Source: an optimization exercise on an open RTL-to-GDS flow (aim: small area). Production flows keep margins and buffers that such runs may drop. Function was checked by simulation only, so behaviour that the tests miss may differ from the original. Some runs may be left out. An edit can pass the tests and still lose a function that they never use. No activity file was given, so power comes from the tool's default toggle rates.

==> flow/design.v <==
module ALU(
    input  [31:0] val_A,
    input  [31:0] val_B,
    input  [2:0]  ALU_op,
    output logic [31:0] ALU_out,
    output logic [7:0]  ALU_flags
);
    logic [31:0] sum_result;
    logic [31:0] diff_result;
    logic        overflow_add, overflow_sub;
    logic        signed_ge, signed_lt, signed_gt, signed_le;
    always_comb begin
        sum_result = $signed(val_A) + $signed(val_B);
        diff_result = $signed(val_A) - $signed(val_B);
        overflow_add = (val_A[31] == val_B[31]) && (val_A[31] != sum_result[31]);
        overflow_sub = (val_A[31] != val_B[31]) && (val_A[31] != diff_result[31]);
        signed_ge = ($signed(val_A) >= $signed(val_B));
        signed_lt = ($signed(val_A) < $signed(val_B));
        signed_gt = ($signed(val_A) > $signed(val_B));
        signed_le = ($signed(val_A) <= $signed(val_B));
        case(ALU_op)
            3'b000: begin  
                ALU_out = sum_result;
                ALU_flags[4] = overflow_add;
            end
            3'b001: begin  
                ALU_out = diff_result;
                ALU_flags[4] = overflow_sub;
            end
            3'b010: begin  
                ALU_out = val_A & val_B;
                ALU_flags[4] = 1'b0;
            end
            3'b011: begin  
                ALU_out = val_A | val_B;
                ALU_flags[4] = 1'b0;
            end
            3'b100: begin  
                ALU_out = val_A ^ val_B;
                ALU_flags[4] = 1'b0;
            end
            3'b101: begin  
                ALU_out = ~val_A;
                ALU_flags[4] = 1'b0;
            end
            default: begin  
                ALU_out = 32'b0;
                ALU_flags[4] = 1'b0;
            end
        endcase
        ALU_flags[7] = ALU_out[31];                     
        ALU_flags[6] = (ALU_out == 32'b0);              
        ALU_flags[5] = 1'b0;                            
        ALU_flags[3] = signed_ge;                       
        ALU_flags[2] = signed_lt;                       
        ALU_flags[1] = signed_gt;                       
        ALU_flags[0] = signed_le;                       
    end
endmodule
module shifter(
    input  [31:0] shift_in,     
    input  [1:0]  shift_op,     
    input  [4:0]  shift_amt,    
    output logic [31:0] shift_out   
);
    logic [4:0] valid_shift_amt;
    logic [31:0] rotate_amount;
    assign valid_shift_amt = (shift_amt > 5'd31) ? 5'd31 : shift_amt;
    assign rotate_amount = 32 - valid_shift_amt;
    always_comb begin
        case (shift_op)
            2'b00: begin  
                shift_out = shift_in << valid_shift_amt;
            end
            2'b01: begin  
                shift_out = shift_in >> valid_shift_amt;
            end
            2'b10: begin  
                shift_out = $signed(shift_in) >>> valid_shift_amt;
            end
            2'b11: begin  
                if (valid_shift_amt == 5'd0) begin
                    shift_out = shift_in;   
                end else begin
                    shift_out = (shift_in >> valid_shift_amt) | 
                               (shift_in << rotate_amount);
                end
            end
            default: begin  
                shift_out = shift_in;
            end
        endcase
    end
endmodule
module status_reg_block(
    input  clk,
    input  rst_n,
    input         en_status,     
    input         status_rdy,    
    input  [31:0] status_in,     
    output logic [31:0] status_out   
);
    logic [31:0] status_reg;
    assign status_out = status_rdy ? status_in : status_reg;
    always_ff @(posedge clk or negedge rst_n) begin
        if (!rst_n) begin
            status_reg <= 32'b0;   
        end else if (en_status) begin
            status_reg <= status_in;
        end
    end
endmodule
module regfile(
    input  clk,
    input  [31:0] w_data1,
    input  [3:0]  w_addr1,
    input         w_en1,
    input  [31:0] w_data2,
    input  [3:0]  w_addr2,
    input         w_en2,
    input  [31:0] w_data_ldr,
    input  [3:0]  w_addr_ldr,
    input         w_en_ldr,
    input  [3:0]  A_addr,
    input  [3:0]  B_addr,
    input  [3:0]  shift_addr,
    input  [3:0]  str_addr,
    input  [3:0]  reg_addr,
    input  [1:0]  sel_pc,
    input         load_pc,
    input  [10:0] start_pc,
    input  [10:0] dp_pc,
    output logic [31:0] A_data,
    output logic [31:0] B_data,
    output logic [31:0] shift_data,
    output logic [31:0] str_data,
    output logic [10:0] pc_out,
    output logic [31:0] reg_output
);
    logic [31:0] registers[1:15];   
    logic [10:0] pc_in;
    assign A_data      = (A_addr == 4'd0)     ? 32'b0 : registers[A_addr];
    assign B_data      = (B_addr == 4'd0)     ? 32'b0 : registers[B_addr];
    assign shift_data  = (shift_addr == 4'd0) ? 32'b0 : registers[shift_addr];
    assign str_data    = (str_addr == 4'd0)   ? 32'b0 : registers[str_addr];
    assign reg_output  = (reg_addr == 4'd0)   ? 32'b0 : registers[reg_addr];
    assign pc_out      = registers[4'd15][10:0];   
    assign pc_in       = pc_out + 1'b1;
    always_ff @(posedge clk) begin
        if (w_en1 && w_addr1 != 4'd0) begin
            registers[w_addr1] <= w_data1;
        end else if (w_en2 && w_addr2 != 4'd0) begin
            registers[w_addr2] <= w_data2;
        end else if (w_en_ldr && w_addr_ldr != 4'd0) begin
            registers[w_addr_ldr] <= w_data_ldr;
        end
        if (load_pc) begin
            case (sel_pc)
                2'b01: registers[4'd15] <= {21'b0, start_pc};
                2'b11: registers[4'd15] <= {21'b0, dp_pc};
                default: registers[4'd15] <= {21'b0, pc_in};
            endcase
        end
    end
endmodule
module idecoder(
    input  [31:0] instr,      
    output logic [3:0]  cond,       
    output logic [6:0]  opcode,     
    output logic        en_status,  
    output logic [3:0]  rn,         
    output logic [3:0]  rd,         
    output logic [3:0]  rs,         
    output logic [3:0]  rm,         
    output logic [1:0]  shift_op,   
    output logic [4:0]  imm5,       
    output logic [11:0] imm12,      
    output logic [23:0] imm24,      
    output logic        P,          
    output logic        U,          
    output logic        W           
);
    logic type_I;    
    logic type_RS;   
    assign cond = instr[31:28];       
    assign type_I = instr[25];        
    assign P = instr[24];             
    assign U = instr[23];             
    assign W = instr[21];             
    assign en_status = instr[20];     
    assign rn = instr[19:16];         
    assign rd = instr[15:12];         
    assign rs = instr[11:8];          
    assign rm = instr[3:0];           
    assign shift_op = instr[6:5];     
    assign imm5 = instr[11:7];        
    assign imm12 = instr[11:0];       
    assign imm24 = instr[23:0];       
    assign type_RS = ~type_I & (instr[4] == 1'b1);
    always_comb begin
        case (instr[27:26])
            2'b00: begin  
                if (instr[27:21] == 7'b0011001) begin  
                    opcode = 7'b0000000;
                end else if (instr[27:21] == 7'b0001000) begin  
                    opcode = 7'b0000001;
                end else if (instr[27:21] == 7'b0001001) begin  
                    if (instr[5] == 1'b0) begin   
                        opcode = 7'b1001001;
                    end else begin               
                        opcode = 7'b1001101;
                    end
                end else begin
                    if (type_I) begin
                        case (instr[24:21])
                            4'b0100: opcode = 7'b0000100;  
                            4'b0010: opcode = 7'b0001001;  
                            4'b1010: opcode = 7'b0001010;  
                            4'b0000: opcode = 7'b0001011;  
                            4'b1100: opcode = 7'b0001100;  
                            4'b0001: opcode = 7'b0001101;  
                            4'b1101: opcode = 7'b0000000;  
                            default: opcode = 7'b0000001;  
                        endcase
                    end else if (type_RS) begin
                        case (instr[24:21])
                            4'b0100: opcode = 7'b0111000;  
                            4'b0010: opcode = 7'b0111001;  
                            4'b1010: opcode = 7'b0111010;  
                            4'b0000: opcode = 7'b0111011;  
                            4'b1100: opcode = 7'b0111100;  
                            4'b0001: opcode = 7'b0111101;  
                            4'b1101: opcode = 7'b0110000;  
                            default: opcode = 7'b0000001;  
                        endcase
                    end else begin
                        case (instr[24:21])
                            4'b0100: opcode = 7'b0011000;  
                            4'b0010: opcode = 7'b0011001;  
                            4'b1010: opcode = 7'b0011010;  
                            4'b0000: opcode = 7'b0011011;  
                            4'b1100: opcode = 7'b0011100;  
                            4'b0001: opcode = 7'b0011101;  
                            4'b1101: opcode = 7'b0010000;  
                            default: opcode = 7'b0000001;  
                        endcase
                    end
                end
            end
            2'b01: begin  
                if (instr[20] == 1'b1) begin  
                    if (instr[25] == 1'b0) begin  
                        if (instr[19:16] == 4'b1111) begin  
                            opcode = 7'b1000000;
                        end else begin  
                            opcode = 7'b1100000;
                        end
                    end else begin  
                        opcode = 7'b1101000;
                    end
                end else begin  
                    if (instr[25] == 1'b0) begin  
                        opcode = 7'b1110000;
                    end else begin  
                        opcode = 7'b1111000;
                    end
                end
            end
            2'b10: begin  
                if (instr[25:24] == 2'b10) begin  
                    opcode = 7'b1001000;
                end else begin  
                    opcode = 7'b1001100;
                end
            end
            default: begin  
                opcode = 7'b0000001;  
            end
        endcase
    end
endmodule
module controller(
    input  clk,
    input  rst_n,
    input  [6:0]  opcode,
    input  [31:0] status_reg,
    input  [3:0]  cond,
    input         P,
    input         U,
    input         W,
    input         en_status_decode,
    output logic         waiting,
    output logic         w_en1,
    output logic         w_en2,
    output logic         w_en_ldr,
    output logic         sel_load_LR,
    output logic [1:0]   sel_A_in,
    output logic [1:0]   sel_B_in,
    output logic [1:0]   sel_shift_in,
    output logic         en_A,
    output logic         en_B,
    output logic         en_C,
    output logic         en_S,
    output logic         sel_A,
    output logic         sel_B,
    output logic         sel_post_indexing,
    output logic [2:0]   ALU_op,
    output logic         en_status,
    output logic         status_rdy,
    output logic         load_ir,
    output logic         load_pc,
    output logic [1:0]   sel_pc,
    output logic         ram_w_en1,
    output logic         ram_w_en2
);
    localparam [3:0] RESET = 4'd0;
    localparam [3:0] FETCH = 4'd1;
    localparam [3:0] FETCH_WAIT = 4'd2;
    localparam [3:0] DECODE = 4'd3;
    localparam [3:0] EXECUTE = 4'd4;
    localparam [3:0] MEMORY_INCREMENT_PC = 4'd5;
    localparam [3:0] MEMORY_WAIT = 4'd6;
    localparam [3:0] WRITE_BACK = 4'd7;
    localparam [3:0] LOAD_PC_START = 4'd8;
    localparam [6:0] NOP = 7'b0000000;
    localparam [6:0] HLT = 7'b0000001;
    localparam [6:0] MOV_I = 7'b0001000;
    localparam [3:0] CMP = 4'b1010;
    localparam [2:0] ALU_ADD = 3'b000;
    localparam [2:0] ALU_SUB = 3'b001;
    localparam [2:0] ALU_AND = 3'b010;
    localparam [2:0] ALU_ORR = 3'b011;
    localparam [2:0] ALU_XOR = 3'b100;
    logic N, Z, C, V;
    assign N = status_reg[31];
    assign Z = status_reg[30];
    assign C = status_reg[29];
    assign V = status_reg[28];
    logic [3:0] state;
    always_ff @(posedge clk or negedge rst_n) begin
        if (!rst_n) begin
            state <= RESET;
        end else begin
            case (state)
                RESET: begin
                    state <= LOAD_PC_START;
                end
                LOAD_PC_START: begin
                    state <= FETCH;
                end
                FETCH: begin
                    state <= FETCH_WAIT;
                end
                FETCH_WAIT: begin
                    state <= DECODE;
                end
                DECODE: begin
                    state <= EXECUTE;
                end
                EXECUTE: begin
                    state <= MEMORY_INCREMENT_PC;
                end
                MEMORY_INCREMENT_PC: begin
                    state <= MEMORY_WAIT;
                end
                MEMORY_WAIT: begin
                    state <= WRITE_BACK;
                end
                WRITE_BACK: begin
                    state <= FETCH;
                end
                default: begin
                    state <= RESET;
                end
            endcase
        end
    end
    always_comb begin
        waiting = 1'b1;
        w_en1 = 1'b0;
        w_en2 = 1'b0;
        w_en_ldr = 1'b0;
        sel_load_LR = 1'b0;
        sel_A_in = 2'b00;
        sel_B_in = 2'b00;
        sel_shift_in = 2'b00;
        en_A = 1'b0;
        en_B = 1'b0;
        en_C = 1'b0;
        en_S = 1'b0;
        sel_A = 1'b0;
        sel_B = 1'b0;
        sel_post_indexing = 1'b0;
        ALU_op = ALU_ADD;
        en_status = 1'b0;
        status_rdy = 1'b0;
        load_ir = 1'b0;
        load_pc = 1'b0;
        sel_pc = 2'b00;
        ram_w_en1 = 1'b0;
        ram_w_en2 = 1'b0;
        case (state)
            RESET: begin
                waiting = 1'b1;
            end
            LOAD_PC_START: begin
                waiting = 1'b1;
                load_pc = 1'b1;
                sel_pc = 2'b01;
            end
            FETCH: begin
                waiting = 1'b1;
            end
            FETCH_WAIT: begin
                waiting = 1'b1;
            end
            DECODE: begin
                waiting = 1'b1;
                load_ir = 1'b1;
            end
            EXECUTE: begin
                waiting = 1'b1;
                if (opcode[6] == 1'b0 && cond != 4'b1111) begin
                    if (opcode[3]) begin
                        en_A = 1'b1;
                    end
                    if (opcode[4]) begin
                        en_B = 1'b1;
                    end
                    en_S = 1'b1;
                    if (opcode[4]) begin
                        sel_shift_in = 2'b00;
                    end else begin
                        sel_shift_in = 2'b00;
                    end
                end 
                else if (opcode[6:5] == 2'b11 || opcode[6:3] == 4'b1000) begin
                    if (opcode[3] == 1'b0) begin
                        if (opcode[6:4] == 3'b100) begin  
                            sel_A_in = 2'b11;  
                        end
                        sel_B_in = 2'b00;  
                        en_A = 1'b1;
                        en_B = 1'b0;
                        en_S = 1'b0;
                        sel_shift_in = 2'b00;
                    end 
                    else begin
                        sel_A_in = 2'b00;  
                        sel_B_in = 2'b00;  
                        en_A = 1'b1;
                        en_B = 1'b1;
                        en_S = 1'b1;
                        sel_shift_in = 2'b00;
                    end
                end 
                else if (opcode[6:3] == 4'b1001) begin
                    en_A = 1'b0;
                    if (opcode[1]) begin
                        en_B = 1'b1;
                    end
                    en_S = 1'b1;
                    sel_shift_in = 2'b11;
                end
            end
            MEMORY_INCREMENT_PC: begin
                waiting = 1'b1;
                en_C = 1'b1;
                if (opcode[6] == 1'b0 && cond != 4'b1111) begin
                    sel_pc = 2'b00;
                    load_pc = 1'b1;
                    case (opcode[2:0])
                        3'b000: ALU_op = ALU_ADD;
                        3'b001: ALU_op = ALU_SUB;
                        3'b010: ALU_op = ALU_AND;
                        3'b011: ALU_op = ALU_ORR;
                        3'b100: ALU_op = ALU_XOR;
                        default: ALU_op = ALU_ADD;
                    endcase
                    if (opcode[3] == 1'b0) begin
                        sel_A = 1'b1;
                    end
                    if (opcode[4] == 1'b0) begin
                        sel_B = 1'b1;
                    end
                    sel_post_indexing = 1'b0;
                    sel_load_LR = 1'b0;
                    en_status = en_status_decode;
                    if (opcode[3:0] != CMP) begin
                        w_en1 = 1'b1;
                    end
                    ram_w_en2 = 1'b0;
                end 
                else if (opcode[6:5] == 2'b11 || opcode[6:3] == 4'b1000) begin
                    sel_pc = 2'b00;
                    load_pc = 1'b1;
                    if (U == 1'b0) begin
                        ALU_op = ALU_SUB;
                    end else begin
                        ALU_op = ALU_ADD;
                    end
                    sel_A = 1'b0;  
                    sel_post_indexing = ~P;
                    if (opcode[3] == 1'b1) begin
                        sel_B = 1'b0;  
                    end else begin
                        sel_B = 1'b1;  
                    end
                    sel_load_LR = 1'b0;
                    en_status = en_status_decode;
                    w_en1 = 1'b0;
                    w_en2 = ~P | W;
                    if (opcode[4] == 1'b1) begin  
                        ram_w_en2 = 1'b1;
                    end else begin  
                        ram_w_en2 = 1'b0;
                    end
                end 
                else if (opcode[6:3] == 4'b1001) begin
                    if ((cond == 4'b0000 && Z) || 
                        (cond == 4'b0001 && ~Z) || 
                        (cond == 4'b0010 && C) || 
                        (cond == 4'b0011 && ~C) || 
                        (cond == 4'b0100 && N) || 
                        (cond == 4'b0101 && ~N) || 
                        (cond == 4'b0110 && V) || 
                        (cond == 4'b0111 && ~V) || 
                        (cond == 4'b1000 && C && ~Z) || 
                        (cond == 4'b1001 && (~C || Z)) || 
                        (cond == 4'b1010 && (N == V)) || 
                        (cond == 4'b1011 && (N != V)) || 
                        (cond == 4'b1100 && (~Z && (N == V))) || 
                        (cond == 4'b1101 && (Z || (N != V))) || 
                        (cond == 4'b1110)) begin
                        sel_pc = 2'b11;
                        load_pc = 1'b1;
                    end else begin
                        sel_pc = 2'b00;
                        load_pc = 1'b1;
                    end
                    if (opcode[2] == 1'b1) begin
                        w_en1 = 1'b1;
                        sel_load_LR = 1'b0;
                    end
                    ALU_op = ALU_ADD;
                    sel_A = 1'b1;
                    if (opcode[1] == 1'b1) begin
                        sel_B = 1'b0;
                    end else begin
                        sel_B = 1'b1;
                    end
                    sel_post_indexing = 1'b0;
                    en_status = 1'b0;
                end
            end
            MEMORY_WAIT: begin
                waiting = 1'b1;
                status_rdy = 1'b1;
            end
            WRITE_BACK: begin
                waiting = 1'b1;
                if (opcode[6:4] == 3'b110 || opcode[6:3] == 4'b1000) begin
                    w_en_ldr = 1'b1;
                end
            end
            default: begin
                waiting = 1'b1;
            end
        endcase
    end
endmodule
module datapath(
    input  clk,
    input  rst_n,
    input  [3:0]  w_addr1,
    input         w_en1,
    input  [3:0]  w_addr2,
    input         w_en2,
    input  [3:0]  w_addr_ldr,
    input         w_en_ldr,
    input  [31:0] w_data_ldr,
    input  [3:0]  A_addr,
    input  [3:0]  B_addr,
    input  [3:0]  shift_addr,
    input  [3:0]  str_addr,
    input  [3:0]  reg_addr,       
    input  [1:0]  sel_pc,
    input         load_pc,
    input  [10:0] start_pc,
    input  [1:0]  sel_A_in,
    input  [1:0]  sel_B_in,
    input  [1:0]  sel_shift_in,
    input         en_A,
    input         en_B,
    input         en_S,
    input  [31:0] shift_imme,
    input         sel_shift,
    input  [1:0]  shift_op,
    input         sel_A,
    input         sel_B,
    input         sel_post_indexing,
    input  [31:0] imme_data,
    input  [2:0]  ALU_op,
    input         en_status,
    input         status_rdy,
    input  [31:0] LR_in,
    input         sel_load_LR,
    output logic [31:0] datapath_out,
    output logic [31:0] status_out,
    output logic [31:0] str_data,
    output logic [10:0] PC,
    output logic [31:0] reg_output
);  
    logic [31:0] A_data, B_data, shift_data, str_data_rf;
    logic [10:0] pc_out;
    logic [31:0] reg_output_rf;
    logic [31:0] shift_out;
    logic [31:0] val_A, val_B, ALU_out, shift_amt, status_in;
    logic [7:0]  ALU_flags;
    logic [31:0] A_in, B_in, shift_in;
    logic [31:0] A_reg, B_reg, S_reg, status_out_reg;
    logic [31:0] w_data1;
    logic [3:0]  w_addr1_in;
    assign PC = pc_out;
    assign reg_output = reg_output_rf;
    assign status_out = status_out_reg;
    assign str_data = str_data_rf;
    regfile regfile(
        .clk(clk),
        .w_data1(w_data1),
        .w_addr1(w_addr1_in),
        .w_en1(w_en1),
        .w_data2(ALU_out),
        .w_addr2(w_addr2),
        .w_en2(w_en2),
        .w_data_ldr(w_data_ldr),
        .w_addr_ldr(w_addr_ldr),
        .w_en_ldr(w_en_ldr),
        .sel_pc(sel_pc),
        .load_pc(load_pc),
        .start_pc(start_pc),
        .dp_pc(ALU_out[10:0]),
        .A_addr(A_addr),
        .B_addr(B_addr),
        .shift_addr(shift_addr),
        .str_addr(str_addr),
        .A_data(A_data),
        .B_data(B_data),
        .shift_data(shift_data),
        .str_data(str_data_rf),
        .pc_out(pc_out),
        .reg_output(reg_output_rf),
        .reg_addr(reg_addr)
    );
    shifter shifter(
        .shift_in(B_reg),
        .shift_op(shift_op),
        .shift_amt(S_reg[4:0]),
        .shift_out(shift_out)
    );
    ALU alu(
        .val_A(val_A),
        .val_B(val_B),
        .ALU_op(ALU_op),
        .ALU_out(ALU_out),
        .ALU_flags(ALU_flags)
    );
    status_reg_block status_reg(
        .clk(clk),
        .rst_n(rst_n),
        .en_status(en_status),
        .status_rdy(status_rdy),
        .status_in(status_in),
        .status_out(status_out_reg)
    );
    assign status_in = {24'b0, ALU_flags};
    assign datapath_out = sel_post_indexing ? val_A : ALU_out;
    assign w_data1 = sel_load_LR ? LR_in : ALU_out;
    assign w_addr1_in = sel_load_LR ? 4'd14 : w_addr1;   
    assign val_A = sel_A ? 32'b0 : A_reg;
    assign val_B = sel_B ? imme_data : shift_out; 
    assign shift_amt = sel_shift ? shift_in : shift_imme;
    always_comb begin
        case (sel_A_in)
            2'b00: A_in = A_data;         
            2'b01: A_in = ALU_out;        
            2'b11: A_in = {21'b0, pc_out};  
            default: A_in = A_data;
        endcase
    end
    always_comb begin
        case (sel_B_in)
            2'b00: B_in = B_data;         
            2'b01: B_in = ALU_out;        
            2'b11: B_in = val_B;          
            default: B_in = B_data;
        endcase
    end
    always_comb begin
        case (sel_shift_in)
            2'b00: shift_in = shift_data;  
            2'b01: shift_in = ALU_out;     
            2'b11: shift_in = 32'b0;       
            default: shift_in = shift_data;
        endcase
    end
    always_ff @(posedge clk or negedge rst_n) begin
        if (!rst_n) begin
            A_reg <= 32'b0;
        end else if (en_A) begin
            A_reg <= A_in;
        end
    end
    always_ff @(posedge clk or negedge rst_n) begin
        if (!rst_n) begin
            B_reg <= 32'b0;
        end else if (en_B) begin
            B_reg <= B_in;
        end
    end
    always_ff @(posedge clk or negedge rst_n) begin
        if (!rst_n) begin
            S_reg <= 32'b0;
        end else if (en_S) begin
            S_reg <= shift_amt;
        end
    end
endmodule
module cpu (
    input  clk,
    input  rst_n,
    input  [31:0] instr,
    input  [31:0] ram_data2,
    input  [10:0] start_pc,
    input  [3:0]  reg_addr,   
    output logic         waiting,
    output logic         ram_w_en1,
    output logic         ram_w_en2,
    output logic [10:0]  ram_addr2,
    output logic [31:0]  ram_in2,
    output logic [31:0]  status_out,
    output logic [31:0]  datapath_out,
    output logic [10:0]  pc_out,
    output logic [31:0]  reg_output
);
    logic [31:0] instr_reg;
    logic [3:0]  cond;            
    logic [6:0]  opcode;          
    logic        en_status_decode;  
    logic [3:0]  rn, rd, rs, rm;  
    logic [1:0]  shift_op;        
    logic [4:0]  imm5;            
    logic [11:0] imm12;           
    logic [23:0] imm24;           
    logic        P, U, W;         
    logic [3:0] rt;
    assign rt = rd;
    logic [31:0] status_out_dp;
    logic [31:0] datapath_out_dp;
    logic [31:0] str_data_dp;
    logic [10:0] pc_out_dp;
    logic [31:0] reg_output_dp;
    logic        waiting_ctrl;
    logic        w_en1, w_en2, w_en_ldr, sel_load_LR;
    logic [1:0]  sel_A_in, sel_B_in, sel_shift_in;
    logic        en_A, en_B, en_C, en_S;
    logic        sel_A, sel_B, sel_post_indexing;
    logic [2:0]  ALU_op;
    logic        en_status, status_rdy_ctrl;
    logic        load_ir, load_pc_ctrl;
    logic [1:0]  sel_pc_ctrl;
    logic        ram_w_en1_ctrl, ram_w_en2_ctrl;
    assign waiting = waiting_ctrl;
    assign status_out = status_out_dp;
    assign datapath_out = datapath_out_dp;
    assign pc_out = pc_out_dp;
    assign reg_output = reg_output_dp;
    assign ram_addr2 = datapath_out_dp[10:0];
    assign ram_in2 = str_data_dp;
    assign ram_w_en1 = ram_w_en1_ctrl;
    assign ram_w_en2 = ram_w_en2_ctrl;
    idecoder idecoder(
        .instr(instr_reg),
        .cond(cond),
        .opcode(opcode),
        .en_status(en_status_decode),
        .rn(rn),
        .rd(rd),
        .rs(rs),
        .rm(rm),
        .shift_op(shift_op),
        .imm5(imm5),
        .imm12(imm12),
        .imm24(imm24),
        .P(P),
        .U(U),
        .W(W)
    );
    datapath datapath(
        .clk(clk),
        .rst_n(rst_n),
        .LR_in(ram_data2),
        .sel_load_LR(sel_load_LR),
        .w_addr1(rd),
        .w_en1(w_en1),
        .w_addr2(rn),
        .w_en2(w_en2),
        .w_addr_ldr(rt),            
        .w_en_ldr(w_en_ldr),
        .w_data_ldr(ram_data2),     
        .A_addr(rn),
        .B_addr(rm),
        .shift_addr(rs),
        .str_addr(rt),
        .reg_addr(reg_addr),        
        .sel_pc(sel_pc_ctrl),
        .load_pc(load_pc_ctrl),
        .start_pc(start_pc),
        .sel_A_in(sel_A_in),
        .sel_B_in(sel_B_in),
        .sel_shift_in(sel_shift_in),
        .en_A(en_A),
        .en_B(en_B),
        .en_S(en_S),
        .shift_imme({27'd0, imm5}),
        .sel_shift(1'b0),           
        .shift_op(shift_op),
        .sel_A(sel_A),
        .sel_B(sel_B),
        .sel_post_indexing(sel_post_indexing),
        .imme_data({20'd0, imm12}),
        .ALU_op(ALU_op),
        .en_status(en_status),
        .status_rdy(status_rdy_ctrl),
        .datapath_out(datapath_out_dp),
        .status_out(status_out_dp),
        .str_data(str_data_dp),
        .PC(pc_out_dp),
        .reg_output(reg_output_dp)
    );
    controller controller(
        .clk(clk),
        .rst_n(rst_n),
        .opcode(opcode),
        .status_reg(status_out_dp),
        .cond(cond),
        .P(P),
        .U(U),
        .W(W),
        .en_status_decode(en_status_decode),
        .waiting(waiting_ctrl),
        .w_en1(w_en1),
        .w_en2(w_en2),
        .w_en_ldr(w_en_ldr),
        .sel_load_LR(sel_load_LR),
        .sel_A_in(sel_A_in),
        .sel_B_in(sel_B_in),
        .sel_shift_in(sel_shift_in),
        .en_A(en_A),
        .en_B(en_B),
        .en_C(en_C),
        .en_S(en_S),
        .sel_A(sel_A),
        .sel_B(sel_B),
        .sel_post_indexing(sel_post_indexing),
        .ALU_op(ALU_op),
        .en_status(en_status),
        .status_rdy(status_rdy_ctrl),
        .load_ir(load_ir),
        .load_pc(load_pc_ctrl),
        .sel_pc(sel_pc_ctrl),
        .ram_w_en1(ram_w_en1_ctrl),
        .ram_w_en2(ram_w_en2_ctrl)
    );
    always_ff @(posedge clk or negedge rst_n) begin
        if (!rst_n) begin
            instr_reg <= 32'b0;
        end else if (load_ir) begin
            instr_reg <= instr;
        end
    end
endmodule
==> flow/run.sh <==
#!/bin/bash
# synth_recipe.tcl (not shown) runs the flow's synth.tcl, then flattens the netlist and writes it again
# the make line also repeats each setting of config.mk as NAME=value (left out here)
make -C /OpenROAD-flow-scripts/flow DESIGN_CONFIG=/design/flow/config.mk WORK_HOME=/design/flow/orfs CLKGATE_MAP_FILE= SYNTH_SCRIPT=/design/flow/synth_recipe.tcl finish
==> flow/config.mk <==
export PLATFORM = sky130hd
export DESIGN_NAME = cpu
export DESIGN_NICKNAME = cpu
export VERILOG_FILES = /design/flow/design.v
export SDC_FILE = /design/flow/constraint.sdc
export NUM_CORES = 4
export LEC_CHECK = 0
export CAP_MARGIN = 40
export CORE_MARGIN = 2
export CORE_UTILIZATION = 40
export SLEW_MARGIN = 20
==> flow/constraint.sdc <==
create_clock -name core_clock -period 12.0 [get_ports {clk}]
set_input_delay 2.4000 -clock core_clock [delete_from_list [all_inputs] [get_ports {clk}]]
set_output_delay 2.4000 -clock core_clock [all_outputs]
set_load 0.01 [all_outputs]
==> notes.md, run 1 <==
* Number of unique standard cell types used by synthesis at 117
* Antenna violations before repair at 11
* Cell Area, Synth at 0.04804 mm^2
* Fraction of synthesized area in multiplexers at 28.14%
* TritonCTS clock tree: done
* PnR worst setup slack at 343.8 ps
* Combinational fraction of design power at 48.2%
* Critical-path maximum fanout at 37
* Half-perimeter wire length after placement at 142800 um
* Share of the yosys chip area belonging to registers at 35.40%
* CTS Root Cell: sky130_fd_sc_hd__clkbuf_16
* Placer's final routability congestion estimate at 1.062
* XOR/XNOR Fraction of Synth Area at 0.6745%
* GR Util All Layers at 33.38%
* Layout multi-input combinational cell count at 3361
* Number of cells in the finished layout apart from fillers at 6222
* Routed vias/inst at 6.821
* Combinational Power at 5.01 mW
* Portion of synthesized cell area occupied by the leading cell type at 28.69%
* Startpoint-to-endpoint class of the critical path: flop to output pin
* Resized cells post-CTS at 0
* WL per Instance at 33.48 um
* Total power of the final layout at 10.39 mW
* Tap cells at 1612
* Worst setup timing slack at the placement stage at 778.6 ps
* Yosys warns at 8
* Power dissipated by switching net loads at 4.452 mW
* Layout overhead on the synthesized area at 14.09%
* Core Region at 0.1195 mm^2
* Global-route wire length before repair at 295100 um
* Number of signal-net buffers in the layout at 414
* Placed cell count at 6081
* Residual DRC at 0
* Number of buffers on the longest clock path at 3
* Sequential power at 3.06 mW
* Simple-gate area share of the yosys netlist at 10.02%
* Shortest clock period the worst path allows after layout at 11660 ps
* Result of the run: complete, no violations
* Number of iterations in the first detailed-routing pass at 7
* Routed via count at 42440
* Most flops, register: datapath.regfile.registers
* Max_cap viols at 0
* Arrival @ worst endpoint at 9260 ps
* Portion of total power attributed to sequential cells at 29.4%
* Final antenna diode count at 3
* Cell area power density at 189.6 mW/mm^2
* Area used by sequential logic in the layout at 0.01705 mm^2
* Clkbuf count at 95
* Final setup viols at 0
* Rows at 127
* Proportion of synthesized flip-flops having asynchronous set or reset at 18.92%
* Die footprint at 0.1229 mm^2
* Vias in the first global route at 40050
* Static leakage at 19.84 nW
* Gate count of the mapped netlist at 4497
* Critical Path Source Type: flop
* Sequential cell area share at 31.11%
* Number of I/O port buffers at 206
* Commonest register cell after synthesis: sky130_fd_sc_hd__edfxtp_1
* Layout sequential cell count at 592
* DP Area at 0.05222 mm^2
* Internal at 5.939 mW
* Compound-gate portion of the synthesized area at 17.63%
* Synthesized flop and latch total at 592
* Clock-cell share at 4.492%
* Unrepaired setup endpoints after global routing: false
* Final non-filler cell area at 0.05481 mm^2
* Fraction of the cycle the final worst path needs at 97.14%
* Number of antenna-violating nets in the routed design at 0
* Fill cells at 11050
* Count of inverters other than clock inverters in the layout at 110
* Adder-cell share of the synthesized area at 3.099%
* Largest area contributor in the synthesized netlist: sky130_fd_sc_hd__edfxtp_1
* Dominant combinational cell family by area after synthesis: multiplexers
* Type of element capturing the critical path: output pin
* Switching share of power at 42.84%
* Highest Clock Rate at 85.79 MHz
* Buffers inserted during post-CTS setup optimization at 0
* Avg Synthesized Cell Area at 10.68 um^2
* Number of enable flip-flop cells after synthesis at 459
* Worst R2R Setup Slack at 3940 ps
* CTS HTree Levels at 3
* Fraction of final layout cells with drive strength greater than 1 at 21.77%
* Max reg flops at 480
* Synth area leaders: sky130_fd_sc_hd__edfxtp_1 29%, sky130_fd_sc_hd__mux4_2 20%, sky130_fd_sc_hd__dfrtp_1 5.8%, sky130_fd_sc_hd__mux2i_1 5.1%, sky130_fd_sc_hd__mux2_2 3.4%
* Commonest cells in the netlist: 459 x sky130_fd_sc_hd__edfxtp_1, 425 x sky130_fd_sc_hd__nand2_1, 417 x sky130_fd_sc_hd__mux4_2
* Layout Skew at 31.09 ps
* Post-Route WL at 208300 um
* CTS clk-pin slew, worst paths at 60 ps
* Pwr top: combinational cells
* Starting density of the core at 40.21%
* Number of pins exceeding their max-slew limit in the final report at 0
* Top library cells by usage in the layout, fill and taps aside: 459 x sky130_fd_sc_hd__edfxtp_1, 425 x sky130_fd_sc_hd__nand2_1, 417 x sky130_fd_sc_hd__mux4_2
* Clock network latency to the later pin of the worst-skew pair at 670 ps
* Path category of the worst min-delay check: flop to flop
* Final Hold Violating Endpoints at 0
* Number of primary I/O pins at 234
* Slew at the pin closest to its max-slew limit at 1014 ps
* Number of clock buffers inserted by TritonCTS at 72
* Pin count of the biggest net entering global routing at 116
* Final-layout worst hold slack at 480.9 ps
* Multi-input logic portion of the cell area at 52.94%
* Clock-net power at 2.32 mW
* Required @ worst endpoint at 9600 ps
* Clock power share at 22.3%
* Max rail drop VDD at 0.1337 mV
* Cell class with the largest area share: multi-input combinational cells
[run 1: path summary, 6_finish.rpt]
| check | start | endpoint | depth (start not counted) |
|---|---|---|---|
| max in group asynchronous | rst_n | instr_reg[12]$_DFFE_PN0N_ | 3 |
| hold / removal | datapath.A_reg[20]$_DFFE_PN0P_ | datapath.A_reg[20]$_DFFE_PN0P_ | 2 |
| setup / recovery | datapath.S_reg[1]$_DFFE_PN0P_ | status_out[6] | 26 |
| hold reg to reg | datapath.A_reg[20]$_DFFE_PN0P_ | datapath.A_reg[20]$_DFFE_PN0P_ | 2 |
| min in group asynchronous | rst_n | datapath.status_reg.status_reg[3]$_DFFE_PN0P_ | 1 |
| setup reg to reg | datapath.S_reg[1]$_DFFE_PN0P_ | datapath.regfile.registers[8][31]$_DFFE_PP_ | 25 |
[run 1: routing by layer]
layer  vias up  global-route usage [%]  wire, um
met5         -                       0        82
met4        12                   18.25     13400
met3       610                   8.334     25340
met2      3014                   50.57     91720
met1     21190                   43.90     77780
li1      17620                       -         -
[run 1: critical path, cell delays in order, from the launching register on]
cell	delay, ps
sky130_fd_sc_hd__dfrtp_4	670
sky130_fd_sc_hd__nor3_1	380
sky130_fd_sc_hd__nand2_1	200
sky130_fd_sc_hd__inv_1	140
sky130_fd_sc_hd__ha_1	340
sky130_fd_sc_hd__nand2b_1	470
sky130_fd_sc_hd__nor2_2	460
sky130_fd_sc_hd__nand2_1	210
sky130_fd_sc_hd__o21ai_0	230
sky130_fd_sc_hd__a21oi_1	100
sky130_fd_sc_hd__o31ai_1	380
sky130_fd_sc_hd__buf_4	210
sky130_fd_sc_hd__ha_1	310
sky130_fd_sc_hd__nor3_1	140
sky130_fd_sc_hd__o31ai_1	480
sky130_fd_sc_hd__nand3_1	220
sky130_fd_sc_hd__a211o_1	340
sky130_fd_sc_hd__o22ai_1	220
sky130_fd_sc_hd__o31ai_1	130
sky130_fd_sc_hd__xnor2_1	160
sky130_fd_sc_hd__o221ai_1	230
sky130_fd_sc_hd__a2111oi_0	640
sky130_fd_sc_hd__buf_4	230
sky130_fd_sc_hd__nand4_1	140
sky130_fd_sc_hd__or4_1	610
sky130_fd_sc_hd__o21ai_1	280
sky130_fd_sc_hd__clkdlybuf4s50_1	610
Figure 1. Metal layers overlaid (run 1).
The bar under the picture is 100 um long. Only two layers are drawn.
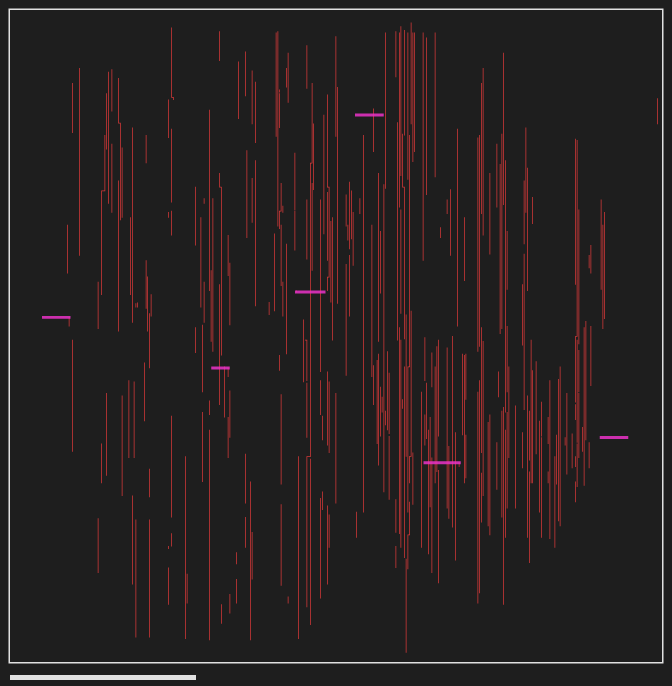
Key: met5 = magenta [wire length 82.8 um]; met4 = red [wire length 13400 um]

Figure 2. The metal 1 layer (run 1).
The bar under the picture is 100 um long.
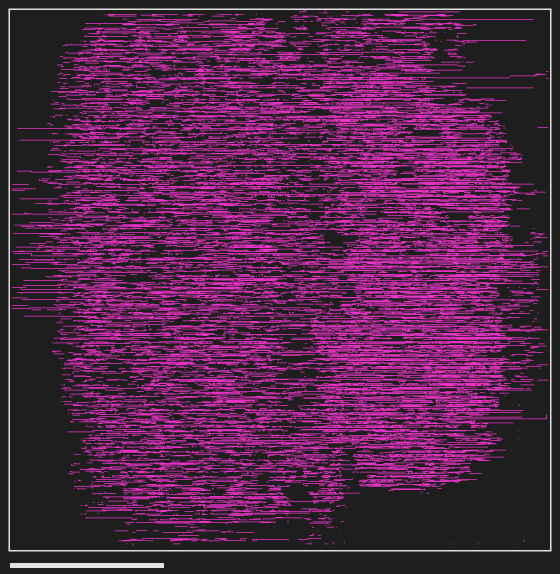
The wires run mostly horizontal. 4354 nets have wire on it. The longest straight run is 122 um. The layer carries 77.8 mm of wire. The layer holds 37% of the routed length.

Figure 3. Routing congestion (run 1).
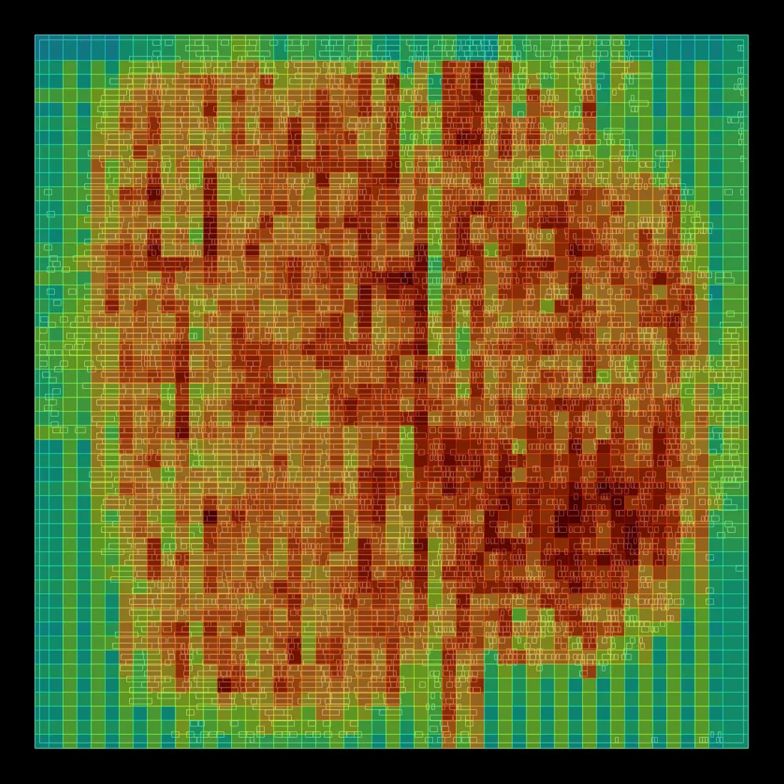
GR peak layer: met2
end-of-flow core utilization: 45.87%
GRT met2 Usage: 50.57%

==> run 2: a larger rewrite; changed files in full <==
==> flow/design.v <==
module ALU(
    input  [31:0] val_A,
    input  [31:0] val_B,
    input  [2:0]  ALU_op,
    output logic [31:0] ALU_out,
    output logic [7:0]  ALU_flags
);
    logic        sub, arith;
    logic [31:0] d, p, s;
    logic [32:0] c;
    assign sub   = (ALU_op == 3'b001);
    assign arith = (ALU_op[2:1] == 2'b00);
    assign d     = val_A ^ val_B;
    assign p     = d ^ {32{sub}};           
    always_comb begin
        c[0] = sub;
        for (int b = 0; b < 8; b++) begin
            logic r;
            r = c[4*b];
            for (int i = 4*b; i < 4*b + 4; i++) begin
                r = p[i] ? r : val_A[i];
                if (i < 4*b + 3) c[i+1] = r;
            end
            c[4*b+4] = (&p[4*b +: 4]) ? c[4*b] : r;
        end
    end
    assign s = p ^ c[31:0];
    always_comb begin
        case (ALU_op)
            3'b010:  ALU_out = val_A & ~d;      
            3'b011:  ALU_out = val_A | d;       
            3'b100:  ALU_out = d;               
            default: ALU_out = s;
        endcase
    end
    logic [31:0] l;
    always_comb begin
        l = val_B;
        l[31] = val_A[31];
    end
    logic [31:0] td [0:5];
    logic [31:0] tl [0:5];
    always_comb begin
        td[0] = d;
        tl[0] = l;
        for (int k = 1; k < 6; k++) begin
            td[k] = 32'd0;
            tl[k] = 32'd0;
            for (int j = 0; j < (32 >> k); j++) begin
                td[k][j] = td[k-1][2*j+1] | td[k-1][2*j];
                tl[k][j] = td[k-1][2*j+1] ? tl[k-1][2*j+1] : tl[k-1][2*j];
            end
        end
    end
    logic lt, gt;
    assign lt = td[5][0] & tl[5][0];
    assign gt = td[5][0] & ~tl[5][0];
    assign ALU_flags[7] = ALU_out[31];
    assign ALU_flags[6] = ~|ALU_out;
    assign ALU_flags[5] = 1'b0;
    assign ALU_flags[4] = arith & ~p[31] & (s[31] != val_A[31]);
    assign ALU_flags[3] = ~lt;
    assign ALU_flags[2] = lt;
    assign ALU_flags[1] = gt;
    assign ALU_flags[0] = ~gt;
endmodule
module shifter(
    input  [31:0] shift_in,
    input  [1:0]  shift_op,
    input  [4:0]  shift_amt,
    input         zero,
    output logic [31:0] shift_out
);
    logic lsl, ror, fill, in_rev, in_fwd;
    assign lsl    = (shift_op == 2'b00);
    assign ror    = (shift_op == 2'b11);
    assign fill   = (shift_op == 2'b10) & shift_in[31] & ~zero;
    assign in_rev = lsl & ~zero;
    assign in_fwd = ~lsl & ~zero;
    logic [31:0] x [0:5];
    always_comb begin
        for (int j = 0; j < 32; j++)
            x[0][j] = (in_rev & shift_in[31-j]) | (in_fwd & shift_in[j]);
        for (int k = 0; k < 5; k++) begin
            for (int j = 0; j < 32; j++) begin
                if (j + (1 << k) < 32)
                    x[k+1][j] = shift_amt[k] ? x[k][j + (1 << k)] : x[k][j];
                else
                    x[k+1][j] = shift_amt[k] ? ((ror & x[k][j + (1 << k) - 32]) | fill) : x[k][j];
            end
        end
        for (int j = 0; j < 32; j++)
            shift_out[j] = lsl ? x[5][31-j] : x[5][j];
    end
endmodule
module cpu (
    input  clk,
    input  rst_n,
    input  [31:0] instr,
    input  [31:0] ram_data2,
    input  [10:0] start_pc,
    input  [3:0]  reg_addr,
    output logic         waiting,
    output logic         ram_w_en1,
    output logic         ram_w_en2,
    output logic [10:0]  ram_addr2,
    output logic [31:0]  ram_in2,
    output logic [31:0]  status_out,
    output logic [31:0]  datapath_out,
    output logic [10:0]  pc_out,
    output logic [31:0]  reg_output
);
    localparam [3:0] RESET = 4'd0, FETCH = 4'd1, FETCH_WAIT = 4'd2, DECODE = 4'd3,
                     EXECUTE = 4'd4, MEM_INC_PC = 4'd5, MEM_WAIT = 4'd6,
                     WRITE_BACK = 4'd7, LOAD_PC_START = 4'd8;
    logic [3:0] state;
    always_ff @(posedge clk or negedge rst_n) begin
        if (!rst_n) state <= RESET;
        else case (state)
            RESET:         state <= LOAD_PC_START;
            LOAD_PC_START: state <= FETCH;
            FETCH:         state <= FETCH_WAIT;
            FETCH_WAIT:    state <= DECODE;
            DECODE:        state <= EXECUTE;
            EXECUTE:       state <= MEM_INC_PC;
            MEM_INC_PC:    state <= MEM_WAIT;
            MEM_WAIT:      state <= WRITE_BACK;
            WRITE_BACK:    state <= FETCH;
            default:       state <= RESET;
        endcase
    end
    logic st_dec, st_exe, st_mem, st_mwait, st_wb, st_ldpc;
    assign st_dec   = (state == DECODE);
    assign st_exe   = (state == EXECUTE);
    assign st_mem   = (state == MEM_INC_PC);
    assign st_mwait = (state == MEM_WAIT);
    assign st_wb    = (state == WRITE_BACK);
    assign st_ldpc  = (state == LOAD_PC_START);
    logic [31:0] ir;
    always_ff @(posedge clk) if (st_dec) ir <= instr;
    logic [6:0] opcode;
    always_comb begin
        case (ir[27:26])
            2'b00: begin
                if (ir[27:21] == 7'b0011001)      opcode = 7'b0000000;
                else if (ir[27:21] == 7'b0001000) opcode = 7'b0000001;
                else if (ir[27:21] == 7'b0001001) opcode = ir[5] ? 7'b1001101 : 7'b1001001;
                else if (ir[25]) begin
                    case (ir[24:21])
                        4'b0100: opcode = 7'b0000100;
                        4'b0010: opcode = 7'b0001001;
                        4'b1010: opcode = 7'b0001010;
                        4'b0000: opcode = 7'b0001011;
                        4'b1100: opcode = 7'b0001100;
                        4'b0001: opcode = 7'b0001101;
                        4'b1101: opcode = 7'b0000000;
                        default: opcode = 7'b0000001;
                    endcase
                end else if (ir[4]) begin
                    case (ir[24:21])
                        4'b0100: opcode = 7'b0111000;
                        4'b0010: opcode = 7'b0111001;
                        4'b1010: opcode = 7'b0111010;
                        4'b0000: opcode = 7'b0111011;
                        4'b1100: opcode = 7'b0111100;
                        4'b0001: opcode = 7'b0111101;
                        4'b1101: opcode = 7'b0110000;
                        default: opcode = 7'b0000001;
                    endcase
                end else begin
                    case (ir[24:21])
                        4'b0100: opcode = 7'b0011000;
                        4'b0010: opcode = 7'b0011001;
                        4'b1010: opcode = 7'b0011010;
                        4'b0000: opcode = 7'b0011011;
                        4'b1100: opcode = 7'b0011100;
                        4'b0001: opcode = 7'b0011101;
                        4'b1101: opcode = 7'b0010000;
                        default: opcode = 7'b0000001;
                    endcase
                end
            end
            2'b01: begin
                if (ir[20]) begin
                    if (!ir[25]) opcode = (ir[19:16] == 4'b1111) ? 7'b1000000 : 7'b1100000;
                    else         opcode = 7'b1101000;
                end else         opcode = ir[25] ? 7'b1111000 : 7'b1110000;
            end
            2'b10:   opcode = (ir[25:24] == 2'b10) ? 7'b1001000 : 7'b1001100;
            default: opcode = 7'b0000001;
        endcase
    end
    logic [3:0] cond;
    logic is_dp, is_mem, is_br, is_lit, is_ldr, is_str, taken;
    assign cond   = ir[31:28];
    assign is_dp  = ~opcode[6] & (cond != 4'b1111);
    assign is_mem = (opcode[6:5] == 2'b11) | (opcode[6:3] == 4'b1000);
    assign is_br  = (opcode[6:3] == 4'b1001);
    assign is_lit = (opcode == 7'b1000000);
    assign is_ldr = is_mem & ~opcode[4];
    assign is_str = is_mem & opcode[4];
    assign taken  = cond[3] ? (cond[2:0] == 3'b001 || cond[2:0] == 3'b010 ||
                               cond[2:0] == 3'b100 || cond[2:0] == 3'b110)
                            : cond[0];
    logic en_A, en_B, en_S;
    assign en_A = st_exe & ((is_dp & opcode[3]) | is_mem);
    assign en_B = st_exe & ((is_dp & opcode[4]) | (is_mem & opcode[3]));
    assign en_S = st_exe & (is_dp | (is_mem & opcode[3]) | is_br);
    logic [2:0] alu_op;
    logic sel_A, sel_B, post_idx, en_status, load_pc, wen;
    always_comb begin
        alu_op = 3'b000;
        sel_A = 1'b0;
        sel_B = 1'b0;
        if (st_mem) begin
            if (is_dp) begin
                case (opcode[2:0])
                    3'b001: alu_op = 3'b001;
                    3'b010: alu_op = 3'b010;
                    3'b011: alu_op = 3'b011;
                    3'b100: alu_op = 3'b100;
                    default: alu_op = 3'b000;
                endcase
                sel_A = ~opcode[3];
                sel_B = ~opcode[4];
            end else if (is_mem) begin
                alu_op = ir[23] ? 3'b000 : 3'b001;
                sel_B = ~opcode[3];
            end else if (is_br) begin
                sel_A = 1'b1;
                sel_B = 1'b1;
            end
        end
    end
    assign post_idx  = st_mem & is_mem & ~ir[24];
    assign en_status = st_mem & (is_dp | is_mem) & ir[20];
    assign load_pc   = st_ldpc | (st_mem & (is_dp | is_mem | is_br));
    assign wen       = (st_mem & ((is_dp & (opcode[3:0] != 4'b1010)) |
                                  (is_br & opcode[2]) |
                                  (is_mem & (~ir[24] | ir[21])))) |
                       (st_wb & is_ldr);
    logic [31:0] rf [1:14];
    logic [31:0] r15;
    logic [3:0]  waddr;
    logic [31:0] wdata;
    logic [31:0] alu_out;
    assign waddr = (st_mem & is_mem) ? ir[19:16] : ir[15:12];
    assign wdata = st_wb ? ram_data2 : alu_out;
    always_ff @(posedge clk) begin
        for (int i = 1; i < 15; i++)
            if (wen && waddr == i[3:0]) rf[i] <= wdata;
    end
    always_ff @(posedge clk) begin
        if (load_pc) begin
            if (st_ldpc)               r15 <= {21'd0, start_pc};
            else if (is_br && taken)   r15 <= {21'd0, ir[10:0]};
            else                       r15 <= {21'd0, r15[10:0] + 11'd1};
        end else if (st_wb && is_ldr && ir[15:12] == 4'd15) begin
            r15 <= ram_data2;
        end
    end
    function automatic logic [31:0] rd_reg(input logic [3:0] a);
        if (a == 4'd0)       rd_reg = 32'd0;
        else if (a == 4'd15) rd_reg = r15;
        else                 rd_reg = rf[a];
    endfunction
    logic [3:0]  paddr;
    logic [31:0] pdata;
    assign paddr = st_dec ? instr[3:0] : st_exe ? ir[19:16] : ir[15:12];
    assign pdata = rd_reg(paddr);
    assign reg_output = rd_reg(reg_addr);
    assign ram_in2    = pdata;
    assign pc_out     = r15[10:0];
    logic [31:0] t_reg, A_reg, B_reg;
    logic [4:0]  S_reg;
    logic        ldA, ldB;
    always_ff @(posedge clk) t_reg <= pdata;
    always_ff @(posedge clk) begin
        if (en_A) A_reg <= is_lit ? {21'd0, pdata[10:0]} : pdata;
        if (en_B) B_reg <= t_reg;
        if (en_S) S_reg <= ir[11:7];
    end
    always_ff @(posedge clk or negedge rst_n) begin
        if (!rst_n) begin
            ldA <= 1'b0;
            ldB <= 1'b0;
        end else begin
            if (en_A) ldA <= 1'b1;
            if (en_B) ldB <= 1'b1;
        end
    end
    logic [31:0] shift_out, val_A, val_B;
    logic [7:0]  flags;
    shifter shifter(.shift_in(B_reg), .shift_op(ir[6:5]), .shift_amt(S_reg), .zero(~ldB), .shift_out(shift_out));
    assign val_A = (sel_A | ~ldA) ? 32'd0 : A_reg;
    assign val_B = sel_B ? {20'd0, ir[11:0]} : shift_out;
    ALU alu(.val_A(val_A), .val_B(val_B), .ALU_op(alu_op), .ALU_out(alu_out), .ALU_flags(flags));
    assign datapath_out = post_idx ? val_A : alu_out;
    assign ram_addr2    = datapath_out[10:0];
    logic [7:0] status_reg;
    always_ff @(posedge clk or negedge rst_n) begin
        if (!rst_n) status_reg <= 8'd0;
        else if (en_status) status_reg <= flags;
    end
    assign status_out = {24'd0, st_mwait ? flags : status_reg};
    assign waiting   = 1'b1;
    assign ram_w_en1 = 1'b0;
    assign ram_w_en2 = st_mem & is_str;
endmodule
==> flow/config.mk <==
export PLATFORM = sky130hd
export DESIGN_NAME = cpu
export DESIGN_NICKNAME = cpu
export VERILOG_FILES = /design/flow/design.v
export SDC_FILE = /design/flow/constraint.sdc
export NUM_CORES = 4
export LEC_CHECK = 0
export ABC_AREA = 1
export CAP_MARGIN = 40
export CORE_MARGIN = 2
export CORE_UTILIZATION = 40
export SLEW_MARGIN = 20
==> notes.md, run 2 <==
* Result of the run: complete, no violations (unchanged)
* GR Util All Layers at 31.67% (was 33.38%)
* Compound-gate portion of the synthesized area at 15.07% (was 17.63%)
* Pwr top: sequential cells (was combinational cells)
* Top library cells by usage in the layout, fill and taps aside: 660 x sky130_fd_sc_hd__nand2_1, 581 x sky130_fd_sc_hd__edfxtp_1, 556 x sky130_fd_sc_hd__inv_1 (was 459 x sky130_fd_sc_hd__edfxtp_1, 425 x sky130_fd_sc_hd__nand2_1, 417 x sky130_fd_sc_hd__mux4_2)
* Buffers inserted during post-CTS setup optimization at 0 (unchanged)
* Internal at 3.922 mW (was 5.939 mW)
* Number of cell instances on the worst register-to-register path at 82 (was 25)
* Top cell by count, worst path: sky130_fd_sc_hd__nand2_2 (was sky130_fd_sc_hd__o31ai_1)
* Final Hold Violating Endpoints at 0 (unchanged)
* Vias in the first global route at 29520 (was 40050)
* CTS Root Cell: sky130_fd_sc_hd__clkbuf_16 (unchanged)
* Number of enable flip-flop cells after synthesis at 581 (was 459)
* Antenna violations before repair at 7 (was 11)
* TritonCTS clock tree: done (unchanged)
* Slew at the pin closest to its max-slew limit at 974.1 ps (was 1014 ps)
* Core Region at 0.08648 mm^2 (was 0.1195 mm^2)
* Reg2Reg Launch Point: ir[5]$_DFFE_PP_ (was datapath.S_reg[1]$_DFFE_PN0P_)
* Synthesized flop and latch total at 626 (was 592)
* Max reg flops at 448 (was 480)
* Required @ worst endpoint at 9600 ps (about the same)
* Path category of the worst min-delay check: flop to flop (unchanged)
* Library cell contributing the largest single delay on the critical path: sky130_fd_sc_hd__clkdlybuf4s50_1 (was sky130_fd_sc_hd__dfrtp_4)
* Number of pins exceeding their max-slew limit in the final report at 0 (unchanged)
* Proportion of synthesized flip-flops having asynchronous set or reset at 2.077% (was 18.92%)
* Number of iterations in the first detailed-routing pass at 6 (was 7)
* Avg Synthesized Cell Area at 9.109 um^2 (was 10.68 um^2)
* Number of unique standard cell types used by synthesis at 64 (was 117)
* Layout overhead on the synthesized area at 18.87% (was 14.09%)
* Startpoint-to-endpoint class of the critical path: flop to output pin (unchanged)
* Switching share of power at 25.33% (was 42.84%)
* Number of clock buffers inserted by TritonCTS at 73 (was 72)
* Fraction of final layout cells with drive strength greater than 1 at 11.21% (was 21.77%)
* Starting density of the core at 40.28% (was 40.21%)
* Combinational fraction of design power at 10.2% (was 48.2%)
* Clock network latency to the later pin of the worst-skew pair at 660 ps (was 670 ps)
* Largest stage delay on the critical path at 570 ps (was 670 ps)
* CTS clk-pin slew, worst paths at 60 ps (about the same)
* Worst hold path depth at 0 (was 2)
* Sequential power at 2.43 mW (was 3.06 mW)
* Post-Route WL at 145600 um (was 208300 um)
* Resized cells post-CTS at 0 (unchanged)
* Commonest register cell after synthesis: sky130_fd_sc_hd__edfxtp_1 (unchanged)
* Arrival @ worst endpoint at 8880 ps (was 9260 ps)
* Cell area power density at 126.8 mW/mm^2 (was 189.6 mW/mm^2)
* Dominant combinational cell family by area after synthesis: simple AND/OR/NAND/NOR gates (was multiplexers)
* Rows at 108 (was 127)
* Static leakage at 16.59 nW (was 19.84 nW)
* Global-route wire length before repair at 204800 um (was 295100 um)
* Layout Skew at 60.07 ps (was 31.09 ps)
* Final setup viols at 0 (unchanged)
* Half-perimeter wire length after placement at 101300 um (was 142800 um)
* Clock power share at 43.4% (was 22.3%)
* Pin count of the biggest net entering global routing at 65 (was 116)
* Highest Clock Rate at 88.69 MHz (was 85.79 MHz)
* Critical register-to-register path endpoint: rf[4][31]$_DFFE_PP_ (was datapath.regfile.registers[8][31]$_DFFE_PP_)
* Portion of total power attributed to sequential cells at 46.3% (was 29.4%)
* Leading cell type in the layout, fill and taps excluded: sky130_fd_sc_hd__nand2_1 (was sky130_fd_sc_hd__edfxtp_1)
* Residual DRC at 0 (unchanged)
* Yosys warns at 39 (was 8)
* Detailed route wirelength on metal2 at 64900 um (was 91720 um)
* Power dissipated by switching net loads at 1.330 mW (was 4.452 mW)
* CTS HTree Levels at 3 (unchanged)
* Worst Hold Path EP: B_reg[13]$_DFFE_PP_ (was datapath.A_reg[20]$_DFFE_PN0P_)
* XOR/XNOR Fraction of Synth Area at 0.9555% (was 0.6745%)
* Critical Path Source Type: flop (unchanged)
* Cell Area, Synth at 0.03483 mm^2 (was 0.04804 mm^2)
* Total length of routed met3 wires at 17400 um (was 25340 um)
* Fill cells at 8191 (was 11050)
* Fraction of synthesized area in multiplexers at 0.1724% (was 28.14%)
* Number of antenna-violating nets in the routed design at 0 (unchanged)
* Top sig layer: met5 (unchanged)
* Simple-gate area share of the yosys netlist at 18.74% (was 10.02%)
* Hold buffer count at CTS at 0 (unchanged)
* Shortest clock period the worst path allows after layout at 11280 ps (was 11660 ps)
* Area used by sequential logic in the layout at 0.01841 mm^2 (was 0.01705 mm^2)
* Number of buffers on the longest clock path at 3 (unchanged)
* Met1 WL at 54470 um (was 77780 um)
* Most flops, register: rf (was datapath.regfile.registers)
* Adder-cell share of the synthesized area at 2.694% (was 3.099%)
* Largest area contributor in the synthesized netlist: sky130_fd_sc_hd__edfxtp_1 (unchanged)
* Max rail drop VDD at 0.09343 mV (was 0.1337 mV)
* Worst hold path startpoint: t_reg[13]$_DFF_P_ (was datapath.A_reg[20]$_DFFE_PN0P_)
* Share of the yosys chip area belonging to registers at 52.86% (was 35.40%)
* Die footprint at 0.08946 mm^2 (was 0.1229 mm^2)
* Critical-path maximum fanout at 13 (was 37)
* Clock-net power at 2.28 mW (was 2.32 mW)
* Total power of the final layout at 5.252 mW (was 10.39 mW)
* Max_cap viols at 0 (unchanged)
* Placer's final routability congestion estimate at 0.9973 (was 1.062)
* Number of violations reported at the end of detailed-routing iteration 0 at 4331 (was 6274)
* Gate count of the mapped netlist at 3824 (was 4497)
* Combinational Power at 538 uW (was 5.01 mW)
* Fraction of the cycle the final worst path needs at 93.96% (was 97.14%)
* Unrepaired setup endpoints after global routing: false (unchanged)
* Type of element capturing the critical path: output pin (unchanged)
* Number of primary I/O pins at 234 (unchanged)
* Commonest cells in the netlist: 662 x sky130_fd_sc_hd__nand2_1, 581 x sky130_fd_sc_hd__edfxtp_1, 559 x sky130_fd_sc_hd__inv_1 (was 459 x sky130_fd_sc_hd__edfxtp_1, 425 x sky130_fd_sc_hd__nand2_1, 417 x sky130_fd_sc_hd__mux4_2)
[run 2: cell types whose count changed after synthesis, sizes merged, moves of 79 or more]
cell    before  now
mux2       147    0
clkbuf     304  144
nor2       400  198
a211oi     172   32
mux2i      247    6
mux4       417    0
nand2      427  726
dfrtp      112   13
inv        107  567
nand3       58  347
edfxtp     459  581
a22oi       81    2
o22ai       25  205
a21oi      297  120
[run 2: cell families (layout without fill, tap and decap cells)]
| kind of cell | count (synthesis) | count (layout) |
|---|---|---|
| and+or+nand+nor | 1432 | 1433 |
| AOI/OAI and AO/OA | 833 | 833 |
| buffers and inverters | 812 | 1084 |
| DFF | 626 | 626 |
| adders and majority gates | 75 | 75 |
| xor gates and xnor gates | 38 | 38 |
| muxes | 6 | 6 |
| other | 2 | 29 |
[run 2: area by class of cell]
cell class	count	area share (%)
diodes	2	0.01209
clock buffers	95	4.759
clock inverters	38	1.157
inverters	580	5.258
multi-input cells	2412	32.51
flip-flops and latches	626	44.47
well taps	1155	3.490
repair buffers	371	8.343
[run 2: stage by stage]
stage	instances	area [um^2]	hold WS (ps)	worst slack (ps)	util [%]
after floorplan	3849	34930	385.5	2701	-
after global placement	5124	38580	386.2	890.2	44.61
after detailed placement	5136	38790	388.7	782.1	44.85
after CTS	5269	41240	399.3	57.25	47.68
after global routing	5278	41400	405.3	36.48	47.87
final	5279	41400	400.5	724.9	47.88
[run 2: worst max-delay path by stage]
stage | start | end | slack (ps) | cells after the start
after detailed placement | ir[5]$_DFFE_PP_ | status_out[6] | 780 | 86
after floorplan | ir[26]$_DFFE_PP_ | status_out[6] | 2700 | 83
after global routing | ir[5]$_DFFE_PP_ | datapath_out[29] | 40 | 83
after CTS | ir[5]$_DFFE_PP_ | status_out[6] | 60 | 86
after global placement | ir[5]$_DFFE_PP_ | status_out[6] | 890 | 86
final | ir[5]$_DFFE_PP_ | datapath_out[29] | 720 | 78
[run 2: worst max-delay path: cells and delay by family, from the launching register on]
family	cells	cell delay, ps
adders and majority gates	1	400
xor gates and xnor gates	1	250
buffers and inverters	2	740
AOI/OAI and AO/OA	8	1510
and+or+nand+nor	66	4820
DFF	1	480
[run 2: per-layer routing]
layer	GRT usage, %	up-vias
li1	-	13880
met1	40.72	14960
met2	49.49	2116
met3	7.944	482
met4	16.48	10
met5	0	-
Figure 4. Metal layers overlaid (run 2).
The bar under the picture is 100 um long. Only two layers are drawn.
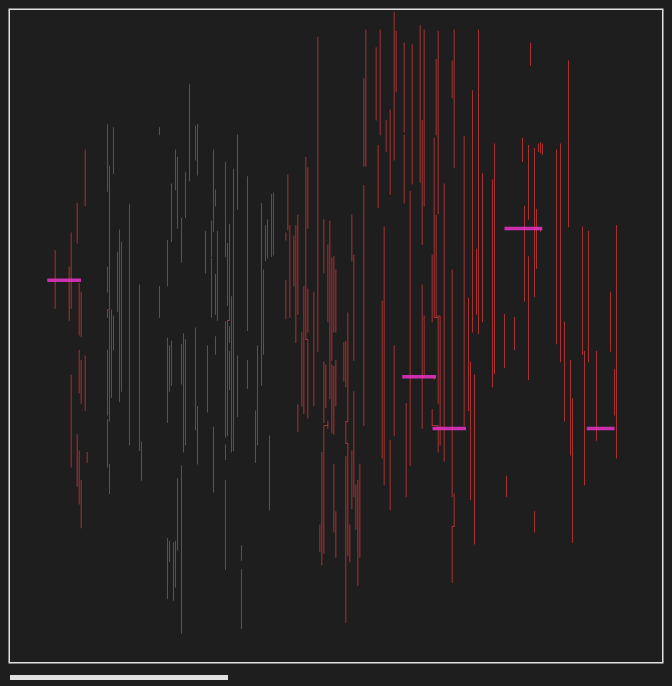
Key: met4 = red [wire length 8820 um]; met5 = magenta [wire length 68.1 um]

Figure 5. Routing congestion (run 2).
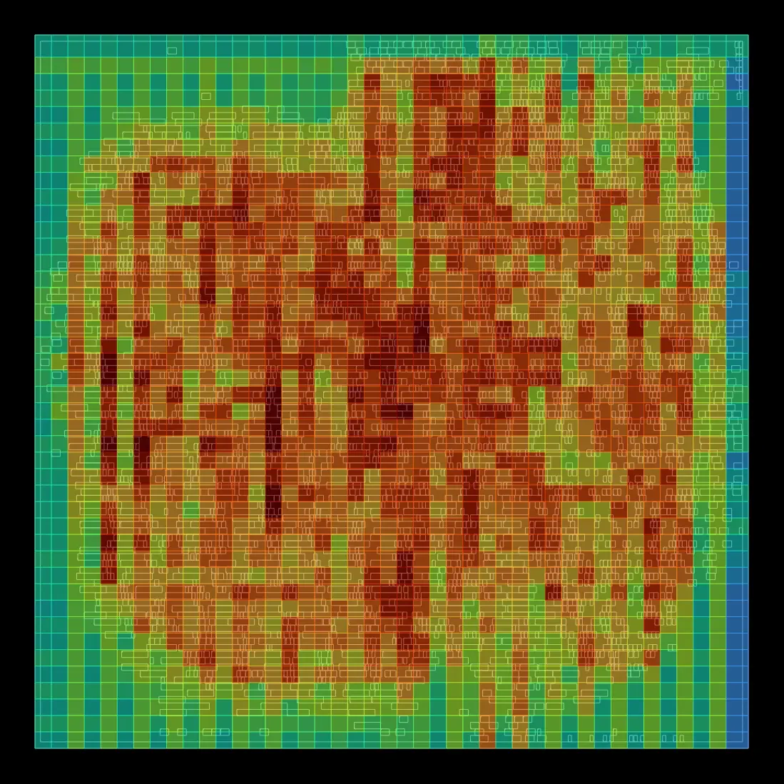
WL per Instance: 27.59 um
GRT met1 Usage: 40.72%
GRT met2 Usage: 49.49%

==> run 3: changes to the inputs <==
--- a/flow/design.v
+++ b/flow/design.v
@@ -1,96 +1 @@
-module ALU(
-    input  [31:0] val_A,
-    input  [31:0] val_B,
-    input  [2:0]  ALU_op,
-    output logic [31:0] ALU_out,
-    output logic [7:0]  ALU_flags
-);
-    logic        sub, arith;
-    logic [31:0] d, p, s;
-    logic [32:0] c;
-    assign sub   = (ALU_op == 3'b001);
-    assign arith = (ALU_op[2:1] == 2'b00);
-    assign d     = val_A ^ val_B;
-    assign p     = d ^ {32{sub}};           
-    always_comb begin
-        c[0] = sub;
-        for (int b = 0; b < 8; b++) begin
-            logic r;
-            r = c[4*b];
-            for (int i = 4*b; i < 4*b + 4; i++) begin
-                r = p[i] ? r : val_A[i];
-                if (i < 4*b + 3) c[i+1] = r;
-            end
-            c[4*b+4] = (&p[4*b +: 4]) ? c[4*b] : r;
-        end
-    end
-    assign s = p ^ c[31:0];
-    always_comb begin
-        case (ALU_op)
-            3'b010:  ALU_out = val_A & ~d;      
-            3'b011:  ALU_out = val_A | d;       
-            3'b100:  ALU_out = d;               
-            default: ALU_out = s;
-        endcase
-    end
-    logic [31:0] l;
-    always_comb begin
-        l = val_B;
-        l[31] = val_A[31];
-    end
-    logic [31:0] td [0:5];
-    logic [31:0] tl [0:5];
-    always_comb begin
-        td[0] = d;
-        tl[0] = l;
-        for (int k = 1; k < 6; k++) begin
-            td[k] = 32'd0;
-            tl[k] = 32'd0;
-            for (int j = 0; j < (32 >> k); j++) begin
-                td[k][j] = td[k-1][2*j+1] | td[k-1][2*j];
-                tl[k][j] = td[k-1][2*j+1] ? tl[k-1][2*j+1] : tl[k-1][2*j];
-            end
-        end
-    end
-    logic lt, gt;
-    assign lt = td[5][0] & tl[5][0];
-    assign gt = td[5][0] & ~tl[5][0];
-    assign ALU_flags[7] = ALU_out[31];
-    assign ALU_flags[6] = ~|ALU_out;
-    assign ALU_flags[5] = 1'b0;
-    assign ALU_flags[4] = arith & ~p[31] & (s[31] != val_A[31]);
-    assign ALU_flags[3] = ~lt;
-    assign ALU_flags[2] = lt;
-    assign ALU_flags[1] = gt;
-    assign ALU_flags[0] = ~gt;
-endmodule
-module shifter(
-    input  [31:0] shift_in,
-    input  [1:0]  shift_op,
-    input  [4:0]  shift_amt,
-    input         zero,
-    output logic [31:0] shift_out
-);
-    logic lsl, ror, fill, in_rev, in_fwd;
-    assign lsl    = (shift_op == 2'b00);
-    assign ror    = (shift_op == 2'b11);
-    assign fill   = (shift_op == 2'b10) & shift_in[31] & ~zero;
-    assign in_rev = lsl & ~zero;
-    assign in_fwd = ~lsl & ~zero;
-    logic [31:0] x [0:5];
-    always_comb begin
-        for (int j = 0; j < 32; j++)
-            x[0][j] = (in_rev & shift_in[31-j]) | (in_fwd & shift_in[j]);
-        for (int k = 0; k < 5; k++) begin
-            for (int j = 0; j < 32; j++) begin
-                if (j + (1 << k) < 32)
-                    x[k+1][j] = shift_amt[k] ? x[k][j + (1 << k)] : x[k][j];
-                else
-                    x[k+1][j] = shift_amt[k] ? ((ror & x[k][j + (1 << k) - 32]) | fill) : x[k][j];
-            end
-        end
-        for (int j = 0; j < 32; j++)
-            shift_out[j] = lsl ? x[5][31-j] : x[5][j];
-    end
-endmodule
 module cpu (
@@ -293,6 +198,86 @@
     logic [7:0]  flags;
-    shifter shifter(.shift_in(B_reg), .shift_op(ir[6:5]), .shift_amt(S_reg), .zero(~ldB), .shift_out(shift_out));
+    logic [1:0]  sh_op;
+    logic [4:0]  sh_n, sh_r;
+    logic        sh_lsl, sh_ror, sh_fill;
+    logic [31:0] sh_ge, sh_valid;
+    logic [31:0] rot [0:5];
+    assign sh_op   = ir[6:5];
+    assign sh_n    = S_reg;
+    assign sh_lsl  = (sh_op == 2'b00);
+    assign sh_ror  = (sh_op == 2'b11);
+    assign sh_r    = sh_lsl ? (5'd0 - sh_n) : sh_n;
+    assign sh_fill = ldB & (sh_op == 2'b10) & B_reg[31];
+    always_comb begin
+        rot[0] = B_reg;
+        for (int k = 0; k < 5; k++)
+            for (int j = 0; j < 32; j++)
+                rot[k+1][j] = sh_r[k] ? rot[k][(j + (1 << k)) % 32] : rot[k][j];
+        for (int j = 0; j < 32; j++)
+            sh_ge[j] = (j[4:0] >= sh_n);
+        for (int j = 0; j < 32; j++)
+            sh_valid[j] = ldB & (sh_ror | (sh_lsl ? sh_ge[j] : sh_ge[31 - j]));
+        for (int j = 0; j < 32; j++)
+            shift_out[j] = sh_valid[j] ? rot[5][j] : sh_fill;
+    end
     assign val_A = (sel_A | ~ldA) ? 32'd0 : A_reg;
     assign val_B = sel_B ? {20'd0, ir[11:0]} : shift_out;
-    ALU alu(.val_A(val_A), .val_B(val_B), .ALU_op(alu_op), .ALU_out(alu_out), .ALU_flags(flags));
+    logic        sub, arith;
+    logic [31:0] d, p, g, s;
+    logic [32:0] c;
+    logic [7:0]  bg, bp;
+    assign sub   = (alu_op == 3'b001);
+    assign arith = (alu_op[2:1] == 2'b00);
+    assign d     = val_A ^ val_B;
+    assign p     = d ^ {32{sub}};           
+    assign g     = val_A & ~p;              
+    always_comb begin
+        for (int b = 0; b < 8; b++) begin
+            bg[b] = g[4*b+3] | (p[4*b+3] & (g[4*b+2] | (p[4*b+2] & (g[4*b+1] | (p[4*b+1] & g[4*b])))));
+            bp[b] = &p[4*b +: 4];
+        end
+        c[0] = sub;
+        for (int b = 0; b < 8; b++) begin
+            c[4*b+1] = g[4*b]   | (p[4*b]   & c[4*b]);
+            c[4*b+2] = g[4*b+1] | (p[4*b+1] & c[4*b+1]);
+            c[4*b+3] = g[4*b+2] | (p[4*b+2] & c[4*b+2]);
+            c[4*b+4] = bg[b] | (bp[b] & c[4*b]);
+        end
+    end
+    assign s = p ^ c[31:0];
+    always_comb begin
+        case (alu_op)
+            3'b010:  alu_out = val_A & ~d;      
+            3'b011:  alu_out = val_A | d;       
+            3'b100:  alu_out = d;               
+            default: alu_out = s;
+        endcase
+    end
+    logic [31:0] cl;
+    logic [31:0] td [0:5];
+    logic [31:0] tl [0:5];
+    logic        lt, gt;
+    always_comb begin
+        cl = val_B;
+        cl[31] = val_A[31];
+        td[0] = d;
+        tl[0] = cl;
+        for (int k = 1; k < 6; k++) begin
+            td[k] = 32'd0;
+            tl[k] = 32'd0;
+            for (int j = 0; j < (32 >> k); j++) begin
+                td[k][j] = td[k-1][2*j+1] | td[k-1][2*j];
+                tl[k][j] = td[k-1][2*j+1] ? tl[k-1][2*j+1] : tl[k-1][2*j];
+            end
+        end
+    end
+    assign lt = td[5][0] & tl[5][0];
+    assign gt = td[5][0] & ~tl[5][0];
+    assign flags[7] = alu_out[31];
+    assign flags[6] = ~|alu_out;
+    assign flags[5] = 1'b0;
+    assign flags[4] = arith & ~p[31] & (s[31] != val_A[31]);
+    assign flags[3] = ~lt;
+    assign flags[2] = lt;
+    assign flags[1] = gt;
+    assign flags[0] = ~gt;
     assign datapath_out = post_idx ? val_A : alu_out;
--- a/flow/config.mk
+++ b/flow/config.mk
@@ -11,2 +11,5 @@
 export CORE_UTILIZATION = 40
+export CTS_BUF_LIST = sky130_fd_sc_hd__clkbuf_8
+export CTS_CLUSTER_DIAMETER = 60
+export CTS_CLUSTER_SIZE = 14
 export SLEW_MARGIN = 20
Figure 6. Where the registers sit (run 3).
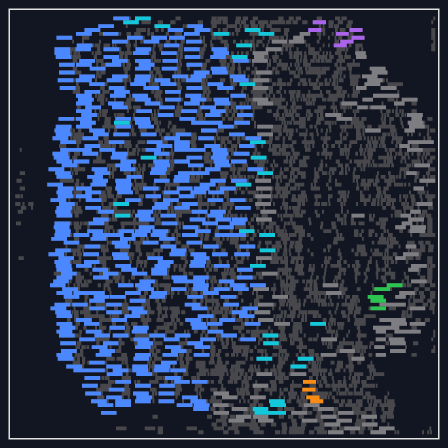
Key: status_reg = purple [sequential cells 7, where north-east]; rf = blue [sequential cells 448]; S_reg = green [sequential cells 5]; state = orange [sequential cells 4]; r15 = cyan [sequential cells 32]

Figure 7. Routing congestion (run 3).
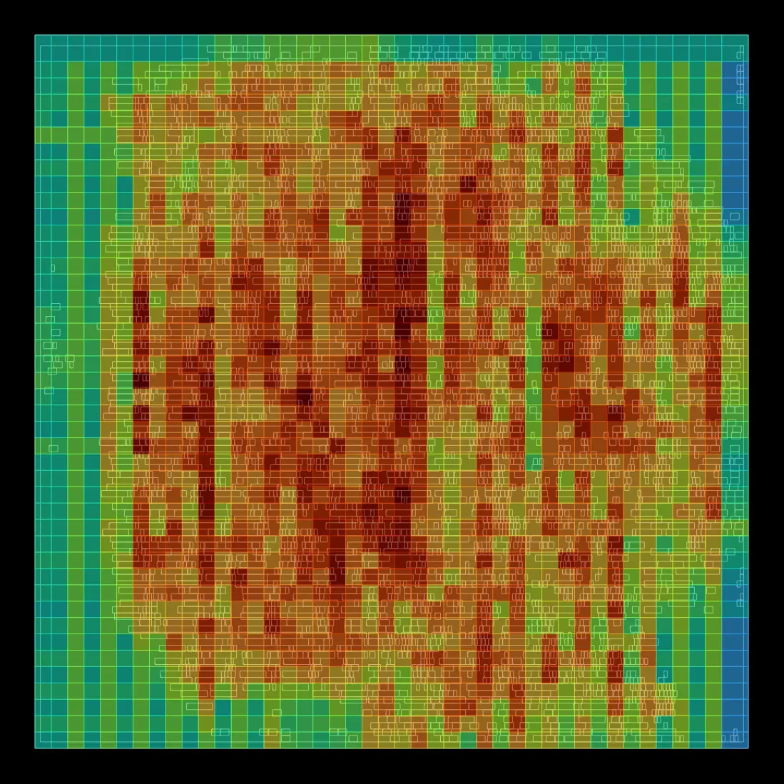
GRT met2 Usage: 49.21%
met3 global-route usage: 5.779%
GRT met1 Usage: 40.41%

==> notes.md, run 3 <==
* Die extent in y at 301.0 um (was 299.1 um)
* Max rail drop VDD at 0.08600 mV (was 0.09343 mV)
* Number of clock sinks at 626 (unchanged)
* Slew at the pin closest to its max-slew limit at 889.6 ps (was 974.1 ps)
* Shortest clock period the worst path allows after layout at 10430 ps (was 11280 ps)
* Final-layout worst hold slack at 407.2 ps (was 400.5 ps)
* Max reg flops at 448 (unchanged)
* Library cell contributing the largest single delay on the critical path: sky130_fd_sc_hd__clkdlybuf4s50_1 (unchanged)
* Startpoint-to-endpoint class of the critical path: flop to output pin (unchanged)
* Gate count of the mapped netlist at 4002 (was 3824)
* Largest stage delay on the critical path at 530 ps (was 570 ps)
* Largest area contributor in the synthesized netlist: sky130_fd_sc_hd__edfxtp_1 (unchanged)
* Number of pins exceeding their max-slew limit in the final report at 0 (unchanged)
* Number of primary I/O pins at 234 (unchanged)
* Top library cells by usage in the layout, fill and taps aside: 859 x sky130_fd_sc_hd__nand2_1, 619 x sky130_fd_sc_hd__inv_1, 581 x sky130_fd_sc_hd__edfxtp_1 (was 660 x sky130_fd_sc_hd__nand2_1, 581 x sky130_fd_sc_hd__edfxtp_1, 556 x sky130_fd_sc_hd__inv_1)
* Max transition margin at 40.30% (was 33.38%)
* Number of iterations in the first detailed-routing pass at 6 (unchanged)
* CTS Root Cell: sky130_fd_sc_hd__clkbuf_8 (was sky130_fd_sc_hd__clkbuf_16)
* Fraction of the cycle the final worst path needs at 86.90% (was 93.96%)
* Antenna violations before repair at 3 (was 7)
* Final setup viols at 0 (unchanged)
* Fraction of final layout cells with drive strength greater than 1 at 8.005% (was 11.21%)
* Setup TNS Final at 0 ps (unchanged)
* Type of element capturing the critical path: output pin (unchanged)
* Highest Clock Rate at 95.90 MHz (was 88.69 MHz)
* WL per Instance at 26.55 um (was 27.59 um)
* Final Hold Violating Endpoints at 0 (unchanged)
* Top cell by count, worst path: sky130_fd_sc_hd__nand2_1 (was sky130_fd_sc_hd__nand2_2)
* Horizontal extent of the die at 301.0 um (was 299.1 um)
* Cell Area, Synth at 0.03529 mm^2 (was 0.03483 mm^2)
* Worst Path Buf+Inv at 8 (was 2)
* Number of violations reported at the end of detailed-routing iteration 0 at 4171 (was 4331)
* Final layout net count at 4365 (was 4220)
* Number of I/O port buffers at 206 (unchanged)
* Static leakage at 16.26 nW (was 16.59 nW)
* Synthesized flop and latch total at 626 (unchanged)
* Number of antenna-violating nets in the routed design at 0 (unchanged)
* Unrepaired setup endpoints after global routing: false (unchanged)
* Pin count of the biggest net entering global routing at 65 (unchanged)
* Remaining Overflow, GRT at 0 (unchanged)
* Result of the run: complete, no violations (unchanged)
* Layout overhead on the synthesized area at 14.56% (was 18.87%)
* Number of unique standard cell types used by synthesis at 64 (unchanged)
* Resized cells post-CTS at 0 (unchanged)
* Post-Route WL at 143200 um (was 145600 um)
* Leading cell type in the layout, fill and taps excluded: sky130_fd_sc_hd__nand2_1 (unchanged)
* Proportion of synthesized flip-flops having asynchronous set or reset at 2.077% (unchanged)
* Layout Skew at 30.85 ps (was 60.07 ps)
* Routed vias/inst at 5.863 (was 5.957)
* Arrival @ worst endpoint at 8030 ps (was 8880 ps)
* Number of enable flip-flop cells after synthesis at 581 (unchanged)
* Critical-path maximum fanout at 28 (was 13)
* Avg Synthesized Cell Area at 8.817 um^2 (was 9.109 um^2)
* Number of clock buffers inserted by TritonCTS at 60 (was 73)
* Clock network latency to the later pin of the worst-skew pair at 760 ps (was 660 ps)
* Most flops, register: rf (unchanged)
* Portion of synthesized cell area occupied by the leading cell type at 49.45% (was 50.09%)
* CTS clk-pin slew, worst paths at 90 ps (was 60 ps)
* Global-route wire length before repair at 202200 um (was 204800 um)
* TritonCTS clock tree: done (unchanged)
* Synth area leaders: sky130_fd_sc_hd__edfxtp_1 49%, sky130_fd_sc_hd__nand2_1 9.2%, sky130_fd_sc_hd__inv_1 6.6%, sky130_fd_sc_hd__o21ai_0 4.8%, sky130_fd_sc_hd__o22ai_1 3.1% (was sky130_fd_sc_hd__edfxtp_1 50%, sky130_fd_sc_hd__nand2_1 7.1%, sky130_fd_sc_hd__inv_1 6.0%, sky130_fd_sc_hd__nand3_1 4.7%, sky130_fd_sc_hd__o22ai_1 3.7%)
* Worst R2R Setup Slack at 4850 ps (was 3580 ps)
* Critical Path Source Type: flop (unchanged)
* GR Util All Layers at 30.86% (was 31.67%)
* Die footprint at 0.09060 mm^2 (was 0.08946 mm^2)
* Hold buffer count at CTS at 0 (unchanged)
* CTS HTree Levels at 2 (was 3)
* Placer's final routability congestion estimate at 1.006 (was 0.9973)
* Number of buffers on the longest clock path at 3 (unchanged)
* Max_cap viols at 0 (unchanged)
* Buffers inserted during post-CTS setup optimization at 0 (unchanged)
* Core Region at 0.08716 mm^2 (was 0.08648 mm^2)
* Commonest cells in the netlist: 864 x sky130_fd_sc_hd__nand2_1, 616 x sky130_fd_sc_hd__inv_1, 581 x sky130_fd_sc_hd__edfxtp_1 (was 662 x sky130_fd_sc_hd__nand2_1, 581 x sky130_fd_sc_hd__edfxtp_1, 559 x sky130_fd_sc_hd__inv_1)
* Commonest register cell after synthesis: sky130_fd_sc_hd__edfxtp_1 (unchanged)
* Starting density of the core at 40.48% (was 40.28%)
* Vias in the first global route at 29240 (was 29520)
* Rows at 108 (unchanged)
* Required @ worst endpoint at 9600 ps (about the same)
* Yosys warns at 37 (was 39)
* Half-perimeter wire length after placement at 99810 um (was 101300 um)
* Cell area power density at 122.1 mW/mm^2 (was 126.8 mW/mm^2)
* Share of the yosys chip area belonging to registers at 52.18% (was 52.86%)
* CP delay by family, top: simple AND/OR/NAND/NOR gates (unchanged)
* Routed via count at 31620 (was 31450)
* Residual DRC at 0 (unchanged)
* Most frequent cell after synthesis: sky130_fd_sc_hd__nand2_1 (unchanged)
* Path category of the worst min-delay check: flop to flop (unchanged)
run 3: metal layers:
| metal | up-vias | GRT usage (%) | wire, um |
|---|---|---|---|
| li1 | 14180 | - | - |
| met1 | 15060 | 40.41 | 55810 |
| met2 | 1942 | 49.21 | 64560 |
| met3 | 436 | 5.779 | 14850 |
| met4 | 2 | 15.04 | 7959 |
| met5 | - | 0 | 13 |
run 3: path summary, 6_finish.rpt:
kind	startpoint	to	cells after the start
max	S_reg[0]$_DFFE_PP_	status_out[6]	43
min	t_reg[19]$_DFF_P_	B_reg[19]$_DFFE_PP_	0
max reg2reg	ir[5]$_DFFE_PP_	rf[12][30]$_DFFE_PP_	42
min reg2reg	t_reg[19]$_DFF_P_	B_reg[19]$_DFFE_PP_	0
max in group asynchronous	rst_n	status_reg[2]$_DFFE_PN0P_	2
min in group asynchronous	rst_n	state[2]$_DFF_PN0_	1
run 3: power by group:
| group | switching (mW) | total (mW) | internal (mW) |
|---|---|---|---|
| Clock | 0.811 | 1.34 | 0.532 |
| Combinational | 0.683 | 1.04 | 0.353 |
| Sequential | 0.0139 | 2.56 | 2.54 |
| Total | 1.51 | 4.93 | 3.43 |
run 3: logic make-up (layout without fill, tap and decap cells):
group | Yosys count | count (layout) | share of synthesized area, %
and+or+nand+nor | 1441 | 1441 | 17.38
AOI/OAI and AO/OA | 946 | 946 | 16.61
buffers and inverters | 865 | 1073 | 9.833
DFF | 626 | 626 | 52.18
adders and majority gates | 79 | 79 | 2.801
xor gates and xnor gates | 37 | 37 | 1.003
muxes | 6 | 6 | 0.1702
other | 2 | 30 | 0.02128
run 3: cell type report:
cell class,count,area [um^2]
Multi-Input combinational cell,2536,13720
Antenna cell,3,7.507
Clock inverter,31,284.0
Clock buffer,61,839.6
Sequential cell,626,18410
Tap cell,1155,1445
Timing Repair Buffer,337,3299
Fill cell,8353,46740
Inverter,644,2417
run 3: stage by stage:
step / area (um^2) / power [mW] / setup WS [ps] / util [%] / instances
detailed placement: 39190 / 3.607 / 2445 / 44.96 / 5292
finish: 40420 / 4.934 / 1572 / 46.38 / 5393
CTS: 40310 / 4.922 / 1571 / 46.25 / 5384
global route: 40420 / 5.100 / 809.1 / 46.37 / 5391
floorplan: 35380 / 3.129 / 4374 / - / 4027
global placement: 38830 / 3.598 / 2196 / 44.55 / 5271
Figure 8. Metal layers overlaid (run 3).
The bar under the picture is 100 um long. Only two layers are drawn.
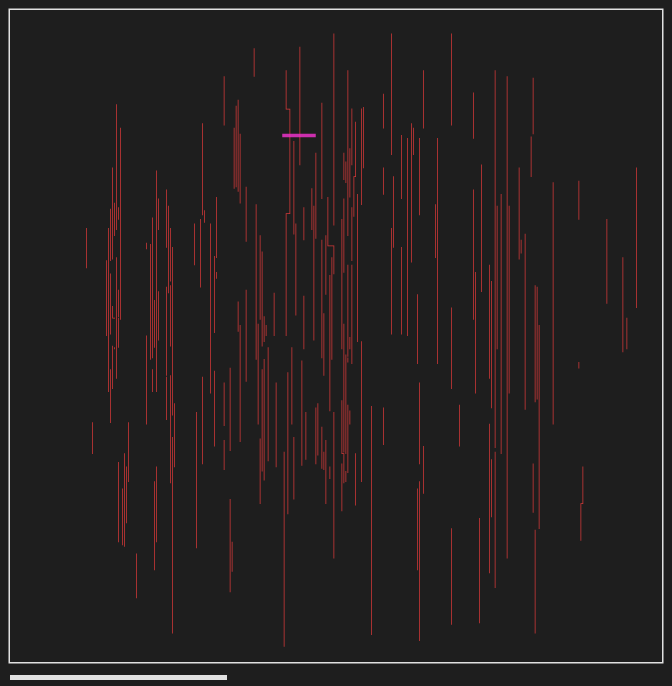

==> run 4: changes to the inputs <==
--- a/flow/design.v
+++ b/flow/design.v
@@ -167,5 +167,5 @@
     function automatic logic [31:0] rd_reg(input logic [3:0] a);
-        if (a == 4'd0)       rd_reg = 32'd0;
-        else if (a == 4'd15) rd_reg = r15;
-        else                 rd_reg = rf[a];
+        rd_reg = {32{a == 4'd15}} & r15;
+        for (int i = 1; i < 15; i++)
+            rd_reg = rd_reg | ({32{a == i[3:0]}} & rf[i]);
     endfunction
@@ -173,4 +173,10 @@
     logic [31:0] pdata;
-    assign paddr = st_dec ? instr[3:0] : st_exe ? ir[19:16] : ir[15:12];
-    assign pdata = rd_reg(paddr);
+    logic        p15_hi;
+    assign paddr  = st_dec ? instr[3:0] : st_exe ? ir[19:16] : ir[15:12];
+    assign p15_hi = (paddr == 4'd15) & ~(st_exe & is_lit);
+    always_comb begin
+        pdata = {{21{p15_hi}} & r15[31:11], {11{paddr == 4'd15}} & r15[10:0]};
+        for (int i = 1; i < 15; i++)
+            pdata = pdata | ({32{paddr == i[3:0]}} & rf[i]);
+    end
     assign reg_output = rd_reg(reg_addr);
@@ -183,3 +189,3 @@
     always_ff @(posedge clk) begin
-        if (en_A) A_reg <= is_lit ? {21'd0, pdata[10:0]} : pdata;
+        if (en_A) A_reg <= pdata;
         if (en_B) B_reg <= t_reg;
==> flow/flow/run.sh (new file) <==
#!/bin/bash
# Own layout flow: the standard synthesis, then the combinational logic
# (never the registers) is mapped again with ABC's &nf mapper, then the standard flow's
# standard layout on that netlist with small port buffers and a leaner
# clock tree.  Each tool's output goes to a log file in this folder.
set -euo pipefail
W=$(pwd)
R=$W/orfs/results/$FLOW_PLATFORM/cpu/base
LIB=$FLOW_HOME/platforms/$FLOW_PLATFORM/lib/sky130_fd_sc_hd__tt_025C_1v80.lib

# 1. standard synthesis
bash standard.sh synth > synth.log 2>&1

# 2. map the logic between the registers again
cp $R/1_2_yosys.v $W/std_1_2_yosys.v
python3 flow/gen_cells.py $LIB > $W/cells_comb.v 2> gen_cells.log
DU=$(grep -o -- "-dont_use [A-Za-z0-9_]*" $W/orfs/logs/$FLOW_PLATFORM/cpu/base/1_2_yosys.log | sort -u | tr '\n' ' ')
printf 'set_driving_cell sky130_fd_sc_hd__buf_1\nset_load 5\n' > $W/abc.constr
cat > $W/remap.ys <<EOS
read_verilog $W/cells_comb.v
read_liberty -lib -ignore_redef $LIB
read_verilog $W/std_1_2_yosys.v
hierarchy -top $FLOW_TOP
flatten
simplemap
opt -purge
abc -script $W/flow/remap.abc -liberty $LIB $DU -constr $W/abc.constr -D ${ABC_D:-12000}
opt_clean -purge
hilomap -singleton -hicell sky130_fd_sc_hd__conb_1 HI -locell sky130_fd_sc_hd__conb_1 LO
splitnets
opt_clean -purge
tee -o $W/remap_stat.txt stat -liberty $LIB
write_verilog -noattr -noexpr -nohex -nodec $W/remap.v
EOS
YOSYS=$(command -v yosys || echo $FLOW_HOME/../tools/install/yosys/bin/yosys)
$YOSYS -s $W/remap.ys > remap.log 2>&1
cp $W/remap.v $R/1_2_yosys.v
rm -f $R/1_synth.odb $R/1_synth.sdc

# 3. standard layout from the new netlist
bash standard.sh \
  "BUFFER_PORTS_ARGS=-buffer_cell sky130_fd_sc_hd__buf_1" \
  "CTS_ARGS=-sink_clustering_enable -repair_clock_nets -buf_list sky130_fd_sc_hd__clkbuf_8 -dont_use_dummy_load -sink_clustering_size 14 -sink_clustering_max_diameter 60" \
  finish > layout.log 2>&1
==> flow/flow/gen_cells.py (new file) <==
#!/usr/bin/env python3
"""Write Verilog models of the combinational cells of a Liberty file (one
assign per output pin, from its function), so Yosys can flatten a mapped
netlist's logic back into gates and map it again."""
import re, sys

def conv(f):
    f = f.strip().strip('"')
    f = re.sub(r'([A-Za-z_][A-Za-z0-9_]*)\s*\'', r'(!\1)', f)   # postfix '
    f = f.replace('!', '~').replace('+', '|').replace('*', '&')
    # juxtaposition means AND: "A B" -> "A & B"
    f = re.sub(r'([A-Za-z0-9_)])\s+(?=[A-Za-z_(~])', r'\1 & ', f)
    return f

text = open(sys.argv[1]).read()
out = []
for m in re.finditer(r'\n\s*cell\s*\(\s*"?([A-Za-z0-9_]+)"?\s*\)\s*\{', text):
    name = m.group(1)
    start = m.end()
    depth, i = 1, start
    while depth:
        c = text[i]
        if c == '{': depth += 1
        elif c == '}': depth -= 1
        i += 1
    body = text[start:i]
    if re.search(r'\b(ff|latch|statetable)\s*\(', body):
        continue
    pins = []
    for pm in re.finditer(r'\n\s*pin\s*\(\s*"?([A-Za-z0-9_]+)"?\s*\)\s*\{', body):
        ps = pm.end(); d, j = 1, ps
        while d:
            c = body[j]
            if c == '{': d += 1
            elif c == '}': d -= 1
            j += 1
        pb = body[ps:j]
        dm = re.search(r'direction\s*:\s*"?(\w+)"?', pb)
        fm = re.search(r'\bfunction\s*:\s*"([^"]*)"', pb)
        pins.append((pm.group(1), dm.group(1) if dm else None, fm.group(1) if fm else None))
    outs = [p for p in pins if p[1] == 'output']
    if not outs or any(p[2] is None for p in outs):
        continue
    ins = [p for p in pins if p[1] == 'input']
    ports = [p[0] for p in ins] + [p[0] for p in outs]
    lines = [f'module {name}({", ".join(ports)});']
    lines += [f'  input {p[0]};' for p in ins]
    lines += [f'  output {p[0]};' for p in outs]
    lines += [f'  assign {p[0]} = {conv(p[2])};' for p in outs]
    lines.append('endmodule')
    out.append('\n'.join(lines))
print('\n'.join(out))
==> flow/flow/remap.abc (new file) <==
&get -n
&st
&dch
&nf
&put
==> flow/standard.sh (new file) <==
#!/bin/bash
# synth_recipe.tcl (not shown) runs the flow's synth.tcl, then flattens the netlist and writes it again
# the make line also repeats each setting of config.mk as NAME=value (left out here)
make -C /OpenROAD-flow-scripts/flow DESIGN_CONFIG=/design/flow/config.mk WORK_HOME=/design/flow/orfs CLKGATE_MAP_FILE= SYNTH_SCRIPT=/design/flow/synth_recipe.tcl "${@:-finish}"
removed: flow/run.sh
Figure 9. Metal layers overlaid (run 4).
The bar under the picture is 100 um long. Only two layers are drawn.
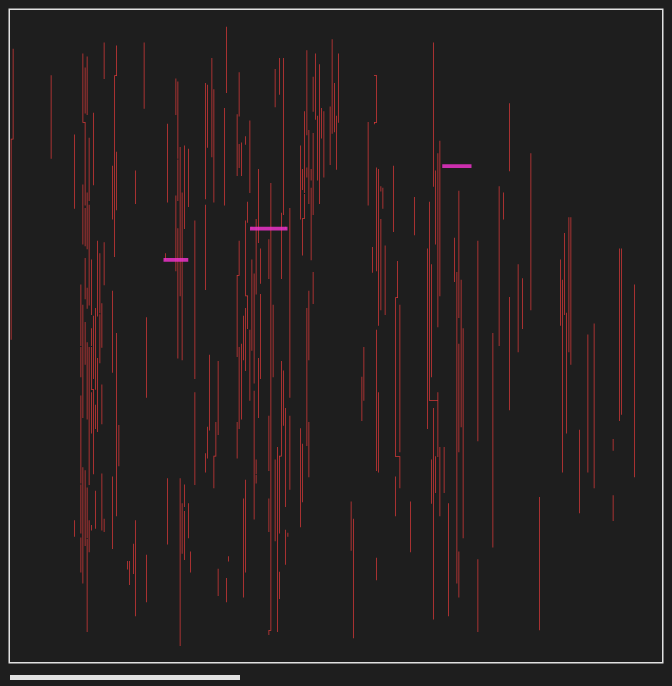
Key: met4 = red [wire length 8400 um]; met5 = magenta [wire length 35.0 um]

==> notes.md, run 4 <==
* Leading cell type in the layout, fill and taps excluded: sky130_fd_sc_hd__edfxtp_1 (was sky130_fd_sc_hd__nand2_1)
* Area used by sequential logic in the layout at 0.01841 mm^2 (unchanged)
* Static leakage at 11.48 nW (was 16.26 nW)
* Yosys warns at 5 (was 37)
* Number of cells in the finished layout apart from fillers at 4102 (was 5393)
* Worst setup timing slack at the placement stage at 1033 ps (was 2445 ps)
* Antenna violations before repair at 9 (was 3)
* Final setup viols at 0 (unchanged)
* Starting density of the core at 40.45% (was 40.48%)
* Gate count of the mapped netlist at 2622 (was 4002)
* Startpoint-to-endpoint class of the critical path: flop to output pin (unchanged)
* Final-layout worst hold slack at 403.4 ps (was 407.2 ps)
* Unrepaired setup endpoints after global routing: false (unchanged)
* Number of clock buffers inserted by TritonCTS at 60 (unchanged)
* Global-route wire length before repair at 198700 um (was 202200 um)
* Arrival @ worst endpoint at 9080 ps (was 8030 ps)
* Fraction of the cycle the final worst path needs at 95.68% (was 86.90%)
* Final layout net count at 3135 (was 4365)
* CP delay by family, top: compound AO/OA/AOI/OAI gates (was simple AND/OR/NAND/NOR gates)
* Fill cells at 7078 (was 8353)
* Placer's final routability congestion estimate at 0.9890 (was 1.006)
* Die extent in y at 283.9 um (was 301.0 um)
* Most flops, register: rf (unchanged)
* Die footprint at 0.08060 mm^2 (was 0.09060 mm^2)
* Number of clock sinks at 626 (unchanged)
* CTS Root Cell: sky130_fd_sc_hd__clkbuf_8 (unchanged)
* Critical-path maximum fanout at 14 (was 28)
* Number of I/O port buffers at 206 (unchanged)
* Pin count of the biggest net entering global routing at 79 (was 65)
* Cell area power density at 115.0 mW/mm^2 (was 122.1 mW/mm^2)
* Max reg flops at 448 (unchanged)
* Post-Route WL at 141900 um (was 143200 um)
* Core Region at 0.07747 mm^2 (was 0.08716 mm^2)
* Rows at 102 (was 108)
* Remaining Overflow, GRT at 0 (unchanged)
* Residual DRC at 0 (unchanged)
* Number of buffers on the longest clock path at 3 (unchanged)
* Clock network latency to the later pin of the worst-skew pair at 780 ps (was 760 ps)
* Top library cells by usage in the layout, fill and taps aside: 581 x sky130_fd_sc_hd__edfxtp_1, 217 x sky130_fd_sc_hd__nand2_1, 206 x sky130_fd_sc_hd__buf_1 (was 859 x sky130_fd_sc_hd__nand2_1, 619 x sky130_fd_sc_hd__inv_1, 581 x sky130_fd_sc_hd__edfxtp_1)
* Final non-filler cell area at 0.03579 mm^2 (was 0.04042 mm^2)
* Fraction of final layout cells with drive strength greater than 1 at 8.585% (was 8.005%)
* Area of combinational cells with multiple inputs at 0.01330 mm^2 (was 0.01372 mm^2)
* Number of iterations in the first detailed-routing pass at 9 (was 6)
* Half-perimeter wire length after placement at 89630 um (was 99810 um)
* Slew at the pin closest to its max-slew limit at 989.9 ps (was 889.6 ps)
* Worst Path Buf+Inv at 1 (was 8)
* Total power of the final layout at 4.115 mW (was 4.934 mW)
* Layout Skew at 159.4 ps (was 30.85 ps)
* Result of the run: complete, no violations (unchanged)
* Path category of the worst min-delay check: flop to flop (unchanged)
* Vias in the first global route at 27600 (was 29240)
* Required @ worst endpoint at 9600 ps (about the same)
* Hold buffer count at CTS at 0 (unchanged)
* WL per Instance at 34.60 um (was 26.55 um)
* Avg Synthesized Cell Area at 11.95 um^2 (was 8.817 um^2)
* Crit-path cells: nor2_2, nand3_1, nand2_1, mux2_1, a211o_1, a31oi_1, mux2i_1, xor2_1, a2111oi_0, a32oi_1, a21oi_1, o21ai_0, a21oi_1, o21ai_0, a211oi_1, o21ai_0, a21oi_1, xor2_1, o211ai_1, nor4bb_1, nand4_1, o31ai_1, buf_1
* Highest Clock Rate at 87.09 MHz (was 95.90 MHz)
* Number of antenna-violating nets in the routed design at 0 (unchanged)
* Cell Area, Synth at 0.03134 mm^2 (was 0.03529 mm^2)
* Max_cap viols at 0 (unchanged)
* Max transition margin at 33.31% (was 40.30%)
* Routed vias/inst at 7.057 (was 5.863)
Figure 10. Routing congestion (run 4).
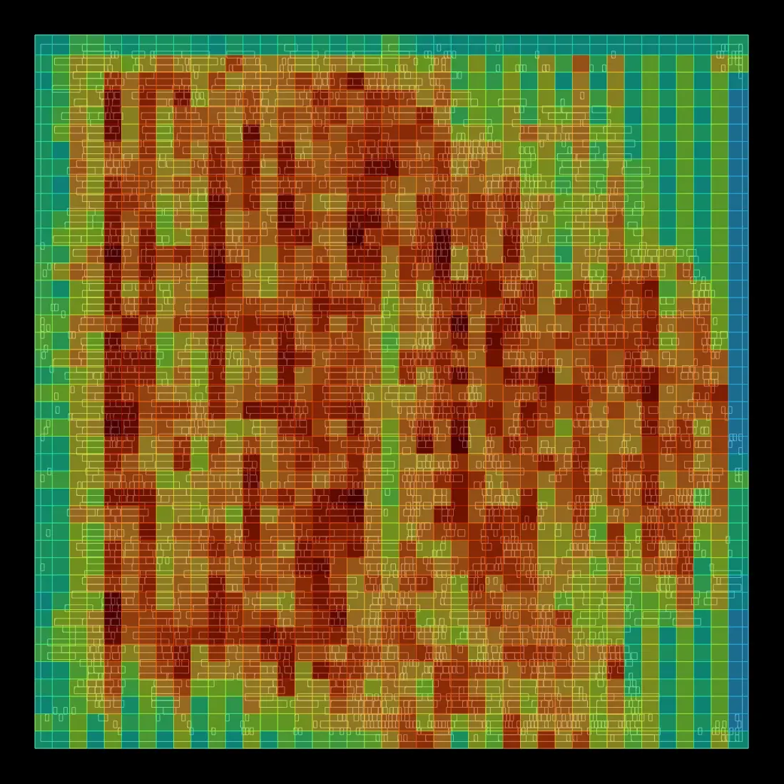
end-of-flow core utilization: 46.20%
GRT met2 Usage: 54.17%
met3 global-route usage: 8.601%
GR Util All Layers: 33.99%

-- run 4: repair_timing --
action / 4_1_cts / 5_1_grt
endpoints found under the setup margin: 0 / 4
gates resized for setup: 0 / 4
setup buffers: 0 / 6
-- run 4: worst reg2reg max path: cells and delay by family, from the launching register on --
kind                   cells  cell delay [ps]
multiplexers               3             1200
flip-flops                 1              670
buffers and inverters      2              360
AND/OR/NAND/NOR            3             1530
AO/OA/AOI/OAI             14             3880
XOR/XNOR                   2              470
-- run 4: where the power goes --
group          switching (mW)  total, mW  internal, mW
Clock                   0.706       1.15         0.441
Combinational           0.354      0.502         0.148
Sequential             0.0131       2.47          2.45
Total                    1.07       4.11          3.04
-- run 4: per-layer routing --
metal / vias to the layer above / global-route usage (%) / wire length, um
met5: - / 0 / 34
met4: 6 / 17.01 / 8397
met3: 548 / 8.601 / 18150
met2: 2435 / 54.17 / 64310
met1: 14090 / 42.99 / 51020
li1: 11880 / - / -
-- run 4: worst paths after layout --
path                                         from                        end  slack (ps)  depth (start not counted)
worst max-delay path              ir[5]$_DFFE_PP_              status_out[6]         520                         23
worst min-delay path            t_reg[22]$_DFF_P_        B_reg[22]$_DFFE_PP_         400                          0
worst max register to register    ir[5]$_DFFE_PP_       rf[12][31]$_DFFE_PP_        3700                         24
worst min register to register  t_reg[22]$_DFF_P_        B_reg[22]$_DFFE_PP_         400                          0
max in group asynchronous                   rst_n            ldB$_DFFE_PN0P_        9870                          2
min in group asynchronous                   rst_n  status_reg[7]$_DFFE_PN0P_        1660                          1
-- run 4: area by class of cell --
cell class / count / share of cell area [%]
inverters: 20 / 0.2097
diodes: 10 / 0.06992
flip-flops and latches: 626 / 51.44
clock buffers: 60 / 2.307
well taps: 1040 / 3.636
repair buffers: 345 / 5.167
multi-input cells: 2001 / 37.17
Figure 11. Nets reached from selected ports (run 4).
The bar under the picture is 100 um long.
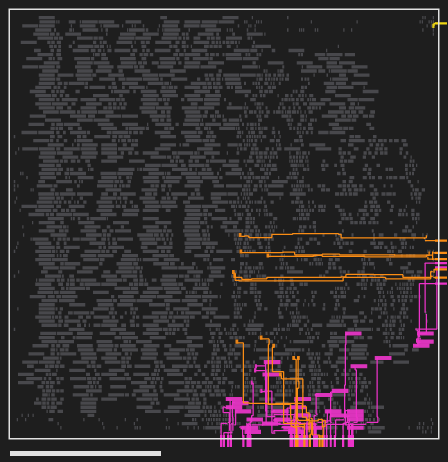

==> run 5: changes to the inputs <==
--- a/flow/design.v
+++ b/flow/design.v
@@ -43,4 +43,13 @@
     assign st_ldpc  = (state == LOAD_PC_START);
-    logic [31:0] ir;
-    always_ff @(posedge clk) if (st_dec) ir <= instr;
+    logic [27:0] ir;
+    logic        cond_nv, taken;
+    always_ff @(posedge clk) begin
+        if (st_dec) begin
+            ir      <= instr[27:0];
+            cond_nv <= (instr[31:28] == 4'b1111);
+            taken   <= instr[31] ? (instr[30:28] == 3'b001 || instr[30:28] == 3'b010 ||
+                                    instr[30:28] == 3'b100 || instr[30:28] == 3'b110)
+                                 : instr[28];
+        end
+    end
     logic [6:0] opcode;
@@ -97,6 +106,4 @@
     end
-    logic [3:0] cond;
-    logic is_dp, is_mem, is_br, is_lit, is_ldr, is_str, taken;
-    assign cond   = ir[31:28];
-    assign is_dp  = ~opcode[6] & (cond != 4'b1111);
+    logic is_dp, is_mem, is_br, is_lit, is_ldr, is_str;
+    assign is_dp  = ~opcode[6] & ~cond_nv;
     assign is_mem = (opcode[6:5] == 2'b11) | (opcode[6:3] == 4'b1000);
@@ -106,5 +113,2 @@
     assign is_str = is_mem & opcode[4];
-    assign taken  = cond[3] ? (cond[2:0] == 3'b001 || cond[2:0] == 3'b010 ||
-                               cond[2:0] == 3'b100 || cond[2:0] == 3'b110)
-                            : cond[0];
     logic en_A, en_B, en_S;
--- a/flow/config.mk
+++ b/flow/config.mk
@@ -8,5 +8,5 @@
 export ABC_AREA = 1
-export CAP_MARGIN = 40
+export CAP_MARGIN = 15
 export CORE_MARGIN = 2
-export CORE_UTILIZATION = 40
+export CORE_UTILIZATION = 50
 export CTS_BUF_LIST = sky130_fd_sc_hd__clkbuf_8
@@ -14,2 +14,2 @@
 export CTS_CLUSTER_SIZE = 14
-export SLEW_MARGIN = 20
+export SLEW_MARGIN = 10
Figure 12. Nets reached from selected ports (run 5).
The bar under the picture is 100 um long.
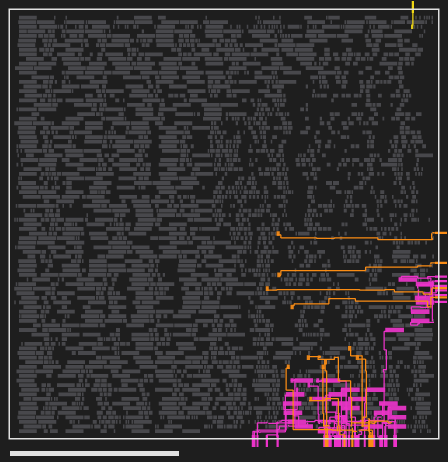
Key: ram_addr2 = orange [bits 11, direction output, edge 7 south, 4 east, end cells 11, buffers 11, wire 875 um]; ram_w_en1 = yellow [bits 1, direction output, edge north, end cells 1, buffers 0, wire 8.80 um]; instr = magenta [bits 32, direction input, edge 26 south, 6 east, end cells 35, buffers 32, wire 1020 um]

==> notes.md, run 5 <==
* CP delay by family, top: compound AO/OA/AOI/OAI gates (unchanged)
* Reg2Reg Launch Point: ir[24]$_DFFE_PP_ (was ir[5]$_DFFE_PP_)
* Required @ worst endpoint at 9600 ps (about the same)
* Worst R2R Setup Slack at 3440 ps (was 3700 ps)
* Number of pins exceeding their max-slew limit in the final report at 0 (unchanged)
* Clock network latency to the later pin of the worst-skew pair at 740 ps (was 780 ps)
* Stages on the worst setup path at 23 (unchanged)
* Setup TNS Final at 0 ps (unchanged)
* Result of the run: complete, no violations (unchanged)
* Fill cells at 5171 (was 7078)
* Avg Synthesized Cell Area at 11.99 um^2 (was 11.95 um^2)
* Number of iterations in the first detailed-routing pass at 10 (was 9)
* Final Hold Violating Endpoints at 0 (unchanged)
* Leading cell type in the layout, fill and taps excluded: sky130_fd_sc_hd__edfxtp_1 (unchanged)
* Die footprint at 0.06419 mm^2 (was 0.08060 mm^2)
* Most flops, register: rf (unchanged)
* Final setup viols at 0 (unchanged)
* Pin count of the biggest net entering global routing at 65 (was 79)
* Horizontal extent of the die at 253.4 um (was 283.9 um)
* Static leakage at 11.19 nW (was 11.48 nW)
* CTS HTree Levels at 2 (unchanged)
* Post-Route WL at 135900 um (was 141900 um)
* Die extent in y at 253.4 um (was 283.9 um)
* CTS clk-pin slew, worst paths at 100 ps (was 80 ps)
* Fraction of final layout cells with drive strength greater than 1 at 7.538% (was 8.585%)
* CTS Root Cell: sky130_fd_sc_hd__clkbuf_8 (unchanged)
* Gate count of the mapped netlist at 2593 (was 2622)
* Shortest clock period the worst path allows after layout at 11600 ps (was 11480 ps)
* Path category of the worst min-delay check: flop to flop (unchanged)
* Number of primary I/O pins at 234 (unchanged)
* Worst Hold Path EP: B_reg[22]$_DFFE_PP_ (unchanged)
* Slew at the pin closest to its max-slew limit at 1141 ps (was 989.9 ps)
* Max transition margin at 23.91% (was 33.31%)
* Routed via count at 28630 (was 28950)
* Hold buffer count at CTS at 0 (unchanged)
* TritonCTS clock tree: done (unchanged)
* Source of the critical timing path: ir[24]$_DFFE_PP_ (was ir[5]$_DFFE_PP_)
* Top library cells by usage in the layout, fill and taps aside: 579 x sky130_fd_sc_hd__edfxtp_1, 239 x sky130_fd_sc_hd__nand2_1, 206 x sky130_fd_sc_hd__buf_1 (was 581 x sky130_fd_sc_hd__edfxtp_1, 217 x sky130_fd_sc_hd__nand2_1, 206 x sky130_fd_sc_hd__buf_1)
* Critical-path maximum fanout at 12 (was 14)
* Half-perimeter wire length after placement at 86220 um (was 89630 um)
* Largest stage delay on the critical path at 630 ps (was 670 ps)
* Number of clock sinks at 624 (was 626)
* Routed vias/inst at 7.469 (was 7.057)
* Final-layout worst hold slack at 386.7 ps (was 403.4 ps)
* Layout Skew at 134.0 ps (was 159.4 ps)
* Library cell contributing the largest single delay on the critical path: sky130_fd_sc_hd__a211o_1 (was sky130_fd_sc_hd__edfxtp_1)
* Worst Path Buf+Inv at 1 (unchanged)
* Worst hold path depth at 0 (unchanged)
* Area of combinational cells with multiple inputs at 0.01316 mm^2 (was 0.01330 mm^2)
* Cell area power density at 115.4 mW/mm^2 (was 115.0 mW/mm^2)
* Vias in the first global route at 26790 (was 27600)
* Antenna violations before repair at 12 (was 9)
* Yosys warns at 5 (unchanged)
* Startpoint-to-endpoint class of the critical path: flop to output pin (unchanged)
* Number of antenna-violating nets in the routed design at 0 (unchanged)
* Layout overhead on the synthesized area at 12.57% (was 14.21%)
* Max rail drop VDD at 0.1173 mV (was 0.08752 mV)
* GR Util All Layers at 41.57% (was 33.99%)
* Cell Area, Synth at 0.03109 mm^2 (was 0.03134 mm^2)
* Crit-path cells: nor4bb_1, a211oi_1, nor2b_1, a31oi_1, a211o_1, o221ai_1, a21o_1, nand2_1, nor3b_1, a2bb2o_1, o21ai_0, o221a_1, o221a_1, o21ai_1, a31oi_1, o41a_1, o311ai_0, a21oi_1, o31ai_1, and4b_1, nand4_1, o31ai_2, buf_1 (was nor2_2, nand3_1, nand2_1, mux2_1, a211o_1, a31oi_1, mux2i_1, xor2_1, a2111oi_0, a32oi_1, a21oi_1, o21ai_0, a21oi_1, o21ai_0, a211oi_1, o21ai_0, a21oi_1, xor2_1, o211ai_1, nor4bb_1, nand4_1, o31ai_1, buf_1)
* Type of element capturing the critical path: output pin (unchanged)
* Starting density of the core at 50.47% (was 40.45%)
* Number of I/O port buffers at 206 (unchanged)
* Worst hold path startpoint: t_reg[22]$_DFF_P_ (unchanged)
* Arrival @ worst endpoint at 9200 ps (was 9080 ps)
* Number of violations reported at the end of detailed-routing iteration 0 at 4193 (was 4873)
* Critical register-to-register path endpoint: rf[9][30]$_DFFE_PP_ (was rf[12][31]$_DFFE_PP_)
* Global-route wire length before repair at 190400 um (was 198700 um)
* Max_cap viols at 0 (unchanged)
* Rows at 91 (was 102)
* Area used by sequential logic in the layout at 0.01835 mm^2 (was 0.01841 mm^2)
* Number of clock buffers inserted by TritonCTS at 55 (was 60)
* Critical Path Source Type: flop (unchanged)
* Unrepaired setup endpoints after global routing: false (unchanged)
* Core Region at 0.06160 mm^2 (was 0.07747 mm^2)
* Number of cell instances on the worst register-to-register path at 21 (was 24)
* Highest Clock Rate at 86.22 MHz (was 87.09 MHz)
* Placer's final routability congestion estimate at 1.005 (was 0.9890)
* Max reg flops at 448 (unchanged)
* Remaining Overflow, GRT at 0 (unchanged)
* Final layout net count at 3068 (was 3135)
* Fraction of the cycle the final worst path needs at 96.66% (was 95.68%)
* Residual DRC at 0 (unchanged)
* Number of buffers on the longest clock path at 3 (unchanged)
Figure 13. Routing congestion (run 5).
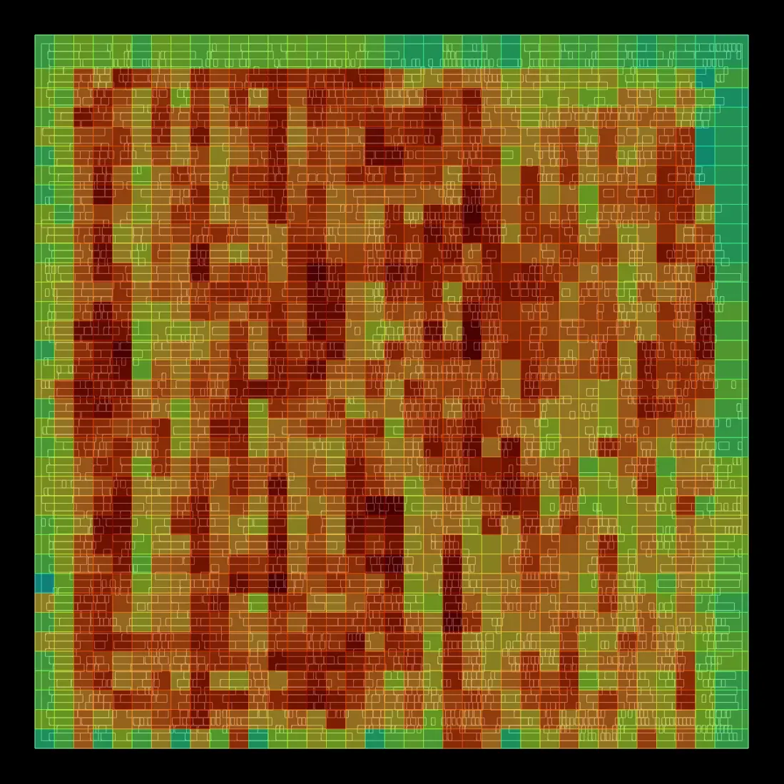
end-of-flow core utilization: 56.82%
GRT met2 Usage: 64.49%
WL per Instance: 35.46 um
met3 global-route usage: 11.51%
GRT met1 Usage: 52.65%

[run 5: worst max-delay path by stage]
stage	slack (ps)	to
finish	400	status_out[6]
global route	30	status_out[6]
CTS	40	status_out[6]
detailed placement	560	status_out[6]
global placement	490	status_out[6]
floorplan	210	status_out[6]
[run 5: power breakdown]
group	internal (mW)	total (mW)	switching (mW)	leakage, nW
combinational	0.135	0.483	0.349	5.16
clock	0.405	1.10	0.690	0.396
sequential	2.45	2.46	0.0118	5.63
total	2.99	4.04	1.05	11.2
[run 5: area by class of cell]
cell class,instances,area share (%)
antenna,11,0.07865
clock buffer,55,2.163
inverter,24,0.2574
multi-input combinational,1971,37.60
sequential,624,52.44
tap,837,2.992
timing repair buffer,311,4.469
[run 5: per-layer routing]
metal  up-vias  GRT usage, %  routed length, um
met3       580         11.51              18960
met1     13830         52.65              47640
met2      2528         64.49              60400
met5         -             0                 60
li1      11690             -                  -
met4         8         23.28               8838
[run 5: what timing repair did]
item / in CTS / in global routing
setup buffers: 0 / 5
gates resized for setup: 2 / 6
setup endpoints to repair: 1 / 5
cloned: 0 / 1
pin swaps: 0 / 2
[run 5: through the flow]
| step | instances | util (%) | setup WS [ps] | power [mW] | cell area (um^2) |
|---|---|---|---|---|---|
| 2_1_floorplan | 2618 | - | 207.9 | 2.761 | 31180 |
| 3_3_place_gp | 3756 | 55.36 | 491.4 | 2.961 | 34100 |
| 3_5_place_dp | 3757 | 55.37 | 556.2 | 2.969 | 34110 |
| 4_1_cts | 3812 | 56.60 | 39.96 | 4.018 | 34870 |
| 5_1_grt | 3827 | 56.79 | 30.05 | 4.142 | 34980 |
| 6_report | 3833 | 56.82 | 401.3 | 4.037 | 35000 |
[run 5: worst register-to-register path, delay by kind of cell (launching register included)]
kind             cells  cell delay (ps)
AND/OR/NAND/NOR      4             1210
flip-flops           1              570
AO/OA/AOI/OAI       17             6440
==> run 6: changes to the inputs <==
==> flow/flow/remap.abc (replaced) <==
&get -n
&st
&dch
&nf -F 8 -A 4 -a
&put
--- a/flow/config.mk
+++ b/flow/config.mk
@@ -10,3 +10,3 @@
 export CORE_MARGIN = 2
-export CORE_UTILIZATION = 50
+export CORE_UTILIZATION = 60
 export CTS_BUF_LIST = sky130_fd_sc_hd__clkbuf_8
==> notes.md, run 6 <==
* Static leakage at 11.15 nW (was 11.19 nW)
* Reg2Reg Launch Point: ir[6]$_DFFE_PP_ (was ir[24]$_DFFE_PP_)
* Die extent in y at 231.4 um (was 253.4 um)
* Layout overhead on the synthesized area at 11.78% (was 12.57%)
* Avg Synthesized Cell Area at 12.00 um^2 (was 11.99 um^2)
* Worst Setup EP: status_out[6] (unchanged)
* Number of I/O port buffers at 206 (unchanged)
* Required @ worst endpoint at 9600 ps (about the same)
* Worst hold path startpoint: t_reg[13]$_DFF_P_ (was t_reg[22]$_DFF_P_)
* Final setup viols at 0 (unchanged)
* Cell class with the largest area share: flip-flops and latches (unchanged)
* Shortest clock period the worst path allows after layout at 11770 ps (was 11600 ps)
* Clkbuf count at 55 (unchanged)
* Slew at the pin closest to its max-slew limit at 1256 ps (was 1141 ps)
* Half-perimeter wire length after placement at 79860 um (was 86220 um)
* Die footprint at 0.05353 mm^2 (was 0.06419 mm^2)
* CTS HTree Levels at 2 (unchanged)
* Critical-path maximum fanout at 16 (was 12)
* Placer's final routability congestion estimate at 1.078 (was 1.005)
* Worst Hold Path EP: B_reg[13]$_DFFE_PP_ (was B_reg[22]$_DFFE_PP_)
* Horizontal extent of the die at 231.4 um (was 253.4 um)
* Number of cell instances on the worst register-to-register path at 23 (was 21)
* Internal at 2.989 mW (was 2.986 mW)
* Number of clock sinks at 624 (unchanged)
* Worst R2R Setup Slack at 3050 ps (was 3440 ps)
* Fraction of final layout cells with drive strength greater than 1 at 7.529% (was 7.538%)
* Clock-cell share at 2.183% (was 2.163%)
* Area of combinational cells with multiple inputs at 0.01302 mm^2 (was 0.01316 mm^2)
* Power dissipated by switching net loads at 1.062 mW (was 1.051 mW)
* Source of the critical timing path: ir[6]$_DFFE_PP_ (was ir[24]$_DFFE_PP_)
* Sequential power at 2.46 mW (about the same)
* Pin count of the biggest net entering global routing at 65 (unchanged)
* Layout Skew at 140.8 ps (was 134.0 ps)
* Routed vias/inst at 8.007 (was 7.469)
* Number of signal-net buffers in the layout at 311 (unchanged)
* Clock network latency to the later pin of the worst-skew pair at 750 ps (was 740 ps)
* Startpoint-to-endpoint class of the critical path: flop to output pin (unchanged)
* WL per Instance at 35.17 um (was 35.46 um)
* Max_cap viols at 0 (unchanged)
* Max reg flops at 448 (unchanged)
* Switching share of power at 26.22% (was 26.03%)
* Max transition margin at 16.26% (was 23.91%)
* Portion of total power attributed to sequential cells at 60.8% (was 60.9%)
* Number of antenna-violating nets in the routed design at 0 (unchanged)
* Result of the run: complete, no violations (unchanged)
* Path category of the worst min-delay check: flop to flop (unchanged)
* Pwr top: sequential cells (unchanged)
* Number of pins exceeding their max-slew limit in the final report at 0 (unchanged)
* Number of primary I/O pins at 234 (unchanged)
* Clock power share at 27.2% (was 27.1%)
* Number of buffers on the longest clock path at 3 (unchanged)
* CTS Root Cell: sky130_fd_sc_hd__clkbuf_8 (unchanged)
* Global-route wire length before repair at 182300 um (was 190400 um)
* Yosys warns at 5 (unchanged)
* Number of clock buffers inserted by TritonCTS at 55 (unchanged)
* Vias in the first global route at 27620 (was 26790)
* Top library cells by usage in the layout, fill and taps aside: 579 x sky130_fd_sc_hd__edfxtp_1, 227 x sky130_fd_sc_hd__nand2_1, 206 x sky130_fd_sc_hd__buf_1 (was 579 x sky130_fd_sc_hd__edfxtp_1, 239 x sky130_fd_sc_hd__nand2_1, 206 x sky130_fd_sc_hd__buf_1)
* CTS clk-pin slew, worst paths at 90 ps (was 100 ps)
* Type of element capturing the critical path: output pin (unchanged)
* Number of cells in the finished layout apart from fillers at 3658 (was 3833)
* Tap cells at 680 (was 837)
* Number of iterations in the first detailed-routing pass at 13 (was 10)
* Total power of the final layout at 4.051 mW (was 4.037 mW)
* Core Region at 0.05120 mm^2 (was 0.06160 mm^2)
* Sequential cell area share at 52.94% (was 52.44%)
* Remaining Overflow, GRT at 0 (unchanged)
* Starting density of the core at 60.58% (was 50.47%)
* Clock-net power at 1.10 mW (about the same)
* GR Util All Layers at 47.10% (was 41.57%)
* Leading cell type in the layout, fill and taps excluded: sky130_fd_sc_hd__edfxtp_1 (unchanged)
* Max rail drop VDD at 0.1379 mV (was 0.1173 mV)
* Final Hold Violating Endpoints at 0 (unchanged)
* Routed via count at 29290 (was 28630)
* Final antenna diode count at 3 (was 11)
* Post-Route WL at 128700 um (was 135900 um)
* Antenna violations before repair at 7 (was 12)
* Gate count of the mapped netlist at 2584 (was 2593)
* Number of violations reported at the end of detailed-routing iteration 0 at 6064 (was 4193)
* Cell Area, Synth at 0.03101 mm^2 (was 0.03109 mm^2)
* Most flops, register: rf (unchanged)
* Layout multi-input combinational cell count at 1959 (was 1971)
* Critical Path Source Type: flop (unchanged)
* Combinational fraction of design power at 12.0% (about the same)
* Highest Clock Rate at 84.98 MHz (was 86.22 MHz)
* Cell area power density at 116.9 mW/mm^2 (was 115.4 mW/mm^2)
* Arrival @ worst endpoint at 9370 ps (was 9200 ps)
* Fill cells at 3778 (was 5171)
* TritonCTS clock tree: done (unchanged)
* Multi-input logic portion of the cell area at 37.56% (was 37.60%)
* Combinational Power at 484 uW (was 483 uW)
* Count of inverters other than clock inverters in the layout at 26 (was 24)
* Layout sequential cell count at 624 (unchanged)
* Placed cell count at 3597 (was 3757)
* Rows at 83 (was 91)
* Portion of the layout cell area used by non-clock buffers at 4.562% (was 4.469%)
run 6: changes by cell type in the layout (fill, tap and decap cells not counted), sizes merged, moves of 6 or more:
cell   previous run  this run
a21oi           166       180
nand2           240       228
and2             45        38
nor3             40        51
a31oi            26        32
diode            11         3
run 6: timing repair:
| item | CTS | global route |
|---|---|---|
| setup endpoints to repair | 0 | 6 |
| setup buffers | 0 | 0 |
| resized for setup | 0 | 12 |
| hold buffers | 0 | 0 |
run 6: stage by stage:
stage | cell area (um^2) | hold WS, ps | util (%) | worst slack, ps | setup TNS, ps
2_1_floorplan | 31110 | 385.5 | - | 338.0 | 0
3_3_place_gp | 33800 | 385.8 | 66.02 | 929.1 | 0
3_5_place_dp | 33830 | 388.7 | 66.07 | 809.8 | 0
4_1_cts | 34580 | 399.0 | 67.55 | 13.98 | 0
5_1_grt | 34660 | 399.4 | 67.70 | -2.311 | -2.311
6_report | 34670 | 400.4 | 67.72 | 232.7 | 0
run 6: per-layer routing:
metal  share of wire [%]  global-route usage [%]  up-vias
li1                    -                       -    11640
met1                  32                   59.86    13720
met2                  42                   68.87     3101
met3                  18                   16.57      823
met5                0.19                   1.838        -
met4                 8.1                   29.66       14
run 6: critical path, stage by stage (launching register included):
cell	delay, ps
sky130_fd_sc_hd__edfxtp_1	610
sky130_fd_sc_hd__nor2_2	180
sky130_fd_sc_hd__buf_4	250
sky130_fd_sc_hd__and3_1	550
sky130_fd_sc_hd__buf_4	280
sky130_fd_sc_hd__a2111oi_1	90
sky130_fd_sc_hd__a211oi_1	320
sky130_fd_sc_hd__a211oi_1	100
sky130_fd_sc_hd__a211oi_1	540
sky130_fd_sc_hd__o31ai_1	260
sky130_fd_sc_hd__xnor2_1	540
sky130_fd_sc_hd__xnor2_1	220
sky130_fd_sc_hd__a2bb2o_1	310
sky130_fd_sc_hd__o21ai_0	350
sky130_fd_sc_hd__o221ai_1	330
sky130_fd_sc_hd__a211oi_1	620
sky130_fd_sc_hd__o21ai_1	290
sky130_fd_sc_hd__a31oi_1	360
sky130_fd_sc_hd__o41a_1	360
sky130_fd_sc_hd__o31ai_1	140
sky130_fd_sc_hd__xor2_1	180
sky130_fd_sc_hd__a21oi_1	600
sky130_fd_sc_hd__and3_1	290
sky130_fd_sc_hd__nand4_1	270
sky130_fd_sc_hd__o31ai_1	410
sky130_fd_sc_hd__buf_1	200
Figure 14. Where the registers sit (run 6).
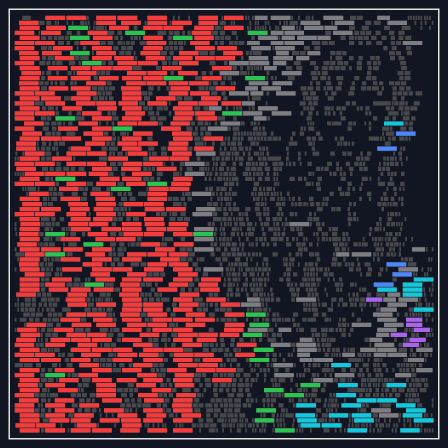
Key: ir = cyan [sequential cells 28]; S_reg = blue [sequential cells 5]; r15 = green [sequential cells 32]; rf = red [sequential cells 448]; status_reg = purple [sequential cells 7, where south-east]

Figure 15. Nets reached from selected ports (run 6).
The bar under the picture is 50 um long.
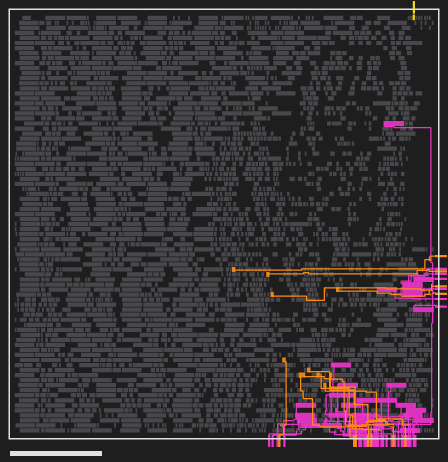
Key: instr = magenta [bits 32, direction input, edge 26 south, 6 east, end cells 35, buffers 32, wire 1120 um]; ram_addr2 = orange [bits 11, direction output, edge 7 south, 4 east, end cells 11, buffers 11, wire 871 um]; ram_w_en1 = yellow [bits 1, direction output, edge north, end cells 1, buffers 0, wire 3.60 um]


==> notes/layouts.md <==
Pictures saved along the way, in no particular order.

Where the registers sit.
picture 1
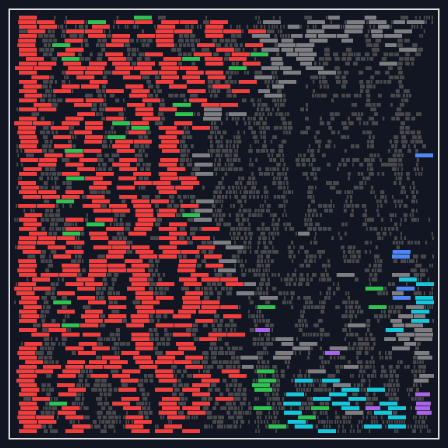
picture 2
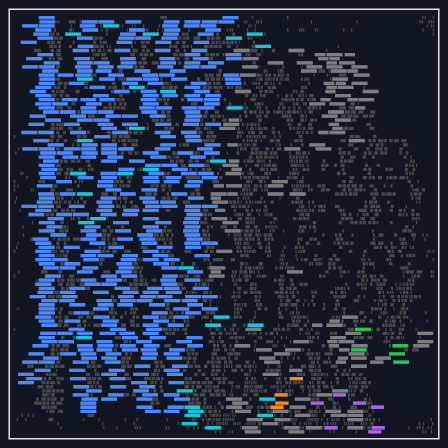
picture 3
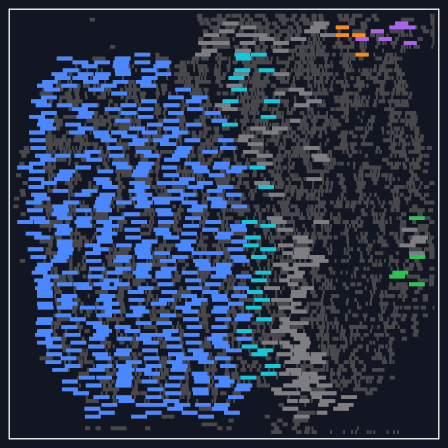
picture 4
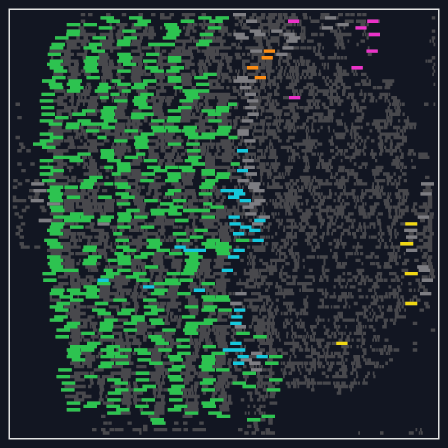
Of these, most cells: picture 4
For run 5, see picture 1.
For run 2, see picture 3.
For run 4, see picture 2.
For run 1, see picture 4.

Key to picture 3:
Key: S_reg = green [sequential cells 5, where east]; r15 = cyan [sequential cells 32, where a vertical strip down the middle]; state = orange [sequential cells 4, where north-east]; status_reg = purple [sequential cells 7, where north-east]; rf = blue [sequential cells 448]
Another 130 sequential cells are not coloured.


## Gallery

Nets reached from selected ports.
The bar under the picture is 100 um long.
image #1
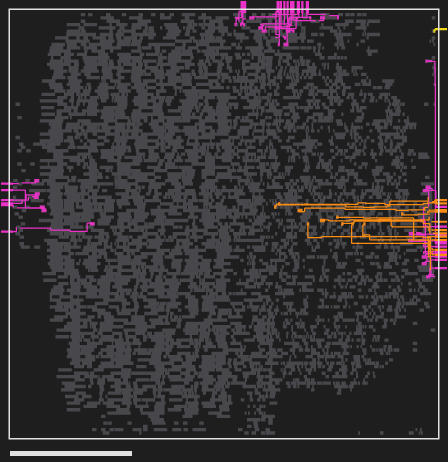
image #2
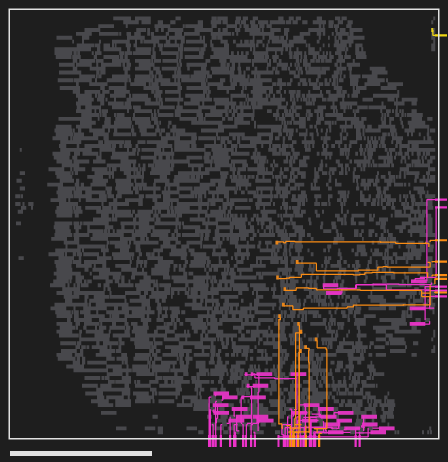
run 1 -> image #1
run 3 -> image #2

==> separate check: timing with driven ports <==
In the flow no input, the clock included, has a driving cell. The finished layouts below were timed again as built, in two steps.
Step 1: set_driving_cell puts a clkbuf_16 on clk and a buf_2 on each other input, an assumption about the parent block.
Step 2 adds t to the input delays and takes it off the output delays; t is the mean of the earliest and latest rising clock arrival at the registers after step 1. Input paths then give back, and output paths get back, about the clock's delay inside the block.
Three values: ideal ports, drivers, drivers and shift; two values: the first two.
run	t, ns	setup WS [ns]	slew at the worst register clock pin (ns)	pins driven straight from the clock port
run 1	0.738	0.344 / 0.261 / 0.999	0.07 / 0.07	1
run 2	0.703	0.725 / 0.652 / 1.355	0.07 / 0.07	1
run 3	0.820	1.572 / 1.499 / 2.319	0.10 / 0.10	1
run 4	0.761	0.518 / 0.454 / 1.215	0.09 / 0.09	1
run 5	0.736	0.401 / 0.342 / 1.078	0.10 / 0.10	1
run 6	0.739	0.233 / 0.177 / 0.915	0.11 / 0.11	1
After both steps setup and hold are still met in every run listed.
